This is an optimization exercise on Yosys and OpenROAD, whose aim is small area and a short achievable clock period, not a production implementation. RTL that was checked went through simulation tests only; none was proved equivalent to the original. Not every run is shown, and edits may drop behaviour that the tests do not exercise. No functional check of the RTL was part of runs 2 to 8.

Run 1, signal wires on met1:
Supply wires on this layer in gray. Cells faint in the background.
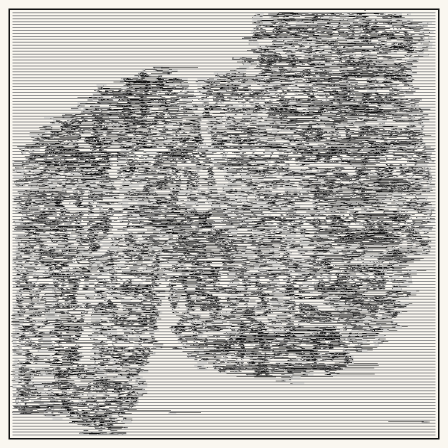
Run 1, signal wires on met2:
Cells faint in the background.
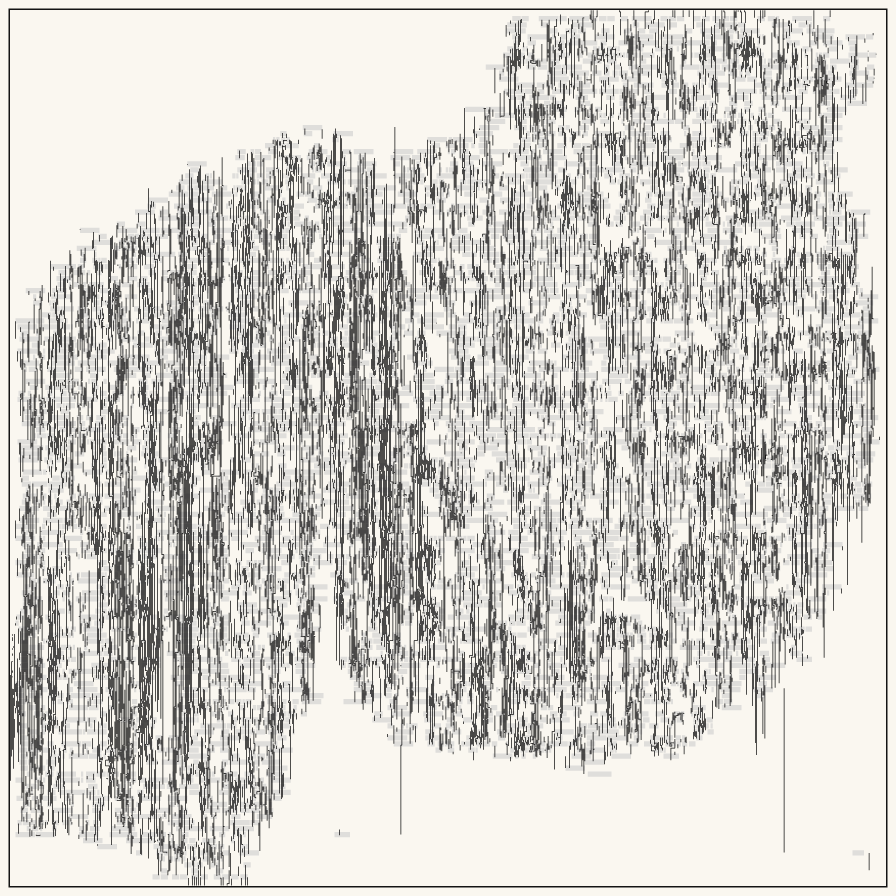
Run 1, met3 routing:
Bar = 100 um.
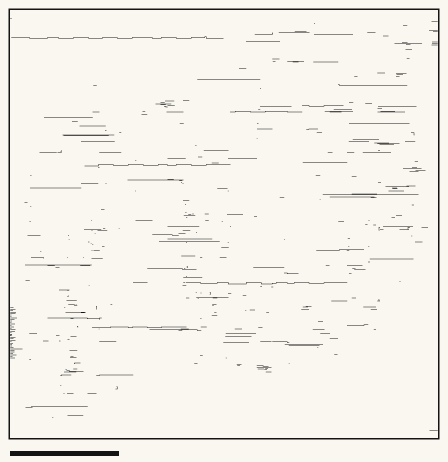
<file path="design/flow/run.sh">
#!/bin/bash
# synth_recipe.tcl (not shown) runs the flow's synth.tcl, then flattens the netlist and writes it again
# the make line also repeats each setting of config.mk as NAME=value (left out here)
make -C /OpenROAD-flow-scripts/flow DESIGN_CONFIG=/design/flow/config.mk WORK_HOME=/design/flow/orfs CLKGATE_MAP_FILE= SYNTH_SCRIPT=/design/flow/synth_recipe.tcl finish
</file>
<file path="design/flow/config.mk">
export PLATFORM = sky130hd
export DESIGN_NAME = cordic
export DESIGN_NICKNAME = cordic
export VERILOG_FILES = /design/flow/design.v
export SDC_FILE = /design/flow/constraint.sdc
export NUM_CORES = 4
export LEC_CHECK = 0
export CAP_MARGIN = 20
export CORE_MARGIN = 2
export CORE_UTILIZATION = 40
export SLEW_MARGIN = 20
</file>
<file path="design/flow/constraint.sdc">
create_clock -name core_clock -period 4.0 [get_ports {clk}]
set_input_delay 0.8000 -clock core_clock [delete_from_list [all_inputs] [get_ports {clk}]]
set_output_delay 0.8000 -clock core_clock [all_outputs]
set_load 0.01 [all_outputs]
</file>
<file path="design/flow/design.v">
module cordic #(
    parameter data_width = 16,
    parameter iterations = 15
    )(
    input clk,
    input reset_n,
    input logic signed [data_width-1:0] angle,
    input logic signed [data_width-1:0] x_i,
    input logic signed [data_width-1:0] y_i,
    output logic signed [data_width-1:0] cos,
    output logic signed [data_width-1:0] sin,
    input valid_in,
    output logic valid_out
    );
    logic signed [data_width-1:0] atan_table [0:iterations-1];
    assign atan_table[0]  = 'd12867;   
    assign atan_table[1]  = 'd7596;    
    assign atan_table[2]  = 'd4013;    
    assign atan_table[3]  = 'd2037;    
    assign atan_table[4]  = 'd1021;    
    assign atan_table[5]  = 'd511;     
    assign atan_table[6]  = 'd256;     
    assign atan_table[7]  = 'd128;     
    assign atan_table[8]  = 'd64;      
    assign atan_table[9]  = 'd32;      
    assign atan_table[10] = 'd16;      
    assign atan_table[11] = 'd8;       
    assign atan_table[12] = 'd4;       
    assign atan_table[13] = 'd2;       
    assign atan_table[14] = 'd1;       
    logic signed [data_width-1:0] x [0:iterations], y [0:iterations], z [0:iterations];
    logic [$clog2(iterations)-1:0] iteration;
    logic valid_pipe [0:iterations];
    always_ff @(posedge clk or negedge reset_n) begin
        if (!reset_n) begin
            x[0] <= 0;
            y[0] <= 0;
            z[0] <= 0;
            valid_pipe[0] <= 0;
        end else if (valid_in) begin
            case (angle[15:14])
                2'b00: begin
                    x[0] <= x_i;
                    y[0] <= y_i;
                    z[0] <= angle;
                end
                2'b01: begin
                    x[0] <= -y_i;
                    y[0] <= x_i;
                    z[0] <= {2'b00, angle[13:0]};
                end
                2'b10: begin
                    x[0] <= -x_i;
                    y[0] <= -y_i;
                    z[0] <= {2'b11, angle[13:0]};
                end
                2'b11: begin
                    x[0] <= y_i;
                    y[0] <= -x_i;
                    z[0] <= -angle;
                end
            endcase
            valid_pipe[0] <= 1;
        end else begin
            valid_pipe[0] <= 0;
        end
    end
    genvar i;
    generate
        for (i = 0; i < iterations; i = i + 1) begin : cordic_pipeline
            always_ff @(posedge clk or negedge reset_n) begin
                if (!reset_n) begin
                    x[i+1] <= 0;
                    y[i+1] <= 0;
                    z[i+1] <= 0;
                    valid_pipe[i+1] <= 0;
                end else if (valid_pipe[i]) begin
                    if (z[i] < 0) begin
                        x[i+1] <= x[i] + (y[i] >>> i);
                        y[i+1] <= y[i] - (x[i] >>> i);
                        z[i+1] <= z[i] + atan_table[i];
                    end else begin
                        x[i+1] <= x[i] - (y[i] >>> i);
                        y[i+1] <= y[i] + (x[i] >>> i);
                        z[i+1] <= z[i] - atan_table[i];
                    end
                    valid_pipe[i+1] <= 1;
                end else begin
                    valid_pipe[i+1] <= 0;
                end
            end
        end
    endgenerate
    assign cos = x[iterations];
    assign sin = y[iterations];
    assign valid_out = valid_pipe[iterations];
endmodule
</file>
==> flow_metrics.py, run 1 <==
metrics = {
    "synth": {
        "synth_xor_xnor_area_share": 0.1052,
        "syn_avg_cell_area_um2": 9.173,
        "ys.warnings.count": 6,
        "synth_adder_area_share": 0.1605,
        "synth_ff_type": "dfrtp_1",
        "postSynthCellCount": 6641,
        "postSynthNetCount": 7447,
        "synth_enable_flop_cells": 0,
        "yosysUniqueCellTypes": 87,
        "yosys-mux-area-fraction": 0.09107,
        "synth-compound-area-share": 0.1925,
        "largest_family_of_logic_cells_by_synthesized_area": "compound AO/OA/AOI/OAI gates",
        "ffs_latches_synth": 744,
    },
    "timing": {
        "fin_crit_sh": 0.9260,
        "slew_viol_final": 0,
        "clock_period_minus_worst_slack_ns": 3.704,
        "fin_skew_ns": 0.05209,
        "finalSetupViolations": 0,
        "worstMarginPinSlew_ns": 0.9053,
        "rsz0062_at_grt": "no",
        "final.hold.worst_slack_ns": 0.05053,
        "timing.max_slew.rel_slack": 0.3965,
        "timing.setup.tns_ns": 0,
        "maxClockFrequency_mhz": 270.0,
        "timing_hold_violations_final": 0,
    },
    "setup_path": {
        "crit_slowest_cell": "nor3b_1",
        "critical_path_peak_fanout": 6,
        "crit_arrival_ns": 4.24,
        "cp-start-kind": "flip-flop",
        "timing.critical_path.buf_inv": 0,
        "cp_cell_sequence": "or3_1, nor3b_1, nor2_1, xnor2_1, ha_1, a21oi_1, o211ai_1, a221oi_1, o31ai_1, a21o_1, a2111oi_0, a211oi_1",
        "timing.critical_path.max_delay_family": "compound AO/OA/AOI/OAI gates",
        "end_kind": "flip-flop",
        "path_class": "reg -> reg",
    },
    "grt": {
        "antenna_violations_before_repair": 0,
        "grt_max_degree": 108,
        "grt_busiest_layer": "met2",
        "number_of_global_route_vias_before_repair": 47411,
        "grt-ovfl-total": 0,
        "wire_length_of_the_first_global_routing_pass_um": 248600,
        "gr-usage-all-layers": 0.1914,
    },
    "routing": {
        "top_signal_layer_used": "met4",
        "ant_nets": 0,
        "drt_drc_violations_left": 0,
        "routed_wire_length_per_instance_um": 16.97,
        "drc_violation_total_after_the_first_tritonroute_iteration": 2508,
        "wl_met2_um": 72100,
        "detailroute.wirelength.met3_um": 4001,
        "met1_length_um": 69740,
    },
    "clock_tree": {
        "clk_pin_slew_worst_paths_ns": 0.06,
        "worst_skew_pair.late_latency_ns": 0.72,
        "cts_root_buf": "clkbuf_16",
        "cts.sink_count": 744,
        "max-clock-path-buffers": 3,
        "h_tree_depth": 3,
        "cts_buffers": 93,
        "postCtsSetupRepairBufs": 0,
        "cts_tree": "built",
    },
    "cells_and_area": {
        "mostFrequentLayoutCells": "dfrtp_1 (731), ha_1 (711), a21oi_1 (654)",
        "antenna-diode-count": 0,
        "fraction_of_layout_cells_with_a_size_suffix_above_1": 0.1061,
        "area_delta_synth_final_pct": 11.09,
        "mostFrequentLayoutCell": "dfrtp_1",
        "layout.nets": 7503,
        "layout.core_utilization": 0.4466,
    },
    "floorplan": {
        "die-area_um2": 155400,
        "ioPinCount": 84,
        "die_width_um": 394.3,
        "rows": 143,
        "die_h_um": 394.3,
        "design.core.area_um2": 151500,
    },
    "place": {
        "global_placer_s_final_weighted_congestion": 0.8799,
        "post-dp-hpwl_um": 116300,
        "placement.io_buffers": 83,
    },
    "min_path": {
        "min_path_type": "in -> async",
    },
    "run_status": {
        "status": "no timing/DRC/antenna violations",
    },
}
About 'signal wires on met1':
main direction: horizontal
nets with wire on the layer: 7089
longest straight run: 70.8 um
wire length on this layer: 69.7 mm
share of all routed wire: 47%
via count of the routed design: 47692
fraction of met1 tracks used by global routing: 0.2515
total wire length after detailed routing: 149400 um

About 'signal wires on met2':
main direction: vertical
wire length on this layer: 72.1 mm
share of all routed wire: 48%
met2 track demand over resource in global routing: 0.3329

About 'met3 routing':
main direction: horizontal
nets with wire on the layer: 245
Global Route met3 Usage: 0.02213

[run 1: timing repair]
action | 4_1_cts | 5_1_grt
setup endpoints to repair | 0 | 1
hold buffers | 0 | 0
gates resized for setup | 0 | 1
[run 1: stage by stage]
stage          instance area, um^2  std cells
2_1_floorplan                60920       6641
3_3_place_gp                 64220       8632
3_5_place_dp                 64220       8632
4_1_cts                      67670       8805
5_1_grt                      67680       8805
6_report                     67680       8805
[run 1: worst paths after layout]
kind,from,endpoint,slack [ns],cells after the start
worst max-delay path,y[3][8]$_DFFE_PN0P_,x[4][15]$_DFFE_PN0P_,0.30,12
worst min-delay path,reset_n,y[9][0]$_DFFE_PN0P_,0.05,1
worst max register to register,y[3][8]$_DFFE_PN0P_,x[4][15]$_DFFE_PN0P_,0.30,12
worst min register to register,y[15][3]$_DFFE_PN0P_,y[15][3]$_DFFE_PN0P_,0.48,1
max in group asynchronous,reset_n,valid_pipe[5]$_DFF_PN0_,2.90,2
min in group core_clock,y[15][3]$_DFFE_PN0P_,y[15][3]$_DFFE_PN0P_,0.48,1
[run 1: Yosys cell counts (65+ instances only)]
library cell	n	area (um^2)
a31oi_1	80	500.5
xor2_1	230	2014
nand2b_1	84	525.5
a21oi_1	654	3273
mux2i_1	86	860.8
nor2_1	529	1986
mux2_2	411	4628
clkbuf_1	146	548.0
a211oi_1	65	488.0
ha_1	711	8896
dfrtp_1	744	18620
nor3_1	129	645.6
o21a_1	77	578.1
a21o_1	208	1562
o21bai_1	77	578.1
o21ai_0	423	2117
nand3_1	89	445.4
xnor2_1	499	4370
nand2_1	372	1396
inv_1	350	1314
[run 1: registers in the layout, summed over array words and instances, names as in the netlist]
signal,cells
valid_pipe,16
z,217
x,255
y,256
[run 1: final cells by class]
type                       count  area (um^2)
timing repair buffer         160         1509
fill                       14667        83870
sequential                   744        18640
inverter                     353         1325
clock inverter                55        899.6
multi-input combinational   5345        40210
clock buffer                 118         2552
tap                         2030         2540
==> run 2: a larger rewrite; changed files in full <==
==> design/flow/design.v <==
module cordic #(
    parameter data_width = 16,
    parameter iterations = 15
    )(
    input clk,
    input reset_n,
    input logic signed [data_width-1:0] angle,
    input logic signed [data_width-1:0] x_i,
    input logic signed [data_width-1:0] y_i,
    output logic signed [data_width-1:0] cos,
    output logic signed [data_width-1:0] sin,
    input valid_in,
    output logic valid_out
    );
    logic [14:0] vp;
    always_ff @(posedge clk or negedge reset_n)
        if (!reset_n) vp <= '0;
        else vp <= {vp[13:0], valid_in};
    assign valid_out = vp[14];
    logic [15:0] s0, d0, e0, n0;
    assign s0 = x_i + y_i;
    assign d0 = x_i - y_i;
    assign e0 = y_i - x_i;
    assign n0 = ~x_i + ~y_i + 16'd2;
    logic [15:0] z0;
    always_comb case (angle[15:14])
        2'b00: z0 = angle;
        2'b01: z0 = {2'b00, angle[13:0]};
        2'b10: z0 = {2'b11, angle[13:0]};
        default: z0 = -angle;
    endcase
    logic [15:0] x1n, y1n;
    always_comb case (angle[15:14])
        2'b00: begin x1n = d0; y1n = s0; end
        2'b11: begin x1n = s0; y1n = e0; end
        default: begin x1n = n0; y1n = d0; end
    endcase
    logic [15:0] z1n;
    assign z1n = (angle[15] & ~angle[14]) ? z0 + 16'sd12867 : z0 - 16'sd12867;
    logic signed [15:0] x1, y1;
    logic signed [14:0] z1;
    always_ff @(posedge clk) begin x1 <= x1n; y1 <= y1n; z1 <= z1n[14:0]; end
    logic signed [15:0] x2_c, y2_c;
    logic signed [15:0] xh1, yh1;
    assign xh1 = x1 >>> 1;
    assign yh1 = y1 >>> 1;
    assign x2_c = x1 + (yh1 ^ {16{~z1[14]}}) + {15'd0, ~z1[14]};
    assign y2_c = y1 + (xh1 ^ {16{z1[14]}}) + {15'd0, z1[14]};
    logic signed [13:0] z2_c;
    logic signed [14:0] z2_f;
    assign z2_f = z1[14] ? z1 + 15'sd7596 : z1 - 15'sd7596;
    assign z2_c = z2_f[13:0];
    logic signed [15:0] x2, y2;
    logic signed [13:0] z2;
    always_ff @(posedge clk) begin x2 <= x2_c; y2 <= y2_c; z2 <= z2_c; end
    logic signed [15:0] x3_c, y3_c;
    logic signed [15:0] xh2, yh2;
    assign xh2 = x2 >>> 2;
    assign yh2 = y2 >>> 2;
    assign x3_c = x2 + (yh2 ^ {16{~z2[13]}}) + {15'd0, ~z2[13]};
    assign y3_c = y2 + (xh2 ^ {16{z2[13]}}) + {15'd0, z2[13]};
    logic signed [12:0] z3_c;
    logic signed [13:0] z3_f;
    assign z3_f = z2[13] ? z2 + 14'sd4013 : z2 - 14'sd4013;
    assign z3_c = z3_f[12:0];
    logic signed [15:0] x3, y3;
    logic signed [12:0] z3;
    always_ff @(posedge clk) begin x3 <= x3_c; y3 <= y3_c; z3 <= z3_c; end
    logic signed [15:0] x4_c, y4_c;
    logic signed [15:0] xh3, yh3;
    assign xh3 = x3 >>> 3;
    assign yh3 = y3 >>> 3;
    assign x4_c = x3 + (yh3 ^ {16{~z3[12]}}) + {15'd0, ~z3[12]};
    assign y4_c = y3 + (xh3 ^ {16{z3[12]}}) + {15'd0, z3[12]};
    logic signed [11:0] z4_c;
    logic signed [12:0] z4_f;
    assign z4_f = z3[12] ? z3 + 13'sd2037 : z3 - 13'sd2037;
    assign z4_c = z4_f[11:0];
    logic signed [15:0] x4, y4;
    logic signed [11:0] z4;
    always_ff @(posedge clk) begin x4 <= x4_c; y4 <= y4_c; z4 <= z4_c; end
    logic signed [15:0] x5_c, y5_c;
    logic signed [15:0] xh4, yh4;
    assign xh4 = x4 >>> 4;
    assign yh4 = y4 >>> 4;
    assign x5_c = x4 + (yh4 ^ {16{~z4[11]}}) + {15'd0, ~z4[11]};
    assign y5_c = y4 + (xh4 ^ {16{z4[11]}}) + {15'd0, z4[11]};
    logic signed [10:0] z5_c;
    logic signed [11:0] z5_f;
    assign z5_f = z4[11] ? z4 + 12'sd1021 : z4 - 12'sd1021;
    assign z5_c = z5_f[10:0];
    logic signed [15:0] x5, y5;
    logic signed [10:0] z5;
    always_ff @(posedge clk) begin x5 <= x5_c; y5 <= y5_c; z5 <= z5_c; end
    logic signed [15:0] x6_c, y6_c;
    logic signed [15:0] xh5, yh5;
    assign xh5 = x5 >>> 5;
    assign yh5 = y5 >>> 5;
    assign x6_c = x5 + (yh5 ^ {16{~z5[10]}}) + {15'd0, ~z5[10]};
    assign y6_c = y5 + (xh5 ^ {16{z5[10]}}) + {15'd0, z5[10]};
    logic signed [9:0] z6_c;
    logic signed [10:0] z6_f;
    assign z6_f = z5[10] ? z5 + 11'sd511 : z5 - 11'sd511;
    assign z6_c = z6_f[9:0];
    logic signed [15:0] x6, y6;
    logic signed [9:0] z6;
    always_ff @(posedge clk) begin x6 <= x6_c; y6 <= y6_c; z6 <= z6_c; end
    logic signed [15:0] x7_c, y7_c;
    logic signed [15:0] xh6, yh6;
    assign xh6 = x6 >>> 6;
    assign yh6 = y6 >>> 6;
    assign x7_c = x6 + (yh6 ^ {16{~z6[9]}}) + {15'd0, ~z6[9]};
    assign y7_c = y6 + (xh6 ^ {16{z6[9]}}) + {15'd0, z6[9]};
    logic signed [8:0] z7_c;
    assign z7_c = {~z6[8], z6[7:0]};
    logic signed [15:0] x7, y7;
    logic signed [8:0] z7;
    always_ff @(posedge clk) begin x7 <= x7_c; y7 <= y7_c; z7 <= z7_c; end
    logic signed [15:0] x8_c, y8_c;
    logic signed [15:0] xh7, yh7;
    assign xh7 = x7 >>> 7;
    assign yh7 = y7 >>> 7;
    assign x8_c = x7 + (yh7 ^ {16{~z7[8]}}) + {15'd0, ~z7[8]};
    assign y8_c = y7 + (xh7 ^ {16{z7[8]}}) + {15'd0, z7[8]};
    logic signed [7:0] z8_c;
    assign z8_c = {~z7[7], z7[6:0]};
    logic signed [15:0] x8, y8;
    logic signed [7:0] z8;
    always_ff @(posedge clk) begin x8 <= x8_c; y8 <= y8_c; z8 <= z8_c; end
    logic signed [15:0] x9_c, y9_c;
    logic signed [15:0] xh8, yh8;
    assign xh8 = x8 >>> 8;
    assign yh8 = y8 >>> 8;
    assign x9_c = x8 + (yh8 ^ {16{~z8[7]}}) + {15'd0, ~z8[7]};
    assign y9_c = y8 + (xh8 ^ {16{z8[7]}}) + {15'd0, z8[7]};
    logic signed [6:0] z9_c;
    assign z9_c = {~z8[6], z8[5:0]};
    logic signed [15:0] x9, y9;
    logic signed [6:0] z9;
    always_ff @(posedge clk) begin x9 <= x9_c; y9 <= y9_c; z9 <= z9_c; end
    logic signed [15:0] x10_c, y10_c;
    logic signed [15:0] xh9, yh9;
    assign xh9 = x9 >>> 9;
    assign yh9 = y9 >>> 9;
    assign x10_c = x9 + (yh9 ^ {16{~z9[6]}}) + {15'd0, ~z9[6]};
    assign y10_c = y9 + (xh9 ^ {16{z9[6]}}) + {15'd0, z9[6]};
    logic signed [5:0] z10_c;
    assign z10_c = {~z9[5], z9[4:0]};
    logic signed [15:0] x10, y10;
    logic signed [5:0] z10;
    always_ff @(posedge clk) begin x10 <= x10_c; y10 <= y10_c; z10 <= z10_c; end
    logic signed [15:0] x11_c, y11_c;
    logic signed [15:0] xh10, yh10;
    assign xh10 = x10 >>> 10;
    assign yh10 = y10 >>> 10;
    assign x11_c = x10 + (yh10 ^ {16{~z10[5]}}) + {15'd0, ~z10[5]};
    assign y11_c = y10 + (xh10 ^ {16{z10[5]}}) + {15'd0, z10[5]};
    logic signed [4:0] z11_c;
    assign z11_c = {~z10[4], z10[3:0]};
    logic signed [15:0] x11, y11;
    logic signed [4:0] z11;
    always_ff @(posedge clk) begin x11 <= x11_c; y11 <= y11_c; z11 <= z11_c; end
    logic signed [15:0] x12_c, y12_c;
    logic signed [15:0] xh11, yh11;
    assign xh11 = x11 >>> 11;
    assign yh11 = y11 >>> 11;
    assign x12_c = x11 + (yh11 ^ {16{~z11[4]}}) + {15'd0, ~z11[4]};
    assign y12_c = y11 + (xh11 ^ {16{z11[4]}}) + {15'd0, z11[4]};
    logic signed [3:0] z12_c;
    assign z12_c = {~z11[3], z11[2:0]};
    logic signed [15:0] x12, y12;
    logic signed [3:0] z12;
    always_ff @(posedge clk) begin x12 <= x12_c; y12 <= y12_c; z12 <= z12_c; end
    logic signed [15:0] x13_c, y13_c;
    logic signed [15:0] xh12, yh12;
    assign xh12 = x12 >>> 12;
    assign yh12 = y12 >>> 12;
    assign x13_c = x12 + (yh12 ^ {16{~z12[3]}}) + {15'd0, ~z12[3]};
    assign y13_c = y12 + (xh12 ^ {16{z12[3]}}) + {15'd0, z12[3]};
    logic signed [2:0] z13_c;
    assign z13_c = {~z12[2], z12[1:0]};
    logic signed [15:0] x13, y13;
    logic signed [2:0] z13;
    always_ff @(posedge clk) begin x13 <= x13_c; y13 <= y13_c; z13 <= z13_c; end
    logic signed [15:0] x14_c, y14_c;
    logic signed [15:0] xh13, yh13;
    assign xh13 = x13 >>> 13;
    assign yh13 = y13 >>> 13;
    assign x14_c = x13 + (yh13 ^ {16{~z13[2]}}) + {15'd0, ~z13[2]};
    assign y14_c = y13 + (xh13 ^ {16{z13[2]}}) + {15'd0, z13[2]};
    logic signed [1:0] z14_c;
    assign z14_c = {~z13[1], z13[0:0]};
    logic signed [15:0] x14, y14;
    logic signed [1:0] z14;
    always_ff @(posedge clk) begin x14 <= x14_c; y14 <= y14_c; z14 <= z14_c; end
    logic signed [15:0] x15_c, y15_c;
    logic signed [15:0] xh14, yh14;
    assign xh14 = x14 >>> 14;
    assign yh14 = y14 >>> 14;
    assign x15_c = x14 + (yh14 ^ {16{~z14[1]}}) + {15'd0, ~z14[1]};
    assign y15_c = y14 + (xh14 ^ {16{z14[1]}}) + {15'd0, z14[1]};
    logic signed [15:0] x15, y15;
    always_ff @(posedge clk) begin x15 <= x15_c; y15 <= y15_c; end
    assign cos = x15;
    assign sin = y15;
endmodule
==> design/flow/config.mk <==
export PLATFORM = sky130hd
export DESIGN_NAME = cordic
export DESIGN_NICKNAME = cordic
export VERILOG_FILES = /design/flow/design.v
export SDC_FILE = /design/flow/constraint.sdc
export NUM_CORES = 4
export LEC_CHECK = 0
export ABC_AREA = 1
export CAP_MARGIN = 20
export CORE_MARGIN = 2
export CORE_UTILIZATION = 40
export SLEW_MARGIN = 20
Run 2, signal wires on met2:
Cells faint in the background.
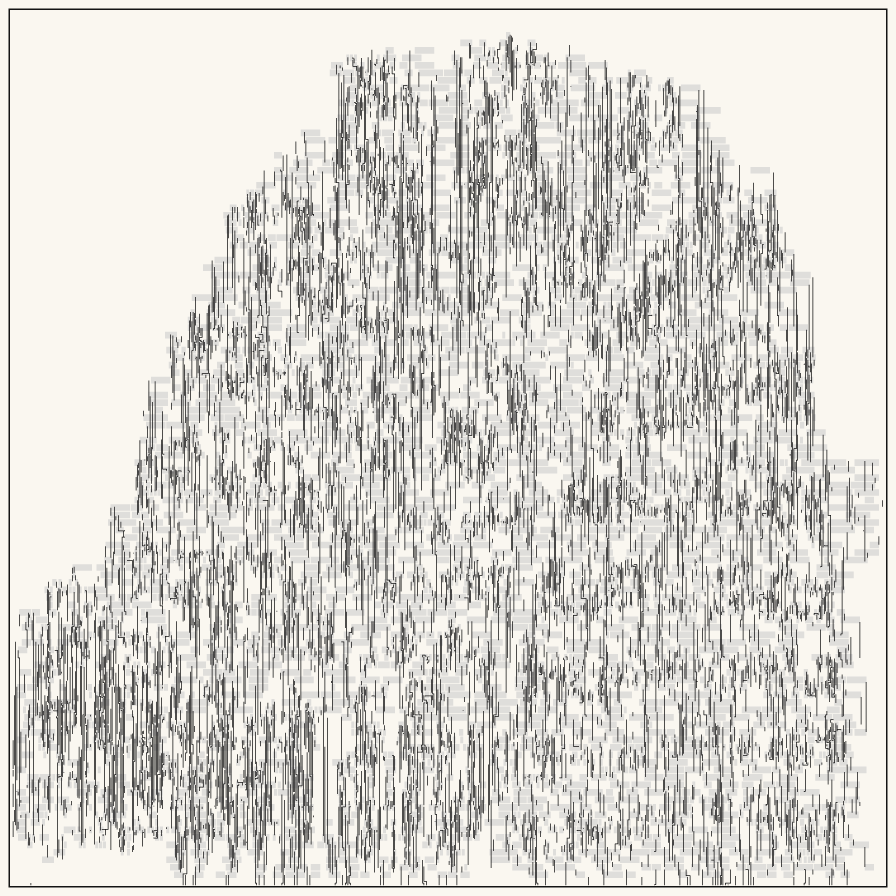
met2 track demand over resource in global routing: 0.3060
total wire length after detailed routing: 88100 um
via count of the routed design: 31010

Run 2, met4 routing:
Supply wires on this layer in gray. Cells faint in the background.
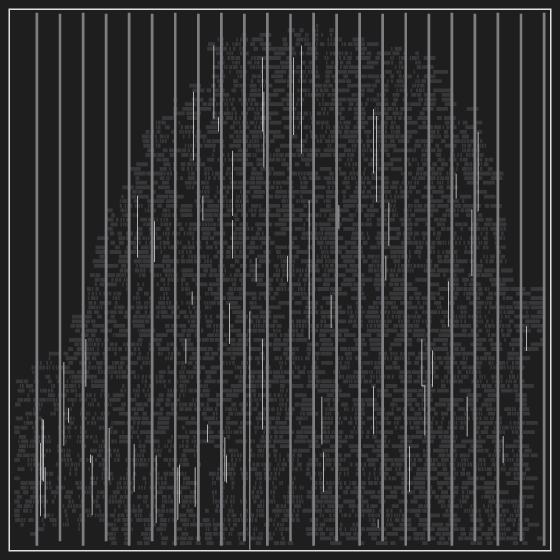
main direction: vertical
share of all routed wire: 2.0%

Run 2, CTS result over the die:
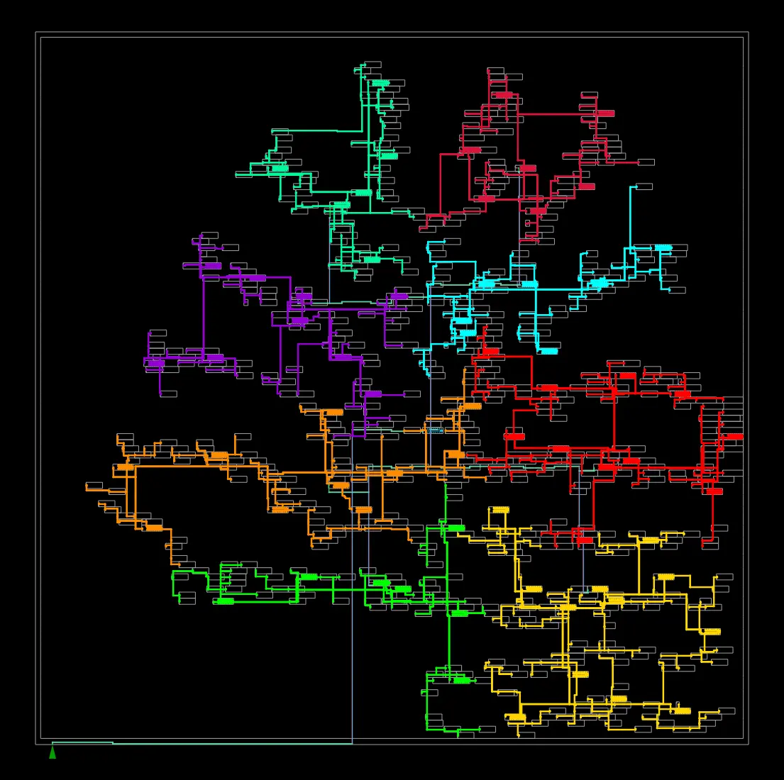
buffer type at the clock tree root: clkbuf_16
CTS Buf Count: 70
H-tree depth: 3

==> run 2 against run 1 <==
  * Sequential share of layout area shrank 0.083 points
  * Synthesized cell count decreased by 28%
  * Global-route usage is 1.8 points lower
  * Synthesized area shrank 35%
  * Cell count shrank 29%
  * Routed wire length shrank 41%
  * Critical path depth shrank 3
  * Critical path type unchanged
==> flow_metrics.py, run 2 <==
metrics = {
    "run_status": {
        "status": "no timing/DRC/antenna violations",
    },
    "job": {
        "drv_cap": 0,
    },
    "synth": {
        "synthTopCellsByArea": "dfxtp_1 (30%), ha_1 (17%), xor2_1 (11%)",
        "synth_ff_type": "dfxtp_1",
        "synth_enable_flop_cells": 0,
        "postSynthNetCount": 5412,
        "syn_avg_cell_area_um2": 8.222,
        "ffs_latches_synth": 604,
        "synth_commonest_cells": "nand2_1 (871), dfxtp_1 (589), ha_1 (530)",
        "synthMostInstantiatedCell": "nand2_1",
        "share_of_flip_flops_with_an_asynchronous_set_or_reset_after_synthesis": 0.02483,
        "ys.warnings.count": 1,
        "yosysSeqAreaShare": 0.3087,
        "synthDominantCellAreaShare": 0.2991,
        "yosysUniqueCellTypes": 55,
        "syn_area_um2": 39420,
        "postSynthCellCount": 4794,
        "synthDominantAreaCellType": "dfxtp_1",
    },
    "cells_and_area": {
        "mostFrequentLayoutCell": "nand2_1",
        "layout.core_utilization": 0.4524,
        "antenna-diode-count": 0,
        "post_route_design_area_um2": 44330,
        "layout.nets": 5555,
        "mostFrequentLayoutCells": "nand2_1 (871), dfxtp_1 (586), ha_1 (530)",
        "number_of_filler_instances_in_the_final_layout": 9673,
        "fraction_of_layout_cells_with_a_size_suffix_above_1": 0.04668,
        "area_delta_synth_final_pct": 12.46,
    },
    "floorplan": {
        "rows": 115,
        "die-area_um2": 101100,
        "die_h_um": 317.9,
        "ioPinCount": 84,
        "initial_utilization": 0.4023,
        "die_width_um": 317.9,
        "design.core.area_um2": 97990,
    },
    "setup_path": {
        "slowest_delay_ns": 0.75,
        "cp_cell_sequence": "buf_4, xor2_1, ha_1, a21oi_1, a21boi_0, o21ai_0, a31oi_1, o21ai_0, xor2_1",
        "path_class": "reg -> reg",
        "cp-start-kind": "flip-flop",
        "critical_path_peak_fanout": 13,
        "end_kind": "flip-flop",
        "crit_slowest_cell": "dfxtp_1",
        "critPathRequiredTime_ns": 4.48,
        "crit_arrival_ns": 3.68,
    },
    "routing": {
        "routed_wire_length_per_instance_um": 14.03,
        "dr.pass1.iters": 5,
        "drc_violation_total_after_the_first_tritonroute_iteration": 1453,
        "drt_drc_violations_left": 0,
        "ant_nets": 0,
        "routed_via_density": 4.939,
    },
    "clock_tree": {
        "clk_pin_slew_worst_paths_ns": 0.06,
        "cts_resized": 0,
        "worst_skew_pair.late_latency_ns": 0.63,
        "max-clock-path-buffers": 3,
        "cts.sink_count": 604,
        "cts_tree": "built",
        "ctsHoldBuffers": 0,
        "postCtsSetupRepairBufs": 0,
    },
    "timing": {
        "rsz0062_at_grt": "no",
        "maxClockFrequency_mhz": 312.9,
        "fin_skew_ns": 0.02957,
        "timing.setup.tns_ns": 0,
        "timing.max_slew.rel_slack": 0.4386,
        "fin_crit_sh": 0.7990,
        "slew_viol_final": 0,
        "timing_hold_violations_final": 0,
        "worstMarginPinSlew_ns": 0.8361,
        "finalSetupViolations": 0,
        "final.hold.worst_slack_ns": 0.3012,
        "clock_period_minus_worst_slack_ns": 3.196,
    },
    "grt": {
        "wire_length_of_the_first_global_routing_pass_um": 148200,
        "antenna_violations_before_repair": 0,
        "grt_max_degree": 47,
        "number_of_global_route_vias_before_repair": 30635,
        "grt-ovfl-total": 0,
        "gr-usage-all-layers": 0.1732,
    },
    "min_path": {
        "min_path_type": "reg -> reg",
    },
    "place": {
        "placement.io_buffers": 83,
        "post-dp-hpwl_um": 72350,
        "global_placer_s_final_weighted_congestion": 0.9074,
        "post_dp_cell_area_um2": 41860,
    },
}
## run 2: changes by cell type after synthesis, sizes merged, moves of 190 or more
cell   change
xnor2    -264
dfxtp    +589
dfrtp    -729
mux2     -411
xor2     +267
nand2    +517
a21o     -190
nor2     -341
## run 2: kinds of logic after synthesis
family,after synthesis,synth area share
AO/OA/AOI/OAI,960,0.1352
AND/OR/NAND/NOR,1433,0.1561
flip-flops,604,0.3087
adder cells (fa/ha/maj),567,0.1870
XOR/XNOR,732,0.1626
buffers and inverters,498,0.05041
## run 2: routing by layer
metal / part of all wire / track usage / up-vias
met2: 0.48 / 0.3060 / 423
met3: 0.030 / 0.02197 / 127
met1: 0.47 / 0.2207 / 13996
li1: - / - / 16464
met5: 0 / 0 / -
met4: 0.020 / 0.04720 / 0
## run 2: path summary, 6_finish.rpt
| path | start | endpoint | slack (ns) | depth (start not counted) |
|---|---|---|---|---|
| setup / recovery | z4[11]$_DFF_P_ | y5[12]$_DFF_P_ | 0.80 | 9 |
| hold / removal | z6[4]$_DFF_P_ | z7[4]$_DFF_P_ | 0.30 | 0 |
| setup reg to reg | z4[11]$_DFF_P_ | y5[12]$_DFF_P_ | 0.80 | 9 |
| hold reg to reg | z6[4]$_DFF_P_ | z7[4]$_DFF_P_ | 0.30 | 0 |
| max in group asynchronous | reset_n | vp[11]$_DFF_PN0_ | 3.06 | 1 |
| min in group asynchronous | reset_n | vp[12]$_DFF_PN0_ | 0.55 | 1 |
## run 2: final cells by class
class,count,area (um^2),area share
clock inverter,29,450.4,0.01016
sequential,604,12170,0.2745
timing repair buffer,123,1131,0.02552
multi-input combinational,3692,25290,0.5704
tap,1287,1610,0.03633
inverter,446,1677,0.03782
clock buffer,97,2004,0.04522
## run 2: metrics by stage
stage / cells / setup slack, ns
6_report: 6278 / 0.8041
5_1_grt: 6278 / 0.5150
4_1_cts: 6278 / 0.6280
3_5_place_dp: 6152 / 0.2640
3_3_place_gp: 6152 / 0.2647
2_1_floorplan: 4794 / 1.096
## run 2: worst max-delay path, delay by kind of cell, from the launching register on
| family | cells | cell delay, ns |
|---|---|---|
| AO/OA/AOI/OAI | 5 | 1.28 |
| XOR/XNOR | 2 | 0.35 |
| buffers and inverters | 1 | 0.36 |
| adder cells (fa/ha/maj) | 1 | 0.30 |
| flip-flops | 1 | 0.75 |
--- run 3 (diff from run 2) ---
--- a/design/flow/config.mk
+++ b/design/flow/config.mk
@@ -9,4 +9,5 @@
 export CAP_MARGIN = 20
 export CORE_MARGIN = 2
 export CORE_UTILIZATION = 40
+export SETUP_SLACK_MARGIN = 1.0
 export SLEW_MARGIN = 20
Run 3, signal wires on met1:
Supply wires on this layer in gray. Cells faint in the background.
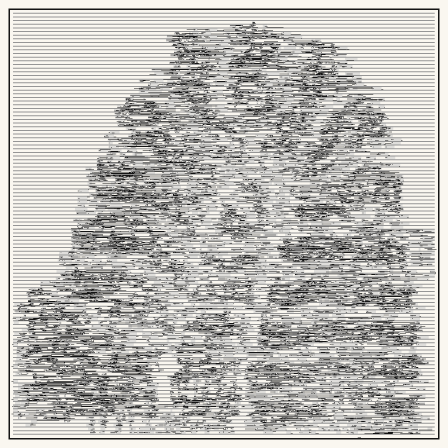
longest straight run: 46.0 um
wire length on this layer: 41.2 mm
share of all routed wire: 47%
nets with wire on the layer: 5331
via count of the routed design: 31055
total wire length after detailed routing: 88190 um
fraction of met1 tracks used by global routing: 0.2208

Run 3, met4 routing:
Supply wires on this layer in gray. Cells faint in the background.
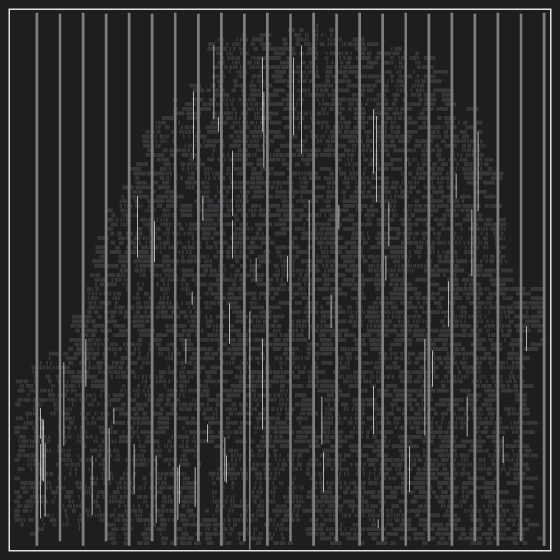

Run 3, met3 routing:
Bar = 100 um.
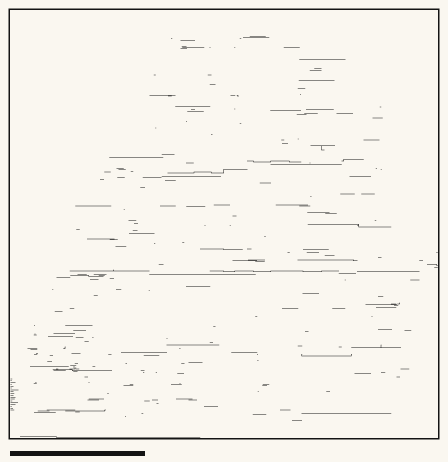
longest straight run: 107 um
wire length on this layer: 2540 um
Global Route met3 Usage: 0.02216

==> run 3 against run 2 <==
  * Setup slack gained 0.34 ns
  * Global-route usage about the same
  * Count of clock-buffer cells in the layout unchanged
  * Die area unchanged
  * Cell count unchanged
  * Still clean
  * Highest routed layer unchanged
  * Critical path depth grew 3
  * Worst hold slack is essentially flat
==> flow_metrics.py, run 3 <==
metrics = {
    "timing": {
        "clock_period_minus_worst_slack_ns": 2.852,
        "final.hold.worst_slack_ns": 0.3013,
        "slew_viol_final": 0,
        "timing.setup.tns_ns": 0,
        "finalSetupViolations": 0,
        "worstMarginPinSlew_ns": 0.8474,
        "rsz0062_at_grt": "yes",
        "maxClockFrequency_mhz": 350.7,
        "fin_crit_sh": 0.7129,
        "timing.final.ws_setup_ns": 1.148,
        "fin_skew_ns": 0.02968,
        "timing_hold_violations_final": 0,
        "timing.max_slew.rel_slack": 0.4310,
    },
    "setup_path": {
        "path_class": "in -> reg",
        "end_kind": "flip-flop",
        "critPathRequiredTime_ns": 4.48,
        "crit_arrival_ns": 3.33,
        "cp-start-kind": "primary input",
        "critical_path_peak_fanout": 7,
    },
    "place": {
        "post-dp-hpwl_um": 72350,
        "global_placer_s_final_weighted_congestion": 0.9074,
        "placement.io_buffers": 83,
        "dp_cells": 6152,
        "detailedPlace.worstSlack_ns": 0.2640,
        "post_dp_cell_area_um2": 41860,
    },
    "clock_tree": {
        "h_tree_depth": 3,
        "max-clock-path-buffers": 3,
        "clk_pin_slew_worst_paths_ns": 0.06,
        "cts_buffers": 70,
        "cts_tree": "built",
        "cts.sink_count": 604,
        "cts_root_buf": "clkbuf_16",
        "ctsHoldBuffers": 0,
        "worst_skew_pair.late_latency_ns": 0.64,
    },
    "grt": {
        "antenna_violations_before_repair": 0,
        "grt_busiest_layer": "met2",
        "gr-usage-all-layers": 0.1732,
        "grt_max_degree": 47,
        "wire_length_of_the_first_global_routing_pass_um": 148300,
        "number_of_global_route_vias_before_repair": 30653,
        "grt-ovfl-total": 0,
        "use_met2": 0.3059,
    },
    "cells_and_area": {
        "layout.core_utilization": 0.4541,
        "antenna-diode-count": 0,
        "post_route_design_area_um2": 44500,
        "mostFrequentLayoutCell": "nand2_1",
        "layout.nets": 5555,
        "area_delta_synth_final_pct": 12.89,
        "number_of_filler_instances_in_the_final_layout": 9655,
        "post_layout_nonfiller_instances": 6278,
        "fraction_of_layout_cells_with_a_size_suffix_above_1": 0.05029,
        "mostFrequentLayoutCells": "nand2_1 (871), dfxtp_1 (580), ha_1 (527)",
    },
    "floorplan": {
        "design.core.area_um2": 97990,
        "die-area_um2": 101100,
        "rows": 115,
        "die_width_um": 317.9,
        "die_h_um": 317.9,
        "initial_utilization": 0.4023,
        "ioPinCount": 84,
    },
    "synth": {
        "synthMostInstantiatedCell": "nand2_1",
        "yosysSeqAreaShare": 0.3087,
        "synth_ff_type": "dfxtp_1",
        "syn_area_um2": 39420,
        "ys.warnings.count": 1,
        "synth_enable_flop_cells": 0,
        "synth_commonest_cells": "nand2_1 (871), dfxtp_1 (589), ha_1 (530)",
        "postSynthNetCount": 5412,
        "postSynthCellCount": 4794,
        "yosysUniqueCellTypes": 55,
        "share_of_flip_flops_with_an_asynchronous_set_or_reset_after_synthesis": 0.02483,
        "synthDominantAreaCellType": "dfxtp_1",
        "syn_avg_cell_area_um2": 8.222,
        "synthDominantCellAreaShare": 0.2991,
        "synthTopCellsByArea": "dfxtp_1 (30%), ha_1 (17%), xor2_1 (11%)",
        "ffs_latches_synth": 604,
    },
    "routing": {
        "drt_drc_violations_left": 0,
        "dr.pass1.iters": 5,
        "ant_nets": 0,
        "routed_via_density": 4.947,
        "drc_violation_total_after_the_first_tritonroute_iteration": 1488,
        "routed_wire_length_per_instance_um": 14.05,
    },
    "run_status": {
        "status": "no timing/DRC/antenna violations",
    },
    "job": {
        "drv_cap": 0,
    },
    "min_path": {
        "min_path_type": "reg -> reg",
    },
}
[run 3: cell counts after synthesis]
Identical to the previous run, type by type.
[run 3: cells by family after synthesis]
| group | count (synthesis) | share of synthesized area |
|---|---|---|
| xor gates and xnor gates | 732 | 0.1626 |
| DFF | 604 | 0.3087 |
| AOI/OAI and AO/OA | 960 | 0.1352 |
| adders and majority gates | 567 | 0.1870 |
| buffers and inverters | 498 | 0.05041 |
| and+or+nand+nor | 1433 | 0.1561 |
[run 3: what timing repair did]
| action | CTS | global route |
|---|---|---|
| gates resized for setup | 7 | 39 |
| setup endpoints to repair | 17 | 55 |
| pin swaps | 0 | 2 |
| buffers inserted | 0 | 0 |
[run 3: layout make-up]
class	count	area [um^2]	area share
Sequential cell	604	12190	0.2738
Tap cell	1287	1610	0.03619
Multi-Input combinational cell	3692	25430	0.5715
Inverter	446	1677	0.03768
Timing Repair Buffer	123	1142	0.02567
Clock buffer	97	2004	0.04504
Clock inverter	29	450.4	0.01012
[run 3: layer usage]
| metal | up-vias | wire length, um |
|---|---|---|
| met4 | 0 | 1820 |
| met1 | 14076 | 41230 |
| met5 | - | 0 |
| li1 | 16456 | - |
| met2 | 396 | 42600 |
| met3 | 127 | 2538 |
[run 3: path summary, 6_finish.rpt]
| check | depth (start not counted) | from | slack, ns | endpoint |
|---|---|---|---|---|
| min in group asynchronous | 1 | reset_n | 0.55 | vp[12]$_DFF_PN0_ |
| max | 12 | x_i[2] | 1.15 | x1[10]$_DFF_P_ |
| min reg2reg | 0 | z6[4]$_DFF_P_ | 0.30 | z7[4]$_DFF_P_ |
| max in group asynchronous | 1 | reset_n | 3.06 | vp[11]$_DFF_PN0_ |
| max reg2reg | 9 | z11[4]$_DFF_P_ | 1.16 | x12[12]$_DFF_P_ |
| min | 0 | z6[4]$_DFF_P_ | 0.30 | z7[4]$_DFF_P_ |
[run 3: worst max-delay path, cell delays in order]
cell and delay (ns):
clkdlybuf4s50_1 0.51, inv_1 0.08, ha_1 0.33, buf_4 0.18
ha_1 0.18, a21oi_1 0.19, nand2_1 0.11, a21oi_1 0.25
o21ai_1 0.19, or2_2 0.31, a21oi_1 0.13, a31oi_1 0.06
==> run 4: a larger rewrite; changed files in full <==
==> design/flow/design.v <==
module cordic #(
    parameter data_width = 16,
    parameter iterations = 15
    )(
    input clk,
    input reset_n,
    input logic signed [data_width-1:0] angle,
    input logic signed [data_width-1:0] x_i,
    input logic signed [data_width-1:0] y_i,
    output logic signed [data_width-1:0] cos,
    output logic signed [data_width-1:0] sin,
    input valid_in,
    output logic valid_out
    );
    function automatic [15:0] rca(input [15:0] a, input [15:0] b, input cin);
        logic c;
        c = cin;
        for (int k = 0; k < 16; k++) begin
            rca[k] = a[k] ^ b[k] ^ c;
            c = (a[k] & b[k]) | (c & (a[k] ^ b[k]));
        end
    endfunction
    function automatic [15:0] sk(input [15:0] a, input [15:0] b, input cin);
        logic [15:0] p0, g, p;
        p0 = a ^ b;
        g = a & b;
        p = p0;
        g[0] = g[0] | (p0[0] & cin);
        for (int l = 0; l < 4; l++)
            for (int j = 0; j < 16; j++)
                if ((j >> l) & 1) begin
                    g[j] = g[j] | (p[j] & g[((j >> l) << l) - 1]);
                    p[j] = p[j] & p[((j >> l) << l) - 1];
                end
        sk = p0 ^ {g[14:0], cin};
    endfunction
    function automatic [15:0] ks(input [15:0] a, input [15:0] b, input cin);
        logic [15:0] p0, g, p, gn, pn;
        p0 = a ^ b;
        g = a & b;
        p = p0;
        g[0] = g[0] | (p0[0] & cin);
        for (int l = 0; l < 4; l++) begin
            gn = g; pn = p;
            for (int j = 0; j < 16; j++)
                if (j >= (1 << l)) begin
                    gn[j] = g[j] | (p[j] & g[j - (1 << l)]);
                    pn[j] = p[j] & p[j - (1 << l)];
                end
            g = gn; p = pn;
        end
        ks = p0 ^ {g[14:0], cin};
    endfunction
    function automatic [15:0] bk(input [15:0] a, input [15:0] b, input cin);
        logic [15:0] p0, g, p;
        p0 = a ^ b;
        g = a & b;
        p = p0;
        g[0] = g[0] | (p0[0] & cin);
        for (int l = 0; l < 4; l++)
            for (int j = 0; j < 16; j++)
                if (((j + 1) % (2 << l)) == 0) begin
                    g[j] = g[j] | (p[j] & g[j - (1 << l)]);
                    p[j] = p[j] & p[j - (1 << l)];
                end
        for (int l = 2; l >= 0; l--)
            for (int j = 0; j < 16; j++)
                if (((j + 1) % (2 << l)) == (1 << l) && j >= (2 << l)) begin
                    g[j] = g[j] | (p[j] & g[j - (1 << l)]);
                    p[j] = p[j] & p[j - (1 << l)];
                end
        bk = p0 ^ {g[14:0], cin};
    endfunction
    function automatic [15:0] rpg(input [15:0] a, input [15:0] b, input cin);
        logic [15:0] p0, g;
        p0 = a ^ b;
        g = a & b;
        g[0] = g[0] | (p0[0] & cin);
        for (int j = 1; j < 16; j++) g[j] = g[j] | (p0[j] & g[j-1]);
        rpg = p0 ^ {g[14:0], cin};
    endfunction
    function automatic [15:0] csel(input [15:0] a, input [15:0] b, input cin);
        logic c, c0, c1;
        logic [7:0] h0, h1;
        c = cin;
        for (int k = 0; k < 8; k++) begin
            csel[k] = a[k] ^ b[k] ^ c;
            c = (a[k] & b[k]) | (c & (a[k] ^ b[k]));
        end
        c0 = 1'b0; c1 = 1'b1;
        for (int k = 8; k < 16; k++) begin
            h0[k-8] = a[k] ^ b[k] ^ c0;
            h1[k-8] = a[k] ^ b[k] ^ c1;
            c0 = (a[k] & b[k]) | (c0 & (a[k] ^ b[k]));
            c1 = (a[k] & b[k]) | (c1 & (a[k] ^ b[k]));
        end
        csel[15:8] = c ? h1 : h0;
    endfunction
    logic [14:0] vp;
    always_ff @(posedge clk or negedge reset_n)
        if (!reset_n) vp <= '0;
        else vp <= {vp[13:0], valid_in};
    assign valid_out = vp[14];
    logic [15:0] s0, d0, e0, n0;
    assign s0 = x_i + y_i;
    assign d0 = x_i - y_i;
    assign e0 = y_i - x_i;
    assign n0 = ~x_i + ~y_i + 16'd2;
    logic [15:0] z0;
    always_comb case (angle[15:14])
        2'b00: z0 = angle;
        2'b01: z0 = {2'b00, angle[13:0]};
        2'b10: z0 = {2'b11, angle[13:0]};
        default: z0 = -angle;
    endcase
    logic [15:0] x1n, y1n;
    always_comb case (angle[15:14])
        2'b00: begin x1n = d0; y1n = s0; end
        2'b11: begin x1n = s0; y1n = e0; end
        default: begin x1n = n0; y1n = d0; end
    endcase
    logic [15:0] z1n;
    assign z1n = (angle[15] & ~angle[14]) ? z0 + 16'sd12867 : z0 - 16'sd12867;
    logic signed [15:0] x1, y1;
    logic signed [14:0] z1;
    always_ff @(posedge clk) begin x1 <= x1n; y1 <= y1n; z1 <= z1n[14:0]; end
    logic sx1;
    always_ff @(posedge clk) sx1 <= ~z1n[14];
    logic signed [15:0] x2_c, y2_c;
    logic signed [15:0] xh1, yh1;
    assign xh1 = x1 >>> 1;
    assign yh1 = y1 >>> 1;
    assign x2_c = sk(x1, yh1 ^ {16{sx1}}, sx1);
    assign y2_c = sk(y1, xh1 ^ {16{z1[14]}}, z1[14]);
    logic signed [13:0] z2_c;
    logic signed [14:0] z2_f;
    assign z2_f = z1[14] ? z1 + 15'sd7596 : z1 - 15'sd7596;
    assign z2_c = z2_f[13:0];
    logic signed [15:0] x2, y2;
    logic signed [13:0] z2;
    always_ff @(posedge clk) begin x2 <= x2_c; y2 <= y2_c; z2 <= z2_c; end
    logic sx2;
    always_ff @(posedge clk) sx2 <= ~z2_c[13];
    logic signed [15:0] x3_c, y3_c;
    logic signed [15:0] xh2, yh2;
    assign xh2 = x2 >>> 2;
    assign yh2 = y2 >>> 2;
    assign x3_c = sk(x2, yh2 ^ {16{sx2}}, sx2);
    assign y3_c = sk(y2, xh2 ^ {16{z2[13]}}, z2[13]);
    logic signed [12:0] z3_c;
    logic signed [13:0] z3_f;
    assign z3_f = z2[13] ? z2 + 14'sd4013 : z2 - 14'sd4013;
    assign z3_c = z3_f[12:0];
    logic signed [15:0] x3, y3;
    logic signed [12:0] z3;
    always_ff @(posedge clk) begin x3 <= x3_c; y3 <= y3_c; z3 <= z3_c; end
    logic sx3;
    always_ff @(posedge clk) sx3 <= ~z3_c[12];
    logic signed [15:0] x4_c, y4_c;
    logic signed [15:0] xh3, yh3;
    assign xh3 = x3 >>> 3;
    assign yh3 = y3 >>> 3;
    assign x4_c = sk(x3, yh3 ^ {16{sx3}}, sx3);
    assign y4_c = sk(y3, xh3 ^ {16{z3[12]}}, z3[12]);
    logic signed [11:0] z4_c;
    logic signed [12:0] z4_f;
    assign z4_f = z3[12] ? z3 + 13'sd2037 : z3 - 13'sd2037;
    assign z4_c = z4_f[11:0];
    logic signed [15:0] x4, y4;
    logic signed [11:0] z4;
    always_ff @(posedge clk) begin x4 <= x4_c; y4 <= y4_c; z4 <= z4_c; end
    logic sx4;
    always_ff @(posedge clk) sx4 <= ~z4_c[11];
    logic signed [15:0] x5_c, y5_c;
    logic signed [15:0] xh4, yh4;
    assign xh4 = x4 >>> 4;
    assign yh4 = y4 >>> 4;
    assign x5_c = sk(x4, yh4 ^ {16{sx4}}, sx4);
    assign y5_c = sk(y4, xh4 ^ {16{z4[11]}}, z4[11]);
    logic signed [10:0] z5_c;
    logic signed [11:0] z5_f;
    assign z5_f = z4[11] ? z4 + 12'sd1021 : z4 - 12'sd1021;
    assign z5_c = z5_f[10:0];
    logic signed [15:0] x5, y5;
    logic signed [10:0] z5;
    always_ff @(posedge clk) begin x5 <= x5_c; y5 <= y5_c; z5 <= z5_c; end
    logic sx5;
    always_ff @(posedge clk) sx5 <= ~z5_c[10];
    logic signed [15:0] x6_c, y6_c;
    logic signed [15:0] xh5, yh5;
    assign xh5 = x5 >>> 5;
    assign yh5 = y5 >>> 5;
    assign x6_c = sk(x5, yh5 ^ {16{sx5}}, sx5);
    assign y6_c = sk(y5, xh5 ^ {16{z5[10]}}, z5[10]);
    logic signed [9:0] z6_c;
    logic signed [10:0] z6_f;
    assign z6_f = z5[10] ? z5 + 11'sd511 : z5 - 11'sd511;
    assign z6_c = z6_f[9:0];
    logic signed [15:0] x6, y6;
    logic signed [9:0] z6;
    always_ff @(posedge clk) begin x6 <= x6_c; y6 <= y6_c; z6 <= z6_c; end
    logic sx6;
    always_ff @(posedge clk) sx6 <= ~z6_c[9];
    logic signed [15:0] x7_c, y7_c;
    logic signed [15:0] xh6, yh6;
    assign xh6 = x6 >>> 6;
    assign yh6 = y6 >>> 6;
    assign x7_c = sk(x6, yh6 ^ {16{sx6}}, sx6);
    assign y7_c = sk(y6, xh6 ^ {16{z6[9]}}, z6[9]);
    logic signed [8:0] z7_c;
    assign z7_c = {~z6[8], z6[7:0]};
    logic signed [15:0] x7, y7;
    logic signed [8:0] z7;
    always_ff @(posedge clk) begin x7 <= x7_c; y7 <= y7_c; z7 <= z7_c; end
    logic sx7;
    always_ff @(posedge clk) sx7 <= ~z7_c[8];
    logic signed [15:0] x8_c, y8_c;
    logic signed [15:0] xh7, yh7;
    assign xh7 = x7 >>> 7;
    assign yh7 = y7 >>> 7;
    assign x8_c = sk(x7, yh7 ^ {16{sx7}}, sx7);
    assign y8_c = sk(y7, xh7 ^ {16{z7[8]}}, z7[8]);
    logic signed [7:0] z8_c;
    assign z8_c = {~z7[7], z7[6:0]};
    logic signed [15:0] x8, y8;
    logic signed [7:0] z8;
    always_ff @(posedge clk) begin x8 <= x8_c; y8 <= y8_c; z8 <= z8_c; end
    logic sx8;
    always_ff @(posedge clk) sx8 <= ~z8_c[7];
    logic signed [15:0] x9_c, y9_c;
    logic signed [15:0] xh8, yh8;
    assign xh8 = x8 >>> 8;
    assign yh8 = y8 >>> 8;
    assign x9_c = sk(x8, yh8 ^ {16{sx8}}, sx8);
    assign y9_c = sk(y8, xh8 ^ {16{z8[7]}}, z8[7]);
    logic signed [6:0] z9_c;
    assign z9_c = {~z8[6], z8[5:0]};
    logic signed [15:0] x9, y9;
    logic signed [6:0] z9;
    always_ff @(posedge clk) begin x9 <= x9_c; y9 <= y9_c; z9 <= z9_c; end
    logic sx9;
    always_ff @(posedge clk) sx9 <= ~z9_c[6];
    logic signed [15:0] x10_c, y10_c;
    logic signed [15:0] xh9, yh9;
    assign xh9 = x9 >>> 9;
    assign yh9 = y9 >>> 9;
    assign x10_c = sk(x9, yh9 ^ {16{sx9}}, sx9);
    assign y10_c = sk(y9, xh9 ^ {16{z9[6]}}, z9[6]);
    logic signed [5:0] z10_c;
    assign z10_c = {~z9[5], z9[4:0]};
    logic signed [15:0] x10, y10;
    logic signed [5:0] z10;
    always_ff @(posedge clk) begin x10 <= x10_c; y10 <= y10_c; z10 <= z10_c; end
    logic sx10;
    always_ff @(posedge clk) sx10 <= ~z10_c[5];
    logic signed [15:0] x11_c, y11_c;
    logic signed [15:0] xh10, yh10;
    assign xh10 = x10 >>> 10;
    assign yh10 = y10 >>> 10;
    assign x11_c = sk(x10, yh10 ^ {16{sx10}}, sx10);
    assign y11_c = sk(y10, xh10 ^ {16{z10[5]}}, z10[5]);
    logic signed [4:0] z11_c;
    assign z11_c = {~z10[4], z10[3:0]};
    logic signed [15:0] x11, y11;
    logic signed [4:0] z11;
    always_ff @(posedge clk) begin x11 <= x11_c; y11 <= y11_c; z11 <= z11_c; end
    logic sx11;
    always_ff @(posedge clk) sx11 <= ~z11_c[4];
    logic signed [15:0] x12_c, y12_c;
    logic signed [15:0] xh11, yh11;
    assign xh11 = x11 >>> 11;
    assign yh11 = y11 >>> 11;
    assign x12_c = sk(x11, yh11 ^ {16{sx11}}, sx11);
    assign y12_c = sk(y11, xh11 ^ {16{z11[4]}}, z11[4]);
    logic signed [3:0] z12_c;
    assign z12_c = {~z11[3], z11[2:0]};
    logic signed [15:0] x12, y12;
    logic signed [3:0] z12;
    always_ff @(posedge clk) begin x12 <= x12_c; y12 <= y12_c; z12 <= z12_c; end
    logic sx12;
    always_ff @(posedge clk) sx12 <= ~z12_c[3];
    logic signed [15:0] x13_c, y13_c;
    logic signed [15:0] xh12, yh12;
    assign xh12 = x12 >>> 12;
    assign yh12 = y12 >>> 12;
    assign x13_c = sk(x12, yh12 ^ {16{sx12}}, sx12);
    assign y13_c = sk(y12, xh12 ^ {16{z12[3]}}, z12[3]);
    logic signed [2:0] z13_c;
    assign z13_c = {~z12[2], z12[1:0]};
    logic signed [15:0] x13, y13;
    logic signed [2:0] z13;
    always_ff @(posedge clk) begin x13 <= x13_c; y13 <= y13_c; z13 <= z13_c; end
    logic sx13;
    always_ff @(posedge clk) sx13 <= ~z13_c[2];
    logic signed [15:0] x14_c, y14_c;
    logic signed [15:0] xh13, yh13;
    assign xh13 = x13 >>> 13;
    assign yh13 = y13 >>> 13;
    assign x14_c = sk(x13, yh13 ^ {16{sx13}}, sx13);
    assign y14_c = sk(y13, xh13 ^ {16{z13[2]}}, z13[2]);
    logic signed [1:0] z14_c;
    assign z14_c = {~z13[1], z13[0:0]};
    logic signed [15:0] x14, y14;
    logic signed [1:0] z14;
    always_ff @(posedge clk) begin x14 <= x14_c; y14 <= y14_c; z14 <= z14_c; end
    logic sx14;
    always_ff @(posedge clk) sx14 <= ~z14_c[1];
    logic signed [15:0] x15_c, y15_c;
    logic signed [15:0] xh14, yh14;
    assign xh14 = x14 >>> 14;
    assign yh14 = y14 >>> 14;
    assign x15_c = sk(x14, yh14 ^ {16{sx14}}, sx14);
    assign y15_c = sk(y14, xh14 ^ {16{z14[1]}}, z14[1]);
    logic signed [15:0] x15, y15;
    always_ff @(posedge clk) begin x15 <= x15_c; y15 <= y15_c; end
    assign cos = x15;
    assign sin = y15;
endmodule
==> design/flow/config.mk <==
export PLATFORM = sky130hd
export DESIGN_NAME = cordic
export DESIGN_NICKNAME = cordic
export VERILOG_FILES = /design/flow/design.v
export SDC_FILE = /design/flow/constraint.sdc
export NUM_CORES = 4
export LEC_CHECK = 0
export ABC_AREA = 1
export CAP_MARGIN = 20
export CORE_MARGIN = 2
export CORE_UTILIZATION = 40
export SLEW_MARGIN = 20
Run 4, met3 routing:
Bar = 100 um.
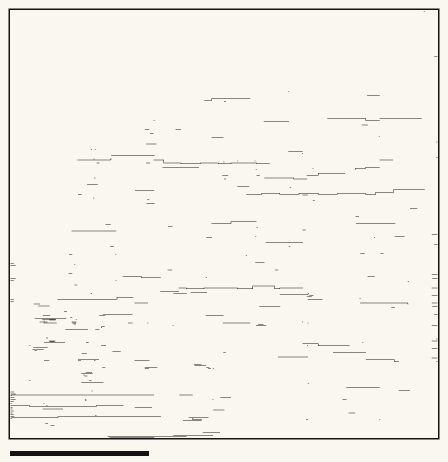
nets with wire on the layer: 132
main direction: horizontal
Global Route met3 Usage: 0.02560
total wire length after detailed routing: 70970 um
via count of the routed design: 26327

Run 4, final layout:
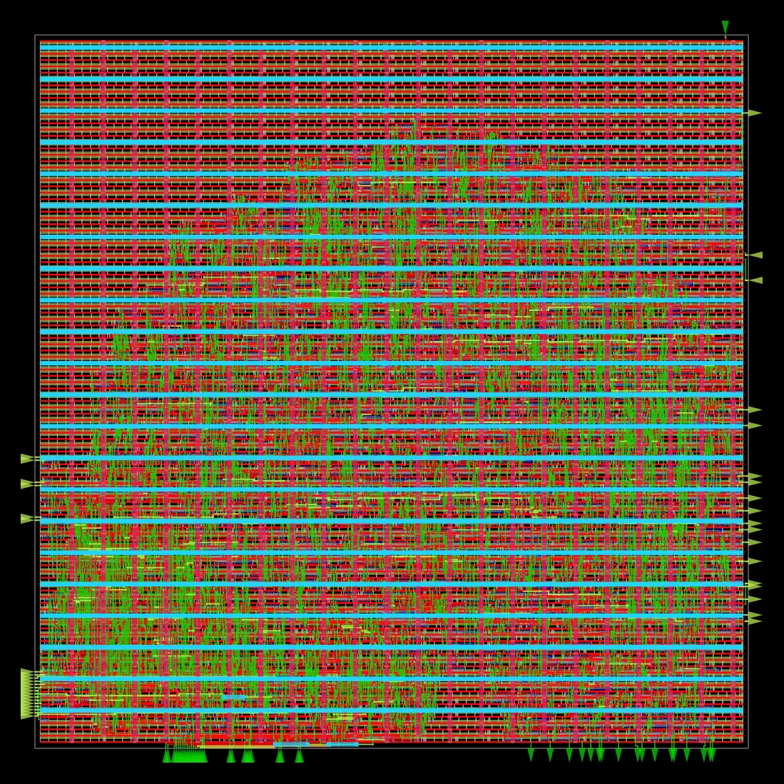
die width: 307.3 um
die outline height: 307.3 um
Site Rows: 111
post-route design area: 41480 um^2
utilization after layout: 0.4539

Run 4, signal wires on met2:
Cells faint in the background.
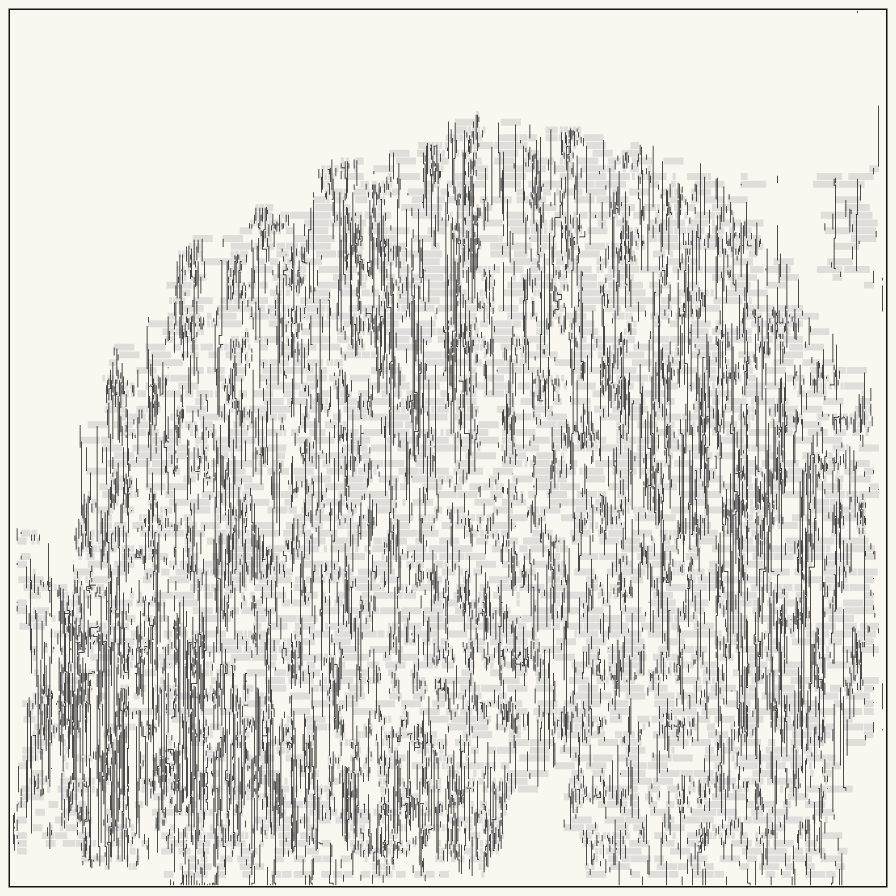
nets with wire on the layer: 4027
longest straight run: 67.3 um
wire length on this layer: 35.9 mm
main direction: vertical
share of all routed wire: 51%
met2 track demand over resource in global routing: 0.2882

==> run 4 against run 3 <==
  * Die area down 6.6%
  * Setup slack worse by 0.17 ns
  * Register-to-register slack worse by 0.13 ns
  * Cell count down 11%
==> flow_metrics.py, run 4 <==
metrics = {
    "setup_path": {
        "path_class": "in -> reg",
        "timing.critical_path.mode_cell": "nand2_1",
        "end_kind": "flip-flop",
        "timing.critical_path.buf_inv": 4,
        "cp-start-kind": "primary input",
        "critPathRequiredTime_ns": 4.49,
        "timing.critical_path.max_delay_family": "adder cells",
        "crit_slowest_cell": "clkdlybuf4s50_1",
        "slowest_delay_ns": 0.58,
        "crit_arrival_ns": 3.51,
        "cp_cell_sequence": "clkdlybuf4s50_1, inv_1, ha_1, ha_1, inv_1, fa_1, o21bai_2, a21o_1, nand2_1, nand2_1, inv_1, o21ai_0, nand2_1, nand3_1, nand2_1",
        "critical_path_peak_fanout": 4,
    },
    "job": {
        "drv_cap": 0,
    },
    "timing": {
        "timing.setup.tns_ns": 0,
        "timing.final.ws_setup_ns": 0.9826,
        "rsz0062_at_grt": "no",
        "clock_period_minus_worst_slack_ns": 3.017,
        "fin_skew_ns": 0.02610,
        "slew_viol_final": 0,
        "fin_crit_sh": 0.7543,
        "final.hold.worst_slack_ns": 0.3024,
        "finalSetupViolations": 0,
        "timing_hold_violations_final": 0,
        "worstMarginPinSlew_ns": 0.7538,
        "timing.max_slew.rel_slack": 0.4968,
        "maxClockFrequency_mhz": 331.4,
    },
    "routing": {
        "dr.pass1.iters": 5,
        "routed_via_density": 4.719,
        "drt_drc_violations_left": 0,
        "ant_nets": 0,
        "routed_wire_length_per_instance_um": 12.72,
        "drc_violation_total_after_the_first_tritonroute_iteration": 891,
    },
    "grt": {
        "number_of_global_route_vias_before_repair": 26359,
        "grt-ovfl-total": 0,
        "gr-usage-all-layers": 0.1534,
        "antenna_violations_before_repair": 5,
        "wire_length_of_the_first_global_routing_pass_um": 121600,
        "grt_max_degree": 40,
    },
    "synth": {
        "synth_xor_xnor_area_share": 0.1388,
        "synth_adder_area_share": 0.2354,
        "synth-compound-area-share": 0.08089,
        "synthDominantCellAreaShare": 0.3280,
        "largest_family_of_logic_cells_by_synthesized_area": "adder cells",
        "yosysUniqueCellTypes": 55,
        "synthTopCellsByArea": "dfxtp_1 (33%), ha_1 (17%), xor2_1 (12%)",
        "synth_commonest_cells": "nand2_1 (827), dfxtp_1 (603), xor2_1 (517)",
        "area_share_of_and_or_nand_nor_cells_after_synthesis": 0.1480,
        "share_of_flip_flops_with_an_asynchronous_set_or_reset_after_synthesis": 0.02427,
        "yosys-mux-area-fraction": 0.007072,
        "yosysSeqAreaShare": 0.3382,
        "postSynthNetCount": 4873,
        "synthDominantAreaCellType": "dfxtp_1",
        "ffs_latches_synth": 618,
        "synthMostInstantiatedCell": "nand2_1",
        "postSynthCellCount": 4203,
        "synth_ff_type": "dfxtp_1",
        "ys.warnings.count": 1,
        "syn_area_um2": 36800,
        "syn_avg_cell_area_um2": 8.755,
        "synth_enable_flop_cells": 0,
    },
    "place": {
        "global_placer_s_final_weighted_congestion": 0.9006,
        "placement.io_buffers": 83,
        "dp_cells": 5452,
        "post-dp-hpwl_um": 57700,
        "detailedPlace.worstSlack_ns": 0.3428,
        "post_dp_cell_area_um2": 39120,
    },
    "floorplan": {
        "ioPinCount": 84,
        "design.core.area_um2": 91390,
        "die-area_um2": 94440,
        "initial_utilization": 0.4027,
    },
    "clock_tree": {
        "max-clock-path-buffers": 3,
        "postCtsSetupRepairBufs": 0,
        "cts_tree": "built",
        "cts_buffers": 70,
        "cts_root_buf": "clkbuf_16",
        "cts.sink_count": 618,
        "cts_resized": 0,
        "ctsHoldBuffers": 0,
        "worst_skew_pair.late_latency_ns": 0.62,
        "h_tree_depth": 3,
        "clk_pin_slew_worst_paths_ns": 0.06,
    },
    "cells_and_area": {
        "mostFrequentLayoutCells": "nand2_1 (827), dfxtp_1 (603), xor2_1 (517)",
        "post_layout_nonfiller_instances": 5579,
        "area_delta_synth_final_pct": 12.73,
        "fraction_of_layout_cells_with_a_size_suffix_above_1": 0.03940,
        "mostFrequentLayoutCell": "nand2_1",
        "layout.nets": 5008,
    },
    "run_status": {
        "status": "no timing/DRC/antenna violations",
    },
    "min_path": {
        "min_path_type": "reg -> reg",
    },
}
==> run 4: cell types whose count changed after synthesis, moves of 26 or more <==
| cell | previous run | this run |
|---|---|---|
| nand4_1 | 68 | 23 |
| o31ai_1 | 27 | 1 |
| a21boi_0 | 27 | 1 |
| a31oi_1 | 85 | 3 |
| xnor2_1 | 235 | 61 |
| ha_1 | 530 | 497 |
| a21oi_1 | 463 | 338 |
| a211oi_1 | 30 | 1 |
| nand2_1 | 871 | 827 |
| o21ai_0 | 246 | 126 |
| mux2i_1 | 0 | 26 |
| fa_1 | 37 | 122 |
| nand3_1 | 188 | 228 |
==> run 4: cell families (layout without fill, tap and decap cells) <==
kind of cell             count (synthesis)  after routing
AO/OA/AOI/OAI                          551            551
XOR/XNOR                               580            580
adder cells (fa/ha/maj)                619            619
buffers and inverters                  493            681
flip-flops                             618            618
multiplexers                            26             26
other                                    0              2
AND/OR/NAND/NOR                       1316           1316
==> run 4: area by class of cell <==
| class | count | area, um^2 |
|---|---|---|
| Sequential cell | 618 | 12450 |
| Multi-Input combinational cell | 3092 | 22450 |
| Inverter | 437 | 1640 |
| Timing Repair Buffer | 119 | 1101 |
| Fill cell | 8769 | 49900 |
| Tap cell | 1186 | 1484 |
| Clock inverter | 25 | 321.6 |
| Clock buffer | 100 | 2036 |
| Antenna cell | 2 | 5.005 |
==> run 4: routing by layer <==
layer | routed length [um] | share of wire | vias up | track usage
met5 | 34 | 0.00048 | - | 0
met1 | 30790 | 0.43 | 11902 | 0.1747
met2 | 35890 | 0.51 | 311 | 0.2882
met3 | 2189 | 0.031 | 147 | 0.02560
li1 | - | - | 13961 | -
met4 | 2075 | 0.029 | 6 | 0.05037
==> run 4: final timing paths <==
check,startpoint,end,slack (ns),cells after the start
max,x_i[1],x1[9]$_DFF_P_,0.98,15
min,z10[1]$_DFF_P_,z11[1]$_DFF_P_,0.30,0
max reg2reg,x14[15]$_DFF_P_,y15[9]$_DFF_P_,1.03,13
min reg2reg,z10[1]$_DFF_P_,z11[1]$_DFF_P_,0.30,0
max in group asynchronous,reset_n,vp[13]$_DFF_PN0_,3.02,1
min in group asynchronous,reset_n,vp[1]$_DFF_PN0_,0.58,1
--- run 5 (diff from run 4) ---
--- a/design/flow/config.mk
+++ b/design/flow/config.mk
@@ -9,4 +9,5 @@
 export CAP_MARGIN = 20
 export CORE_MARGIN = 2
 export CORE_UTILIZATION = 40
+export SETUP_SLACK_MARGIN = 2.5
 export SLEW_MARGIN = 20
Run 5, met3 routing:
Bar = 100 um.
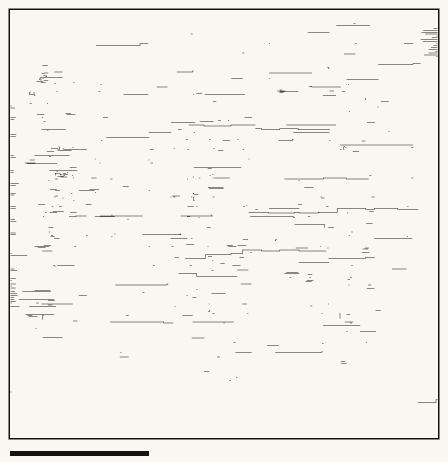
Global Route met3 Usage: 0.02257
total wire length after detailed routing: 101400 um
via count of the routed design: 30971

Run 5, signal wires on met2:
Cells faint in the background.
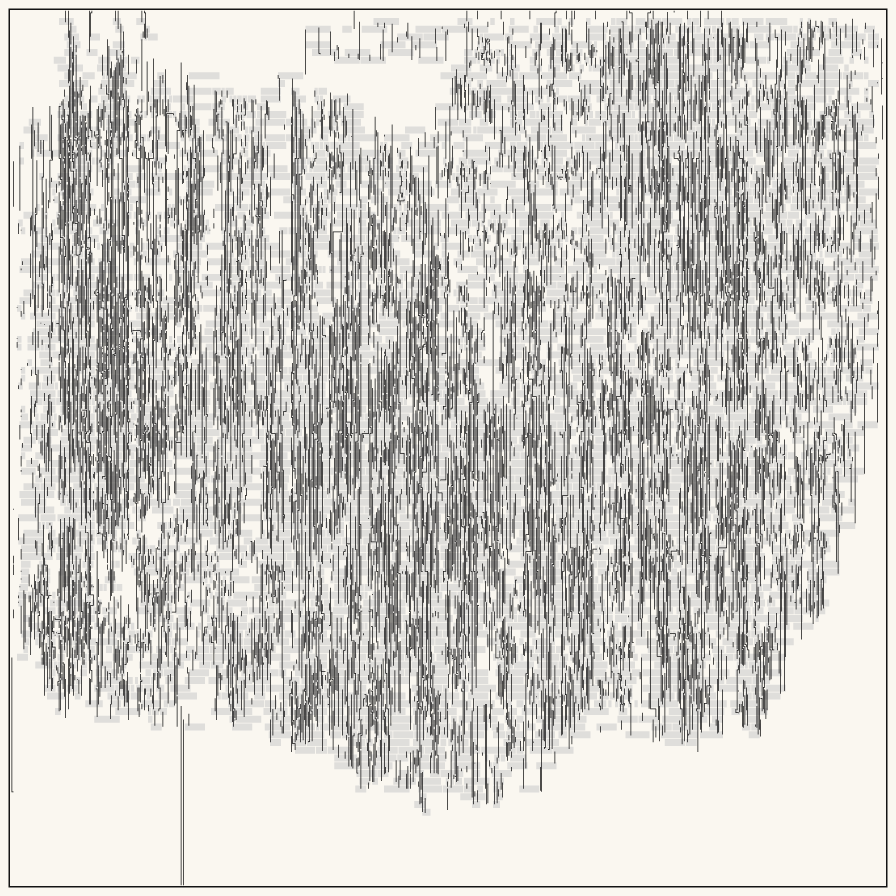
met2 track demand over resource in global routing: 0.3585

Run 5, final layout:
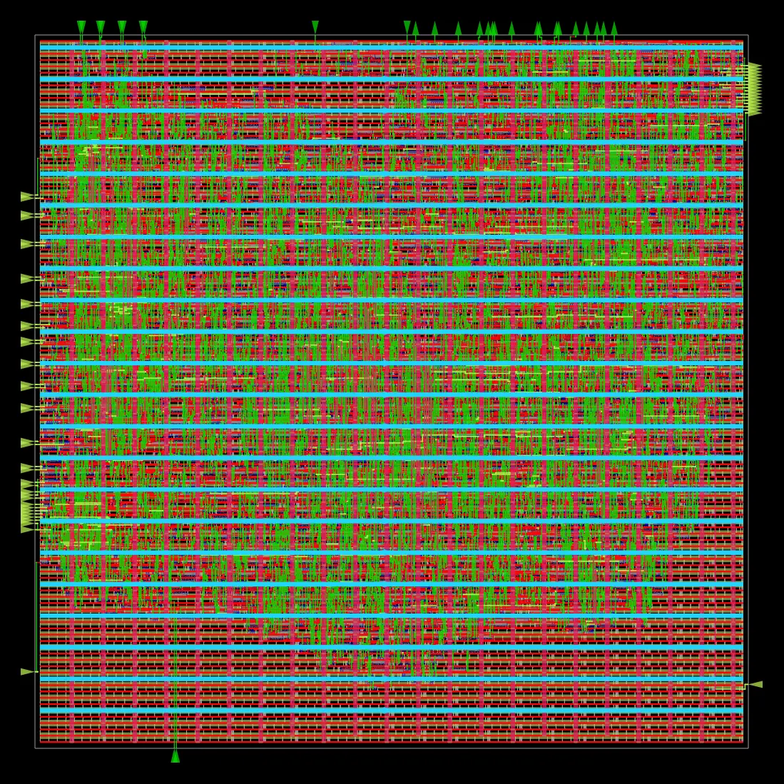
utilization after layout: 0.6290
post-route design area: 57480 um^2
final standard cell count with taps included and fillers excluded: 6331

==> run 5 against run 4 <==
  * Count of clock-buffer cells in the layout rose by 4
  * Core utilization is 18 points higher
  * Worst hold slack better by 0.013 ns
  * Critical endpoint is now x15[9]$_DFF_P_
==> flow_metrics.py, run 5 <==
metrics = {
    "clock_tree": {
        "cts_buffers": 71,
        "max-clock-path-buffers": 3,
        "worst_skew_pair.late_latency_ns": 0.62,
        "cts.sink_count": 618,
        "cts_root_buf": "clkbuf_16",
        "cts_tree": "built",
        "clk_pin_slew_worst_paths_ns": 0.06,
        "h_tree_depth": 3,
        "ctsHoldBuffers": 0,
    },
    "floorplan": {
        "die_h_um": 307.3,
        "ioPinCount": 84,
        "initial_utilization": 0.4027,
        "die-area_um2": 94440,
        "rows": 111,
        "design.core.area_um2": 91390,
        "die_width_um": 307.3,
    },
    "timing": {
        "finalSetupViolations": 0,
        "fin_crit_sh": 0.6336,
        "clock_period_minus_worst_slack_ns": 2.534,
        "timing_hold_violations_final": 0,
        "timing.max_slew.rel_slack": 0.5805,
        "fin_skew_ns": 0.02334,
        "rsz0062_at_grt": "yes",
        "worstMarginPinSlew_ns": 0.6273,
        "slew_viol_final": 0,
        "timing.final.ws_setup_ns": 1.466,
        "timing.setup.tns_ns": 0,
        "maxClockFrequency_mhz": 394.6,
    },
    "min_path": {
        "min_path_type": "reg -> reg",
        "timing.hold.worst_path_depth": 0,
    },
    "cells_and_area": {
        "area_delta_synth_final_pct": 56.19,
        "mostFrequentLayoutCell": "dfxtp_1",
        "fraction_of_layout_cells_with_a_size_suffix_above_1": 0.4814,
        "antenna-diode-count": 0,
        "layout.nets": 5759,
        "mostFrequentLayoutCells": "dfxtp_1 (522), nand2_1 (445), buf_6 (412)",
    },
    "synth": {
        "synthTopCellsByArea": "dfxtp_1 (33%), ha_1 (17%), xor2_1 (12%)",
        "syn_area_um2": 36800,
        "yosysUniqueCellTypes": 55,
        "yosysSeqAreaShare": 0.3382,
        "synth_ff_type": "dfxtp_1",
        "syn_avg_cell_area_um2": 8.755,
        "share_of_flip_flops_with_an_asynchronous_set_or_reset_after_synthesis": 0.02427,
        "ys.warnings.count": 1,
        "synth_commonest_cells": "nand2_1 (827), dfxtp_1 (603), xor2_1 (517)",
        "synthDominantAreaCellType": "dfxtp_1",
        "synth_enable_flop_cells": 0,
        "synthDominantCellAreaShare": 0.3280,
        "ffs_latches_synth": 618,
        "synthMostInstantiatedCell": "nand2_1",
        "postSynthCellCount": 4203,
        "postSynthNetCount": 4873,
    },
    "setup_path": {
        "critPathRequiredTime_ns": 4.50,
        "crit_arrival_ns": 3.03,
        "r2r_cells": 13,
        "critical_path_peak_fanout": 6,
        "path_class": "reg -> reg",
        "end_kind": "flip-flop",
        "cp-start-kind": "flip-flop",
    },
    "run_status": {
        "status": "no timing/DRC/antenna violations",
    },
    "routing": {
        "drt_drc_violations_left": 0,
        "dr.pass1.iters": 5,
        "ant_nets": 0,
        "routed_via_density": 4.892,
        "routed_wire_length_per_instance_um": 16.01,
        "drc_violation_total_after_the_first_tritonroute_iteration": 993,
    },
    "grt": {
        "wire_length_of_the_first_global_routing_pass_um": 148200,
        "grt-ovfl-total": 0,
        "number_of_global_route_vias_before_repair": 31310,
        "grt_max_degree": 23,
        "antenna_violations_before_repair": 0,
        "gr-usage-all-layers": 0.1892,
    },
    "place": {
        "post_dp_cell_area_um2": 40980,
        "global_placer_s_final_weighted_congestion": 0.8706,
        "detailedPlace.worstSlack_ns": 0.4201,
        "placement.io_buffers": 83,
        "post-dp-hpwl_um": 59200,
    },
    "job": {
        "drv_cap": 0,
    },
}
run 5: cell counts after synthesis:
Identical to the previous run, type by type.
run 5: timing repair:
action                                   CTS  global route
pin swaps                                537           488
endpoints found under the setup margin   530           521
setup buffers                            574           198
gates resized for setup                 1440           727
cloned                                     2             0
run 5: worst max-delay path, stage by stage (launching register included):
cell	delay, ns
dfxtp_4	0.36
or2_4	0.26
nand2_4	0.08
clkinvlp_4	0.20
ha_4	0.31
a21oi_2	0.15
nand2_2	0.09
nand3_2	0.07
nand2_2	0.07
nand2_2	0.06
nand2_2	0.06
a21o_1	0.21
fa_2	0.34
xor2_1	0.14
run 5: metal layers:
metal	wire, um	vias to the layer above	GRT usage
met4	4425	0	0.07725
met2	54680	515	0.3585
met3	2611	254	0.02257
met5	0	-	0
li1	-	15391	-
met1	39650	14811	0.2129
run 5: layout make-up:
type | instances | area, um^2
multi-input cells | 3092 | 30530
fillers | 6717 | 33910
repair buffers | 868 | 8574
repair inverters | 1 | 7.507
flip-flops and latches | 618 | 12680
clock inverters | 25 | 307.8
inverters | 437 | 1785
well taps | 1186 | 1484
clock buffers | 104 | 2112
run 5: final timing paths:
| check | startpoint | end | slack, ns |
|---|---|---|---|
| max reg2reg | sx14$_DFF_P_ | x15[9]$_DFF_P_ | 1.47 |
| max in group asynchronous | reset_n | vp[0]$_DFF_PN0_ | 3.01 |
| min in group asynchronous | reset_n | vp[14]$_DFF_PN0_ | 0.58 |
| max | sx14$_DFF_P_ | x15[9]$_DFF_P_ | 1.47 |
| min | z9[3]$_DFF_P_ | z10[3]$_DFF_P_ | 0.32 |
| min reg2reg | z9[3]$_DFF_P_ | z10[3]$_DFF_P_ | 0.32 |
run 5: kinds of logic after synthesis:
family / after synthesis / share of synthesized area
flops: 618 / 0.3382
buf+inv: 493 / 0.05172
xor+xnor: 580 / 0.1388
fa+ha+maj: 619 / 0.2354
compound gates: 551 / 0.08089
mux: 26 / 0.007072
simple gates: 1316 / 0.1480
run 5: per-stage QoR:
step	instances	utilization	hold WS, ns
global route	6331	0.6290	0.3288
detailed placement	5428	0.4484	0.3121
global placement	5428	0.4484	0.3103
CTS	6133	0.5739	0.3184
floorplan	4203	-	0.3096
finish	6331	0.6290	0.3150
--- run 6 (diff from run 5) ---
--- a/design/flow/config.mk
+++ b/design/flow/config.mk
@@ -9,5 +9,5 @@
 export CAP_MARGIN = 20
 export CORE_MARGIN = 2
 export CORE_UTILIZATION = 40
-export SETUP_SLACK_MARGIN = 2.5
+export SETUP_SLACK_MARGIN = 1.5
 export SLEW_MARGIN = 20
Run 6, CTS result over the die:
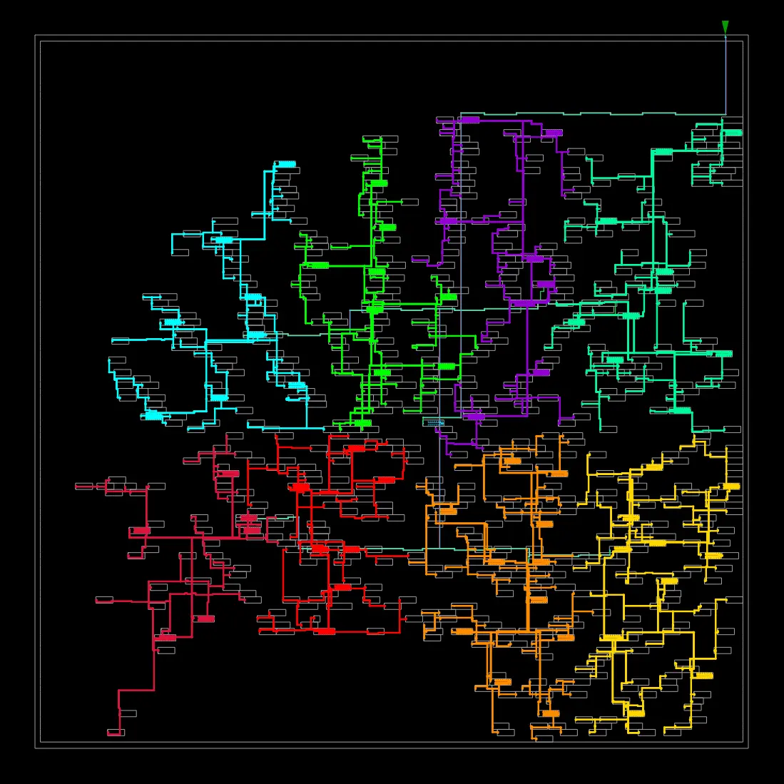
number of flip-flops and latches: 618
number of sinks on the clock net: 618

Run 6, signal wires on met2:
Cells faint in the background.
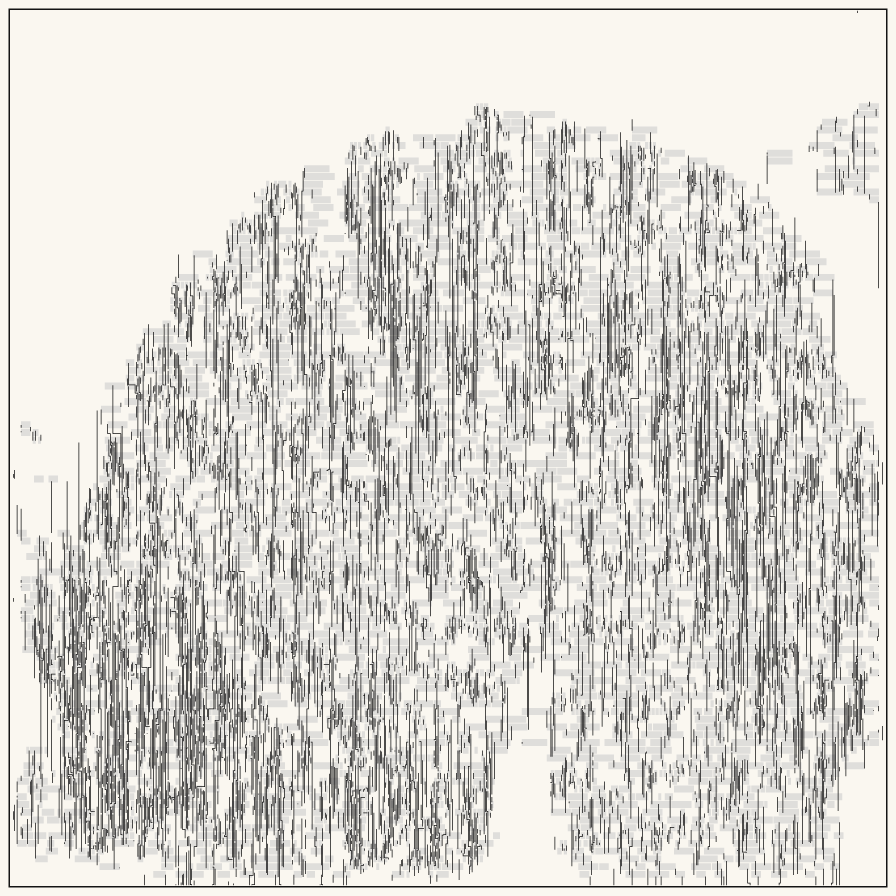
longest straight run: 69.7 um
main direction: vertical
wire length on this layer: 39.1 mm
share of all routed wire: 51%
nets with wire on the layer: 4215
total wire length after detailed routing: 76580 um
via count of the routed design: 27035
met2 track demand over resource in global routing: 0.3023

Run 6, met3 routing:
Bar = 100 um.
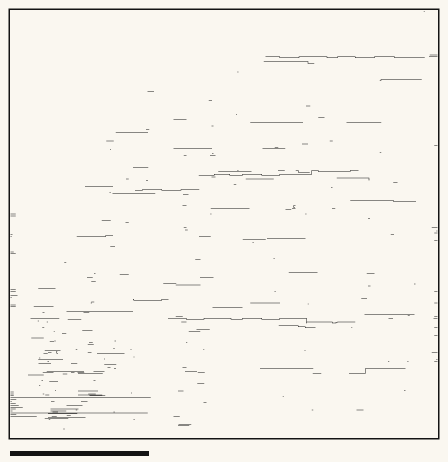
nets with wire on the layer: 139
main direction: horizontal
longest straight run: 101 um
Global Route met3 Usage: 0.02409

==> run 6 against run 5 <==
  * Largest cell class unchanged
  * Clock skew down 0.0061 ns
  * First-iteration DRC count down 9.2%
  * Cell count down 10%
  * Flip-flop and latch count stayed put
  * Worst hold slack better by 0.0025 ns
  * Via count is 13% lower
==> flow_metrics.py, run 6 <==
metrics = {
    "run_status": {
        "status": "no timing/DRC/antenna violations",
    },
    "grt": {
        "grt-ovfl-total": 0,
        "gr-usage-all-layers": 0.1617,
        "wire_length_of_the_first_global_routing_pass_um": 126700,
        "number_of_global_route_vias_before_repair": 26807,
        "grt_busiest_layer": "met2",
        "antenna_violations_before_repair": 2,
        "fraction_of_met1_tracks_used_by_global_routing": 0.1868,
        "grt_max_degree": 23,
    },
    "place": {
        "post-dp-hpwl_um": 59700,
        "global_placer_s_final_weighted_congestion": 0.9001,
        "placement.io_buffers": 83,
        "dp_cells": 5437,
    },
    "clock_tree": {
        "h_tree_depth": 3,
        "cts_tree": "built",
        "clk_pin_slew_worst_paths_ns": 0.06,
        "ctsHoldBuffers": 0,
        "cts_resized": 137,
        "worst_skew_pair.late_latency_ns": 0.61,
        "postCtsSetupRepairBufs": 46,
        "cts_buffers": 70,
        "cts_root_buf": "clkbuf_16",
        "max-clock-path-buffers": 3,
    },
    "synth": {
        "ys.warnings.count": 1,
        "share_of_flip_flops_with_an_asynchronous_set_or_reset_after_synthesis": 0.02427,
        "synthDominantCellAreaShare": 0.3280,
        "yosysUniqueCellTypes": 55,
        "syn_avg_cell_area_um2": 8.755,
        "postSynthCellCount": 4203,
        "synth_commonest_cells": "nand2_1 (827), dfxtp_1 (603), xor2_1 (517)",
        "synth_ff_type": "dfxtp_1",
        "ffs_latches_synth": 618,
        "syn_area_um2": 36800,
        "synthMostInstantiatedCell": "nand2_1",
        "postSynthNetCount": 4873,
        "yosysSeqAreaShare": 0.3382,
        "synth_enable_flop_cells": 0,
        "synthDominantAreaCellType": "dfxtp_1",
        "synthTopCellsByArea": "dfxtp_1 (33%), ha_1 (17%), xor2_1 (12%)",
    },
    "floorplan": {
        "design.core.area_um2": 91390,
        "initial_utilization": 0.4027,
        "die_h_um": 307.3,
        "ioPinCount": 84,
        "die-area_um2": 94440,
        "rows": 111,
        "die_width_um": 307.3,
    },
    "min_path": {
        "min_path_type": "reg -> reg",
    },
    "timing": {
        "timing.max_slew.rel_slack": 0.5930,
        "timing_hold_violations_final": 0,
        "slew_viol_final": 0,
        "fin_crit_sh": 0.6299,
        "maxClockFrequency_mhz": 396.9,
        "rsz0062_at_grt": "yes",
        "worstMarginPinSlew_ns": 0.6085,
        "timing.setup.tns_ns": 0,
        "clock_period_minus_worst_slack_ns": 2.520,
        "finalSetupViolations": 0,
        "fin_skew_ns": 0.01723,
    },
    "setup_path": {
        "path_class": "reg -> reg",
        "regToRegStartpoint": "y14[15]$_DFF_P_",
        "critical_path_peak_fanout": 6,
        "timing.critical_path.buf_inv": 1,
        "cp_cell_sequence": "or2_4, nand2_4, clkinvlp_4, ha_4, a21oi_2, nand2_2, nand3_2, nand2_2, nand2_2, nand2_2, a21o_4, fa_2, xor2_1",
        "cp-start-kind": "flip-flop",
        "slowest_delay_ns": 0.35,
        "crit_arrival_ns": 3.02,
        "r2r_cells": 13,
        "critPathRequiredTime_ns": 4.50,
        "end_kind": "flip-flop",
        "timing.critical_path.max_delay_family": "simple AND/OR/NAND/NOR gates",
        "r2r_end": "x15[9]$_DFF_P_",
        "worstSetupPathDepth": 13,
        "worstSetupStartpoint": "y14[15]$_DFF_P_",
        "worst-r2r-setup-slack_ns": 1.48,
        "critPathCapture": "x15[9]$_DFF_P_",
        "crit_slowest_cell": "fa_2",
        "timing.critical_path.mode_cell": "nand2_2",
    },
    "cells_and_area": {
        "mostFrequentLayoutCells": "nand2_1 (732), dfxtp_1 (544), xor2_1 (492)",
        "post_layout_nonfiller_instances": 5686,
        "multi_input_area_um2": 23900,
        "area_delta_synth_final_pct": 20.17,
        "layout.nets": 5113,
        "sequential_cell_area_um2": 12590,
        "fraction_of_layout_cells_with_a_size_suffix_above_1": 0.1454,
        "number_of_filler_instances_in_the_final_layout": 8630,
        "mostFrequentLayoutCell": "nand2_1",
    },
    "routing": {
        "wl_met2_um": 39120,
        "dr.pass1.iters": 7,
        "top_signal_layer_used": "met4",
        "routed_wire_length_per_instance_um": 13.47,
        "routed_via_density": 4.755,
        "drt_drc_violations_left": 0,
        "ant_nets": 0,
        "drc_violation_total_after_the_first_tritonroute_iteration": 902,
        "met1_length_um": 32710,
        "detailroute.wirelength.met3_um": 2229,
    },
    "job": {
        "drv_cap": 0,
    },
}
## run 6: cell types whose count changed in the layout (fill, tap and decap cells not counted), sizes merged
cell           before  now
buf               851  142
dlymetal6s2s        0   21
clkinv             18   16
clkdlybuf4s15       5    1
inv               427  433
clkdlybuf4s50       6   50
clkbuf            104   99
bufinv              5   12
diode               0    2
dlygate4sd2         6    4
clkinvlp           13   10
## run 6: cells by family after synthesis
family	count (synthesis)	synth area share
AND/OR/NAND/NOR	1316	0.1480
flip-flops	618	0.3382
AO/OA/AOI/OAI	551	0.08089
adder cells (fa/ha/maj)	619	0.2354
buffers and inverters	493	0.05172
XOR/XNOR	580	0.1388
multiplexers	26	0.007072
## run 6: layout make-up
type | count | area share
multi-input combinational | 3092 | 0.5405
sequential | 618 | 0.2846
clock buffer | 93 | 0.04572
timing repair buffer | 224 | 0.04527
inverter | 437 | 0.03772
tap | 1186 | 0.03356
clock inverter | 34 | 0.01253
antenna | 2 | 0.0001132
## run 6: through the flow
| stage | util | setup slack, ns | hold slack [ns] | cell area [um^2] |
|---|---|---|---|---|
| global route | 0.4839 | 1.397 | 0.3275 | 44220 |
| global placement | 0.4307 | 0.4162 | 0.3107 | 39360 |
| floorplan | - | 1.391 | 0.3096 | 37210 |
| CTS | 0.4681 | 1.388 | 0.3196 | 42780 |
| detailed placement | 0.4307 | 0.4321 | 0.3121 | 39360 |
| finish | 0.4839 | 1.480 | 0.3176 | 44220 |
## run 6: worst min-delay path by stage
stage                   startpoint              to  slack [ns]  cells past startpoint
finish               z7[5]$_DFF_P_   z8[5]$_DFF_P_        0.32                      0
global route         z6[7]$_DFF_P_   z7[7]$_DFF_P_        0.33                      0
CTS                  z7[5]$_DFF_P_   z8[5]$_DFF_P_        0.32                      0
detailed placement  z12[1]$_DFF_P_  z13[1]$_DFF_P_        0.31                      0
global placement    z10[3]$_DFF_P_  z11[3]$_DFF_P_        0.31                      0
floorplan            z9[1]$_DFF_P_  z10[1]$_DFF_P_        0.31                      0
--- run 7 (diff from run 6) ---
--- a/design/flow/config.mk
+++ b/design/flow/config.mk
@@ -9,5 +9,7 @@
 export CAP_MARGIN = 20
 export CORE_MARGIN = 2
 export CORE_UTILIZATION = 40
+export CTS_BUF_LIST = sky130_fd_sc_hd__clkbuf_4
+export CTS_CLUSTER_SIZE = 20
 export SETUP_SLACK_MARGIN = 1.5
 export SLEW_MARGIN = 20
Run 7, final layout:
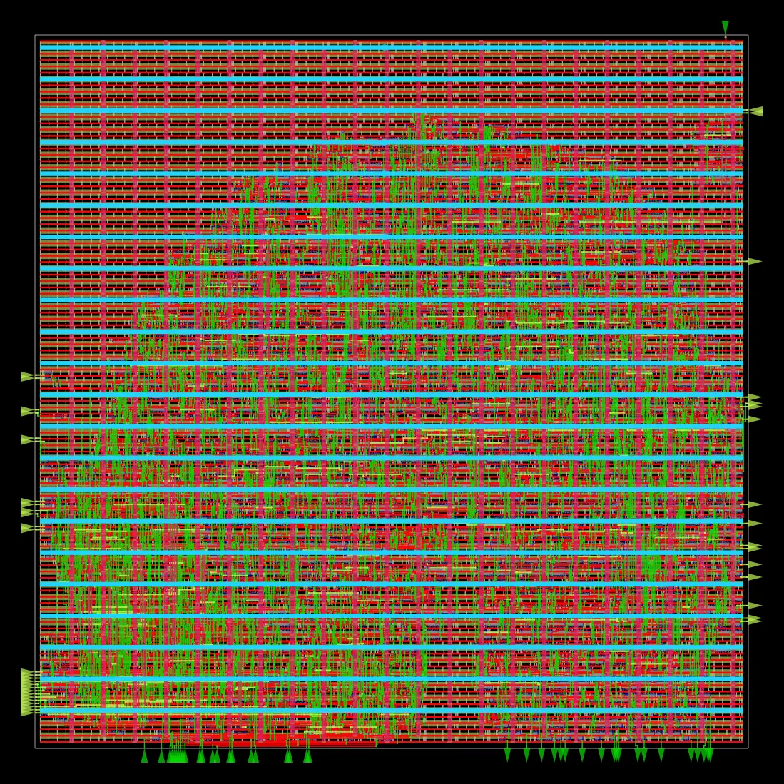
post-route design area: 43010 um^2
final standard cell count with taps included and fillers excluded: 5842

Run 7, CTS result over the die:
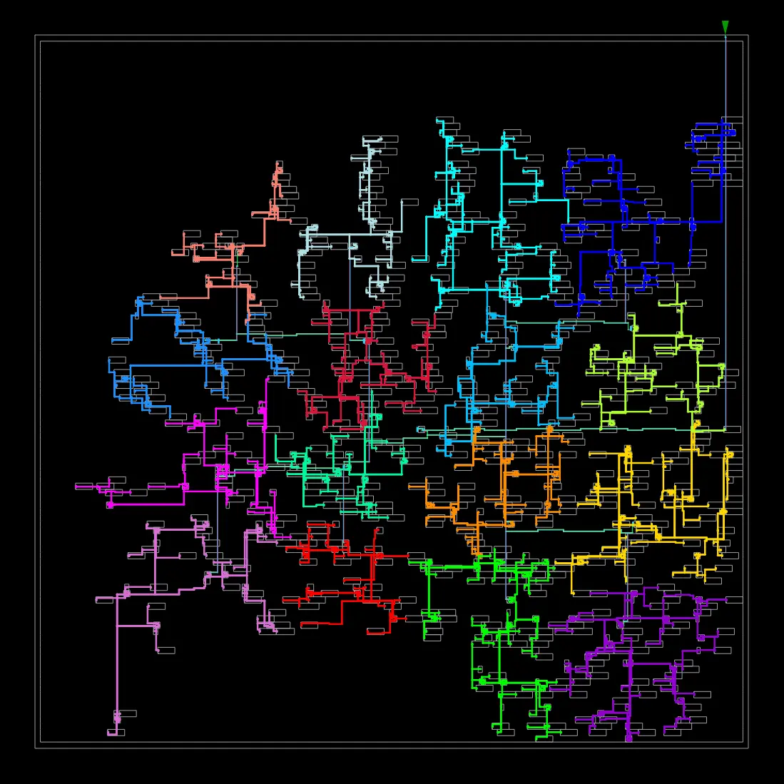
CTS Buf Count: 167
H-tree depth: 4
buffer type at the clock tree root: clkbuf_4

Run 7, signal wires on met2:
Cells faint in the background.
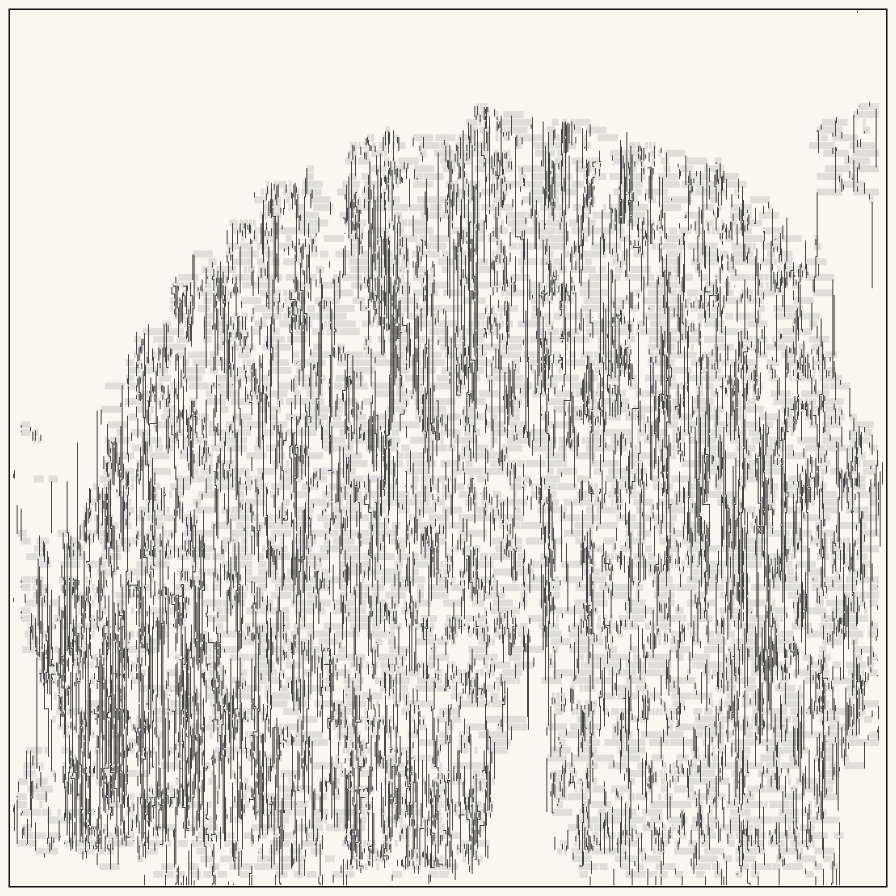
longest straight run: 75.8 um
main direction: vertical
nets with wire on the layer: 4274
share of all routed wire: 51%
wire length on this layer: 38.6 mm
met2 track demand over resource in global routing: 0.2964
via count of the routed design: 27499

==> run 7 against run 6 <==
  * Sequential share of layout area grew 0.81 points
  * Cell count up 2.7%
  * Still clean
  * Count of clock-buffer cells in the layout rose by 132
  * Non-clock buffer count down 25
  * Critical path type unchanged
==> flow_metrics.py, run 7 <==
metrics = {
    "run_status": {
        "status": "no timing/DRC/antenna violations",
    },
    "cells_and_area": {
        "mostFrequentLayoutCells": "nand2_1 (742), dfxtp_1 (544), xor2_1 (496)",
        "area_delta_synth_final_pct": 16.88,
        "mostFrequentLayoutCell": "nand2_1",
        "layout.nets": 5185,
        "fraction_of_layout_cells_with_a_size_suffix_above_1": 0.1440,
    },
    "clock_tree": {
        "postCtsSetupRepairBufs": 32,
        "cts_tree": "built",
        "cts_resized": 91,
        "max-clock-path-buffers": 3,
        "clk_pin_slew_worst_paths_ns": 0.07,
        "ctsHoldBuffers": 0,
        "worst_skew_pair.late_latency_ns": 1.01,
        "cts.sink_count": 618,
    },
    "grt": {
        "wire_length_of_the_first_global_routing_pass_um": 125900,
        "antenna_violations_before_repair": 4,
        "grt_max_degree": 23,
        "number_of_global_route_vias_before_repair": 27331,
        "gr-usage-all-layers": 0.1618,
        "grt-ovfl-total": 0,
    },
    "timing": {
        "timing.max_slew.rel_slack": 0.5797,
        "rsz0062_at_grt": "yes",
        "timing_hold_violations_final": 0,
        "slew_viol_final": 0,
        "worstMarginPinSlew_ns": 0.6283,
        "maxClockFrequency_mhz": 395.1,
        "timing.setup.tns_ns": 0,
        "fin_skew_ns": 0.09034,
        "finalSetupViolations": 0,
        "clock_period_minus_worst_slack_ns": 2.531,
        "fin_crit_sh": 0.6327,
    },
    "synth": {
        "ys.warnings.count": 1,
        "postSynthCellCount": 4203,
        "syn_avg_cell_area_um2": 8.755,
        "synth_commonest_cells": "nand2_1 (827), dfxtp_1 (603), xor2_1 (517)",
        "syn_area_um2": 36800,
        "area_share_of_and_or_nand_nor_cells_after_synthesis": 0.1480,
        "yosys-mux-area-fraction": 0.007072,
        "synthDominantCellAreaShare": 0.3280,
        "postSynthNetCount": 4873,
        "synthMostInstantiatedCell": "nand2_1",
        "yosysUniqueCellTypes": 55,
        "synth_enable_flop_cells": 0,
        "synthDominantAreaCellType": "dfxtp_1",
        "synth_xor_xnor_area_share": 0.1388,
        "yosysSeqAreaShare": 0.3382,
        "ffs_latches_synth": 618,
        "largest_family_of_logic_cells_by_synthesized_area": "adder cells",
        "synthTopCellsByArea": "dfxtp_1 (33%), ha_1 (17%), xor2_1 (12%)",
        "share_of_flip_flops_with_an_asynchronous_set_or_reset_after_synthesis": 0.02427,
        "synth-compound-area-share": 0.08089,
        "synth_ff_type": "dfxtp_1",
        "synth_adder_area_share": 0.2354,
    },
    "floorplan": {
        "design.core.area_um2": 91390,
        "die-area_um2": 94440,
        "initial_utilization": 0.4027,
        "die_width_um": 307.3,
        "ioPinCount": 84,
        "die_h_um": 307.3,
        "rows": 111,
    },
    "setup_path": {
        "crit_slowest_cell": "ha_1",
        "path_class": "reg -> reg",
        "critical_path_peak_fanout": 6,
        "end_kind": "flip-flop",
        "slowest_delay_ns": 0.39,
        "timing.critical_path.mode_cell": "nand2_2",
        "cp_cell_sequence": "or2_4, nand2_4, clkinvlp_4, ha_1, a21oi_1, nand2_2, nand2_2, nand2_2, a21o_4, fa_2, xor2_1",
        "critPathRequiredTime_ns": 4.85,
        "cp-start-kind": "flip-flop",
        "crit_arrival_ns": 3.38,
    },
    "routing": {
        "drt_wl_total_um": 75870,
        "ant_nets": 0,
        "drt_drc_violations_left": 0,
        "dr.pass1.iters": 5,
        "drc_violation_total_after_the_first_tritonroute_iteration": 924,
        "routed_wire_length_per_instance_um": 12.99,
        "routed_via_density": 4.707,
    },
    "job": {
        "drv_cap": 0,
    },
    "place": {
        "post-dp-hpwl_um": 59700,
        "post_dp_cell_area_um2": 39360,
        "placement.io_buffers": 83,
        "global_placer_s_final_weighted_congestion": 0.9001,
    },
    "min_path": {
        "min_path_type": "in -> async",
    },
}
## run 7: changes by cell type in the layout (fill, tap and decap cells not counted), moves of 14 or more
cell / delta
dlygate4sd2_1: +24
clkbuf_4: +226
buf_4: -27
inv_1: +14
clkbuf_16: -73
a21oi_1: +17
dlymetal6s2s_1: -17
ha_1: +16
clkinv_1: +53
ha_4: -15
## run 7: through the flow
| stage | setup WS [ns] | util | instances | hold slack, ns |
|---|---|---|---|---|
| 2_1_floorplan | 1.391 | - | 4203 | 0.3096 |
| 3_3_place_gp | 0.4162 | 0.4307 | 5437 | 0.3107 |
| 3_5_place_dp | 0.4321 | 0.4307 | 5437 | 0.3121 |
| 4_1_cts | 1.483 | 0.4571 | 5770 | 0.07402 |
| 5_1_grt | 1.377 | 0.4705 | 5835 | 0.1641 |
| 6_report | 1.469 | 0.4707 | 5842 | 0.1901 |
## run 7: worst max-delay path: cells and delay by family (launching register included)
family	cells	cell delay (ns)
xor+xnor	1	0.14
simple gates	5	0.57
buf+inv	1	0.20
fa+ha+maj	2	0.72
flops	1	0.32
compound gates	2	0.45
## run 7: area by class of cell
| cell class | instances | area, um^2 |
|---|---|---|
| Inverter | 437 | 1654 |
| Multi-Input combinational cell | 3092 | 23410 |
| Clock inverter | 76 | 375.4 |
| Tap cell | 1186 | 1484 |
| Antenna cell | 9 | 22.52 |
| Fill cell | 8819 | 48370 |
| Timing Repair Buffer | 199 | 1784 |
| Clock buffer | 225 | 1689 |
| Sequential cell | 618 | 12590 |
## run 7: path summary, 6_finish.rpt
check | start | to | slack, ns | cells past startpoint
worst max-delay path | sx14$_DFF_P_ | x15[9]$_DFF_P_ | 1.47 | 11
max in group asynchronous | reset_n | vp[6]$_DFF_PN0_ | 3.40 | 1
worst min-delay path | reset_n | vp[8]$_DFF_PN0_ | 0.19 | 1
worst max register to register | sx14$_DFF_P_ | x15[9]$_DFF_P_ | 1.47 | 11
min in group core_clock | valid_in | vp[0]$_DFF_PN0_ | 0.25 | 1
worst min register to register | z11[2]$_DFF_P_ | z12[2]$_DFF_P_ | 0.31 | 0
## run 7: metal layers
metal	up-vias	track usage	wire length, um
met3	172	0.03331	2902
met5	-	0	0
met1	12465	0.1791	31910
met2	418	0.2964	38590
met4	0	0.07317	2473
li1	14444	-	-
--- run 8 (diff from run 7) ---
--- a/design/flow/config.mk
+++ b/design/flow/config.mk
@@ -8,8 +8,6 @@
 export ABC_AREA = 1
 export CAP_MARGIN = 20
 export CORE_MARGIN = 2
-export CORE_UTILIZATION = 40
-export CTS_BUF_LIST = sky130_fd_sc_hd__clkbuf_4
-export CTS_CLUSTER_SIZE = 20
+export CORE_UTILIZATION = 60
 export SETUP_SLACK_MARGIN = 1.5
 export SLEW_MARGIN = 20
Run 8, final layout:
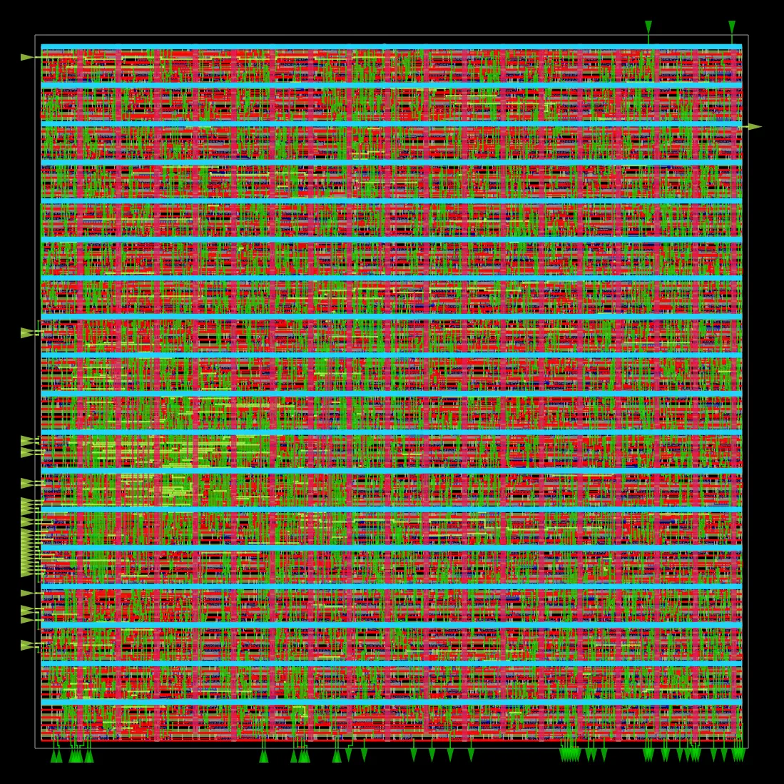
die area: 63330 um^2
final standard cell count with taps included and fillers excluded: 5294
die outline height: 251.7 um

Run 8, met3 routing:
Bar = 100 um.
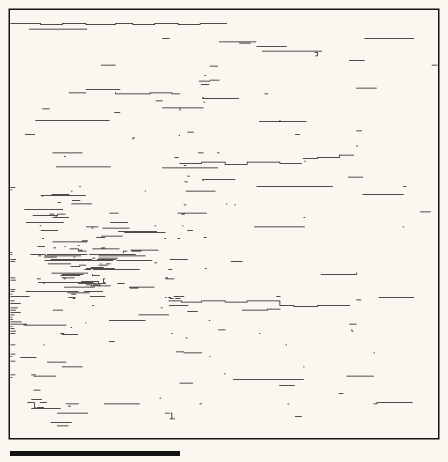
main direction: horizontal
share of all routed wire: 3.3%
longest straight run: 44.6 um
total wire length after detailed routing: 77130 um
Global Route met3 Usage: 0.02909

Run 8, met4 routing:
Supply wires on this layer in gray. Cells faint in the background.
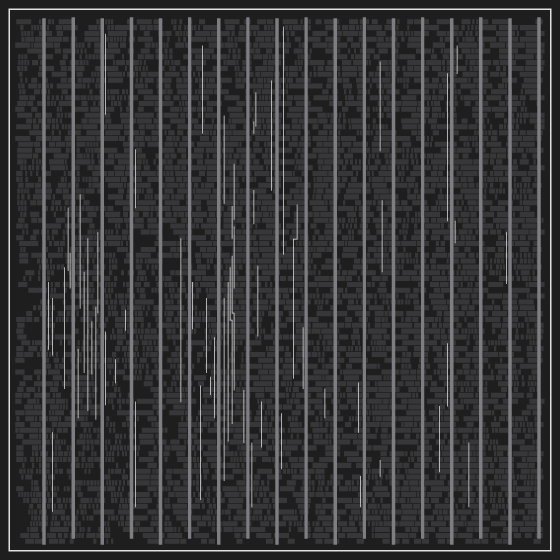
main direction: vertical
share of all routed wire: 2.8%
wire length on this layer: 2150 um
longest straight run: 106 um
via count of the routed design: 27204

==> run 8 against run 7 <==
  * Still clean on timing, DRC and antenna
  * Synthesized area unchanged
  * Count of clock-buffer cells in the layout decreased by 127
  * Cell area increased by 1.6%
  * Synthesized cell count unchanged
  * First-iteration DRC count increased by 38%
  * Sequential share of layout area decreased by 0.45 points
  * Register-to-register slack improved by 0.02 ns
  * Non-clock buffer count increased by 46
  * Largest cell class unchanged
  * Highest routed layer unchanged
==> flow_metrics.py, run 8 <==
metrics = {
    "floorplan": {
        "die_width_um": 251.7,
        "ioPinCount": 84,
        "initial_utilization": 0.6085,
        "rows": 90,
        "design.core.area_um2": 60470,
    },
    "clock_tree": {
        "ctsHoldBuffers": 0,
        "cts.sink_count": 618,
        "cts_buffers": 68,
        "h_tree_depth": 3,
        "max-clock-path-buffers": 3,
        "clk_pin_slew_worst_paths_ns": 0.06,
        "worst_skew_pair.late_latency_ns": 0.61,
    },
    "routing": {
        "drc_violation_total_after_the_first_tritonroute_iteration": 1275,
        "routed_wire_length_per_instance_um": 14.57,
        "drt_drc_violations_left": 0,
        "routed_via_density": 5.139,
    },
    "timing": {
        "timing_hold_violations_final": 0,
        "final.hold.worst_slack_ns": 0.3162,
        "slew_viol_final": 0,
        "worstMarginPinSlew_ns": 0.7026,
        "timing.max_slew.rel_slack": 0.5311,
        "timing.setup.tns_ns": 0,
        "fin_skew_ns": 0.02108,
        "rsz0062_at_grt": "yes",
        "fin_crit_sh": 0.6268,
        "clock_period_minus_worst_slack_ns": 2.507,
        "finalSetupViolations": 0,
    },
    "synth": {
        "synth_commonest_cells": "nand2_1 (827), dfxtp_1 (603), xor2_1 (517)",
        "synthMostInstantiatedCell": "nand2_1",
        "postSynthCellCount": 4203,
        "syn_area_um2": 36800,
        "ys.warnings.count": 1,
        "syn_avg_cell_area_um2": 8.755,
        "synthTopCellsByArea": "dfxtp_1 (33%), ha_1 (17%), xor2_1 (12%)",
        "share_of_flip_flops_with_an_asynchronous_set_or_reset_after_synthesis": 0.02427,
        "yosysSeqAreaShare": 0.3382,
        "synth_enable_flop_cells": 0,
        "ffs_latches_synth": 618,
        "yosysUniqueCellTypes": 55,
        "synthDominantAreaCellType": "dfxtp_1",
        "synthDominantCellAreaShare": 0.3280,
        "postSynthNetCount": 4873,
    },
    "grt": {
        "antenna_violations_before_repair": 0,
        "wire_length_of_the_first_global_routing_pass_um": 125800,
        "number_of_global_route_vias_before_repair": 26243,
        "gr-usage-all-layers": 0.2404,
        "grt_max_degree": 24,
        "grt-ovfl-total": 0,
    },
    "setup_path": {
        "critPathRequiredTime_ns": 4.48,
        "timing.critical_path.mode_cell": "nand2_2",
        "crit_arrival_ns": 2.99,
        "end_kind": "flip-flop",
        "cp-start-kind": "flip-flop",
        "slowest_delay_ns": 0.34,
        "critical_path_peak_fanout": 6,
        "path_class": "reg -> reg",
    },
    "cells_and_area": {
        "fraction_of_layout_cells_with_a_size_suffix_above_1": 0.1449,
        "number_of_filler_instances_in_the_final_layout": 4644,
        "mostFrequentLayoutCells": "nand2_1 (745), dfxtp_1 (543), xor2_1 (485)",
        "area_delta_synth_final_pct": 18.73,
        "layout.nets": 5132,
        "multi_input_area_um2": 23970,
        "sequential_cell_area_um2": 12590,
        "post_route_design_area_um2": 43690,
        "layout.core_utilization": 0.7226,
        "antenna-diode-count": 0,
        "mostFrequentLayoutCell": "nand2_1",
    },
    "job": {
        "drv_cap": 0,
    },
    "min_path": {
        "min_path_type": "reg -> reg",
    },
    "place": {
        "post_dp_cell_area_um2": 38950,
        "placement.io_buffers": 83,
    },
    "run_status": {
        "status": "no timing/DRC/antenna violations",
    },
}
==> run 8: cell types whose count changed in the layout (fill, tap and decap cells not counted), sizes merged <==
cell / previous run / this run
buf: 116 / 163
bufinv: 1 / 4
clkbuf: 226 / 101
clkdlybuf4s15: 4 / 2
clkdlybuf4s50: 46 / 49
clkinv: 72 / 15
clkinvlp: 5 / 8
diode: 9 / 0
dlygate4sd2: 28 / 12
dlymetal6s2s: 4 / 16
inv: 435 / 432
==> run 8: kinds of logic (layout without fill, tap and decap cells) <==
group,count (synthesis),after routing,synth area share
adder cells (fa/ha/maj),619,619,0.2354
XOR/XNOR,580,580,0.1388
AND/OR/NAND/NOR,1316,1316,0.1480
AO/OA/AOI/OAI,551,551,0.08089
multiplexers,26,26,0.007072
flip-flops,618,618,0.3382
buffers and inverters,493,802,0.05172
==> run 8: per-layer routing <==
layer | routed length, um | up-vias | GRT usage
li1 | - | 14194 | -
met1 | 34690 | 12464 | 0.3097
met5 | 0 | - | 0
met3 | 2546 | 132 | 0.02909
met2 | 37750 | 414 | 0.4227
met4 | 2147 | 0 | 0.07075
==> run 8: final timing paths <==
kind                                          to       startpoint  cells after the start  slack (ns)
min in group asynchronous       vp[13]$_DFF_PN0_          reset_n                      1        0.58
max in group asynchronous       vp[11]$_DFF_PN0_          reset_n                      1        3.03
worst min register to register     z7[4]$_DFF_P_    z6[4]$_DFF_P_                      0        0.32
worst max-delay path              y15[9]$_DFF_P_  x14[15]$_DFF_P_                     13        1.49
worst min-delay path               z7[4]$_DFF_P_    z6[4]$_DFF_P_                      0        0.32
worst max register to register    y15[9]$_DFF_P_  x14[15]$_DFF_P_                     13        1.49
==> run 8: through the flow <==
| step | setup WS (ns) | cells |
|---|---|---|
| 2_1_floorplan | 1.391 | 4203 |
| 3_3_place_gp | 0.4483 | 5045 |
| 3_5_place_dp | 0.4287 | 5045 |
| 4_1_cts | 1.497 | 5206 |
| 5_1_grt | 1.373 | 5294 |
| 6_report | 1.493 | 5294 |
==> run 8: cell type report <==
cell class,instances,area share
Sequential cell,618,0.2882
Clock inverter,22,0.006815
Timing Repair Buffer,245,0.05097
Tap cell,782,0.02239
Clock buffer,98,0.04499
Inverter,437,0.03797
Multi-Input combinational cell,3092,0.5487
==> run 8: what timing repair did <==
action	in CTS	in global routing
setup buffers	41	88
gates resized for setup	136	312
pin swaps	26	83
setup endpoints to repair	229	224

==> gallery <==
CTS result over the die.
(a)
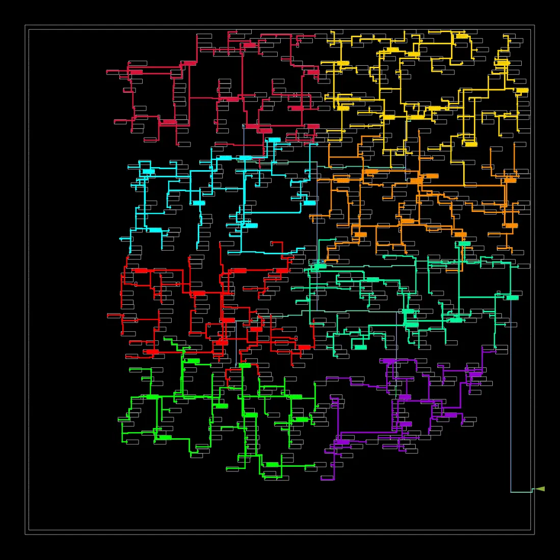
(b)
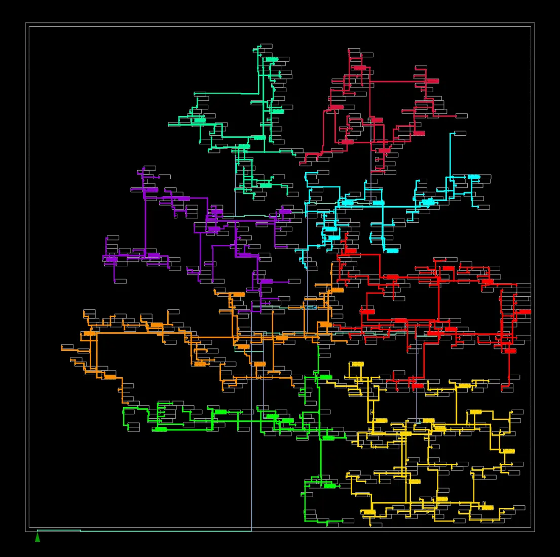
(c)
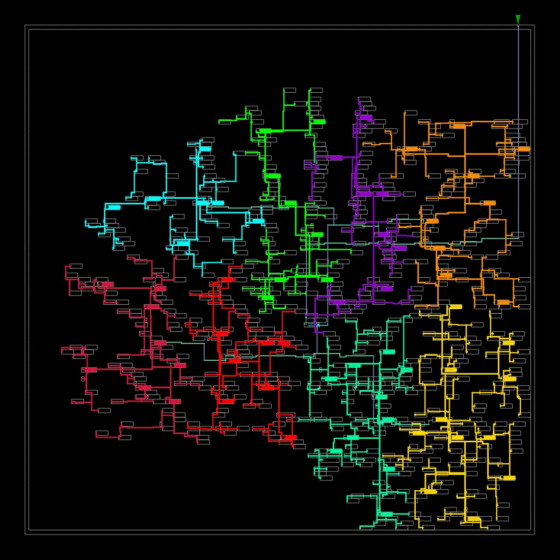
(d)
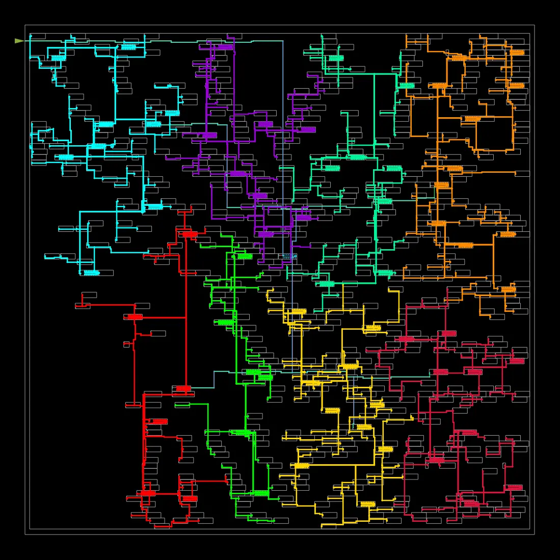
(e)
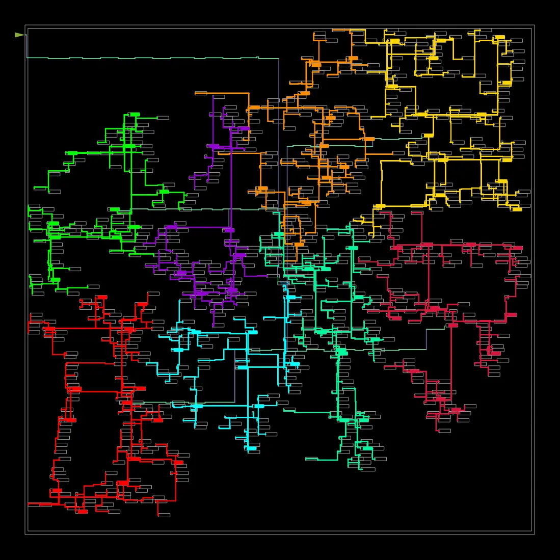
(a) -> run 5
(c) -> run 4
(b) -> run 3
(e) -> run 1
(d) -> run 8


==> gallery <==
Met4 routing.
Supply wires on this layer in gray. Cells faint in the background.
image #1
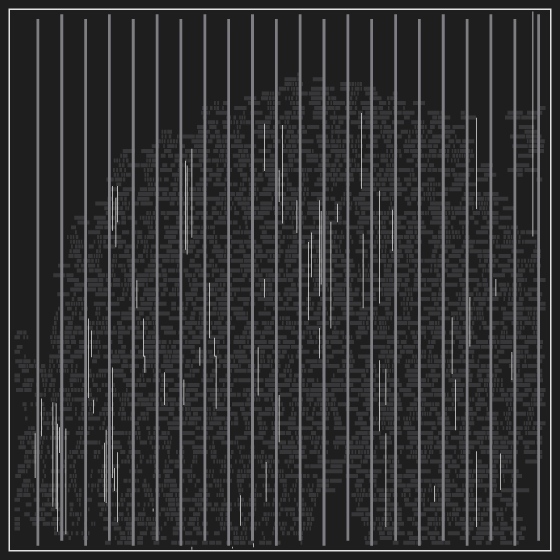
image #2
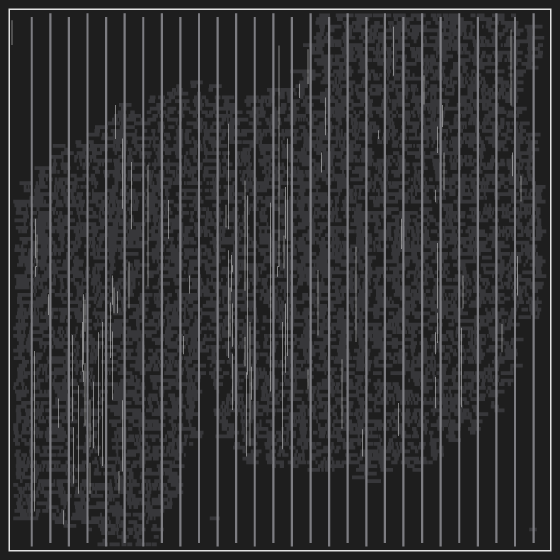
image #3
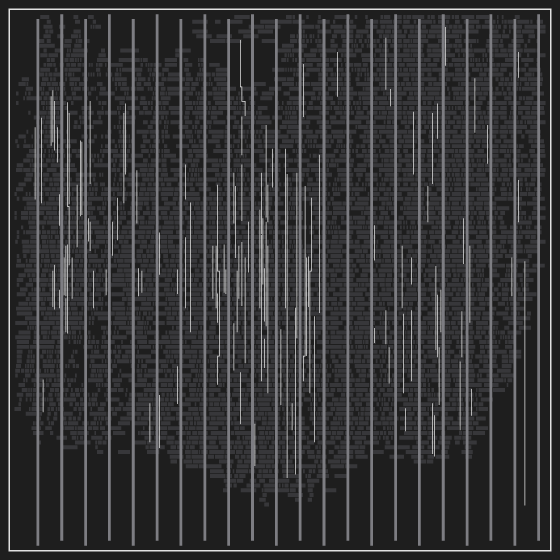
run 5: image #3
run 1: image #2
run 4: image #1

Key to image #3:
share of all routed wire: 4.4%
nets with wire on the layer: 95
main direction: vertical

-- static timing again, ports no longer ideal --
Ports are ideal in the flow. The routed layouts listed here were re-timed in OpenROAD. Step 1, drivers: a clkbuf_16 drives clk and a buf_2 each remaining input, both assumed. Step 2 adds t to the input delays and takes it off the output delays; t is the mean of the earliest and latest rising clock arrival at the registers after step 1. Input paths then give back, and output paths get back, about the clock's delay inside the block. Slacks: ideal / step 1 / step 2; pairs: ideal / step 1.
| run | t, ns | setup WS [ns] | worst register clock-pin slew, ns |
|---|---|---|---|
| run 1 | 0.778 | 0.296 / 0.296 / 0.296 | 0.07 / 0.07 |
| run 2 | 0.680 | 0.804 / 0.804 / 0.249 | 0.06 / 0.06 |
| run 3 | 0.682 | 1.148 / 1.158 / 0.507 | 0.06 / 0.06 |
| run 4 | 0.671 | 0.983 / 1.027 / 0.356 | 0.06 / 0.06 |
| run 5 | 0.675 | 1.466 / 1.466 / 1.096 | 0.07 / 0.07 |
| run 6 | 0.670 | 1.480 / 1.480 / 0.929 | 0.07 / 0.07 |
| run 7 | 1.031 | 1.469 / 1.469 / 0.585 | 0.07 / 0.07 |
| run 8 | 0.663 | 1.493 / 1.493 / 0.896 | 0.07 / 0.07 |
After both steps every run listed still meets setup and hold. For run 7, which loses most, drivers alone change the setup slack by 0.000 ns; drivers and shift together by -0.884 ns.
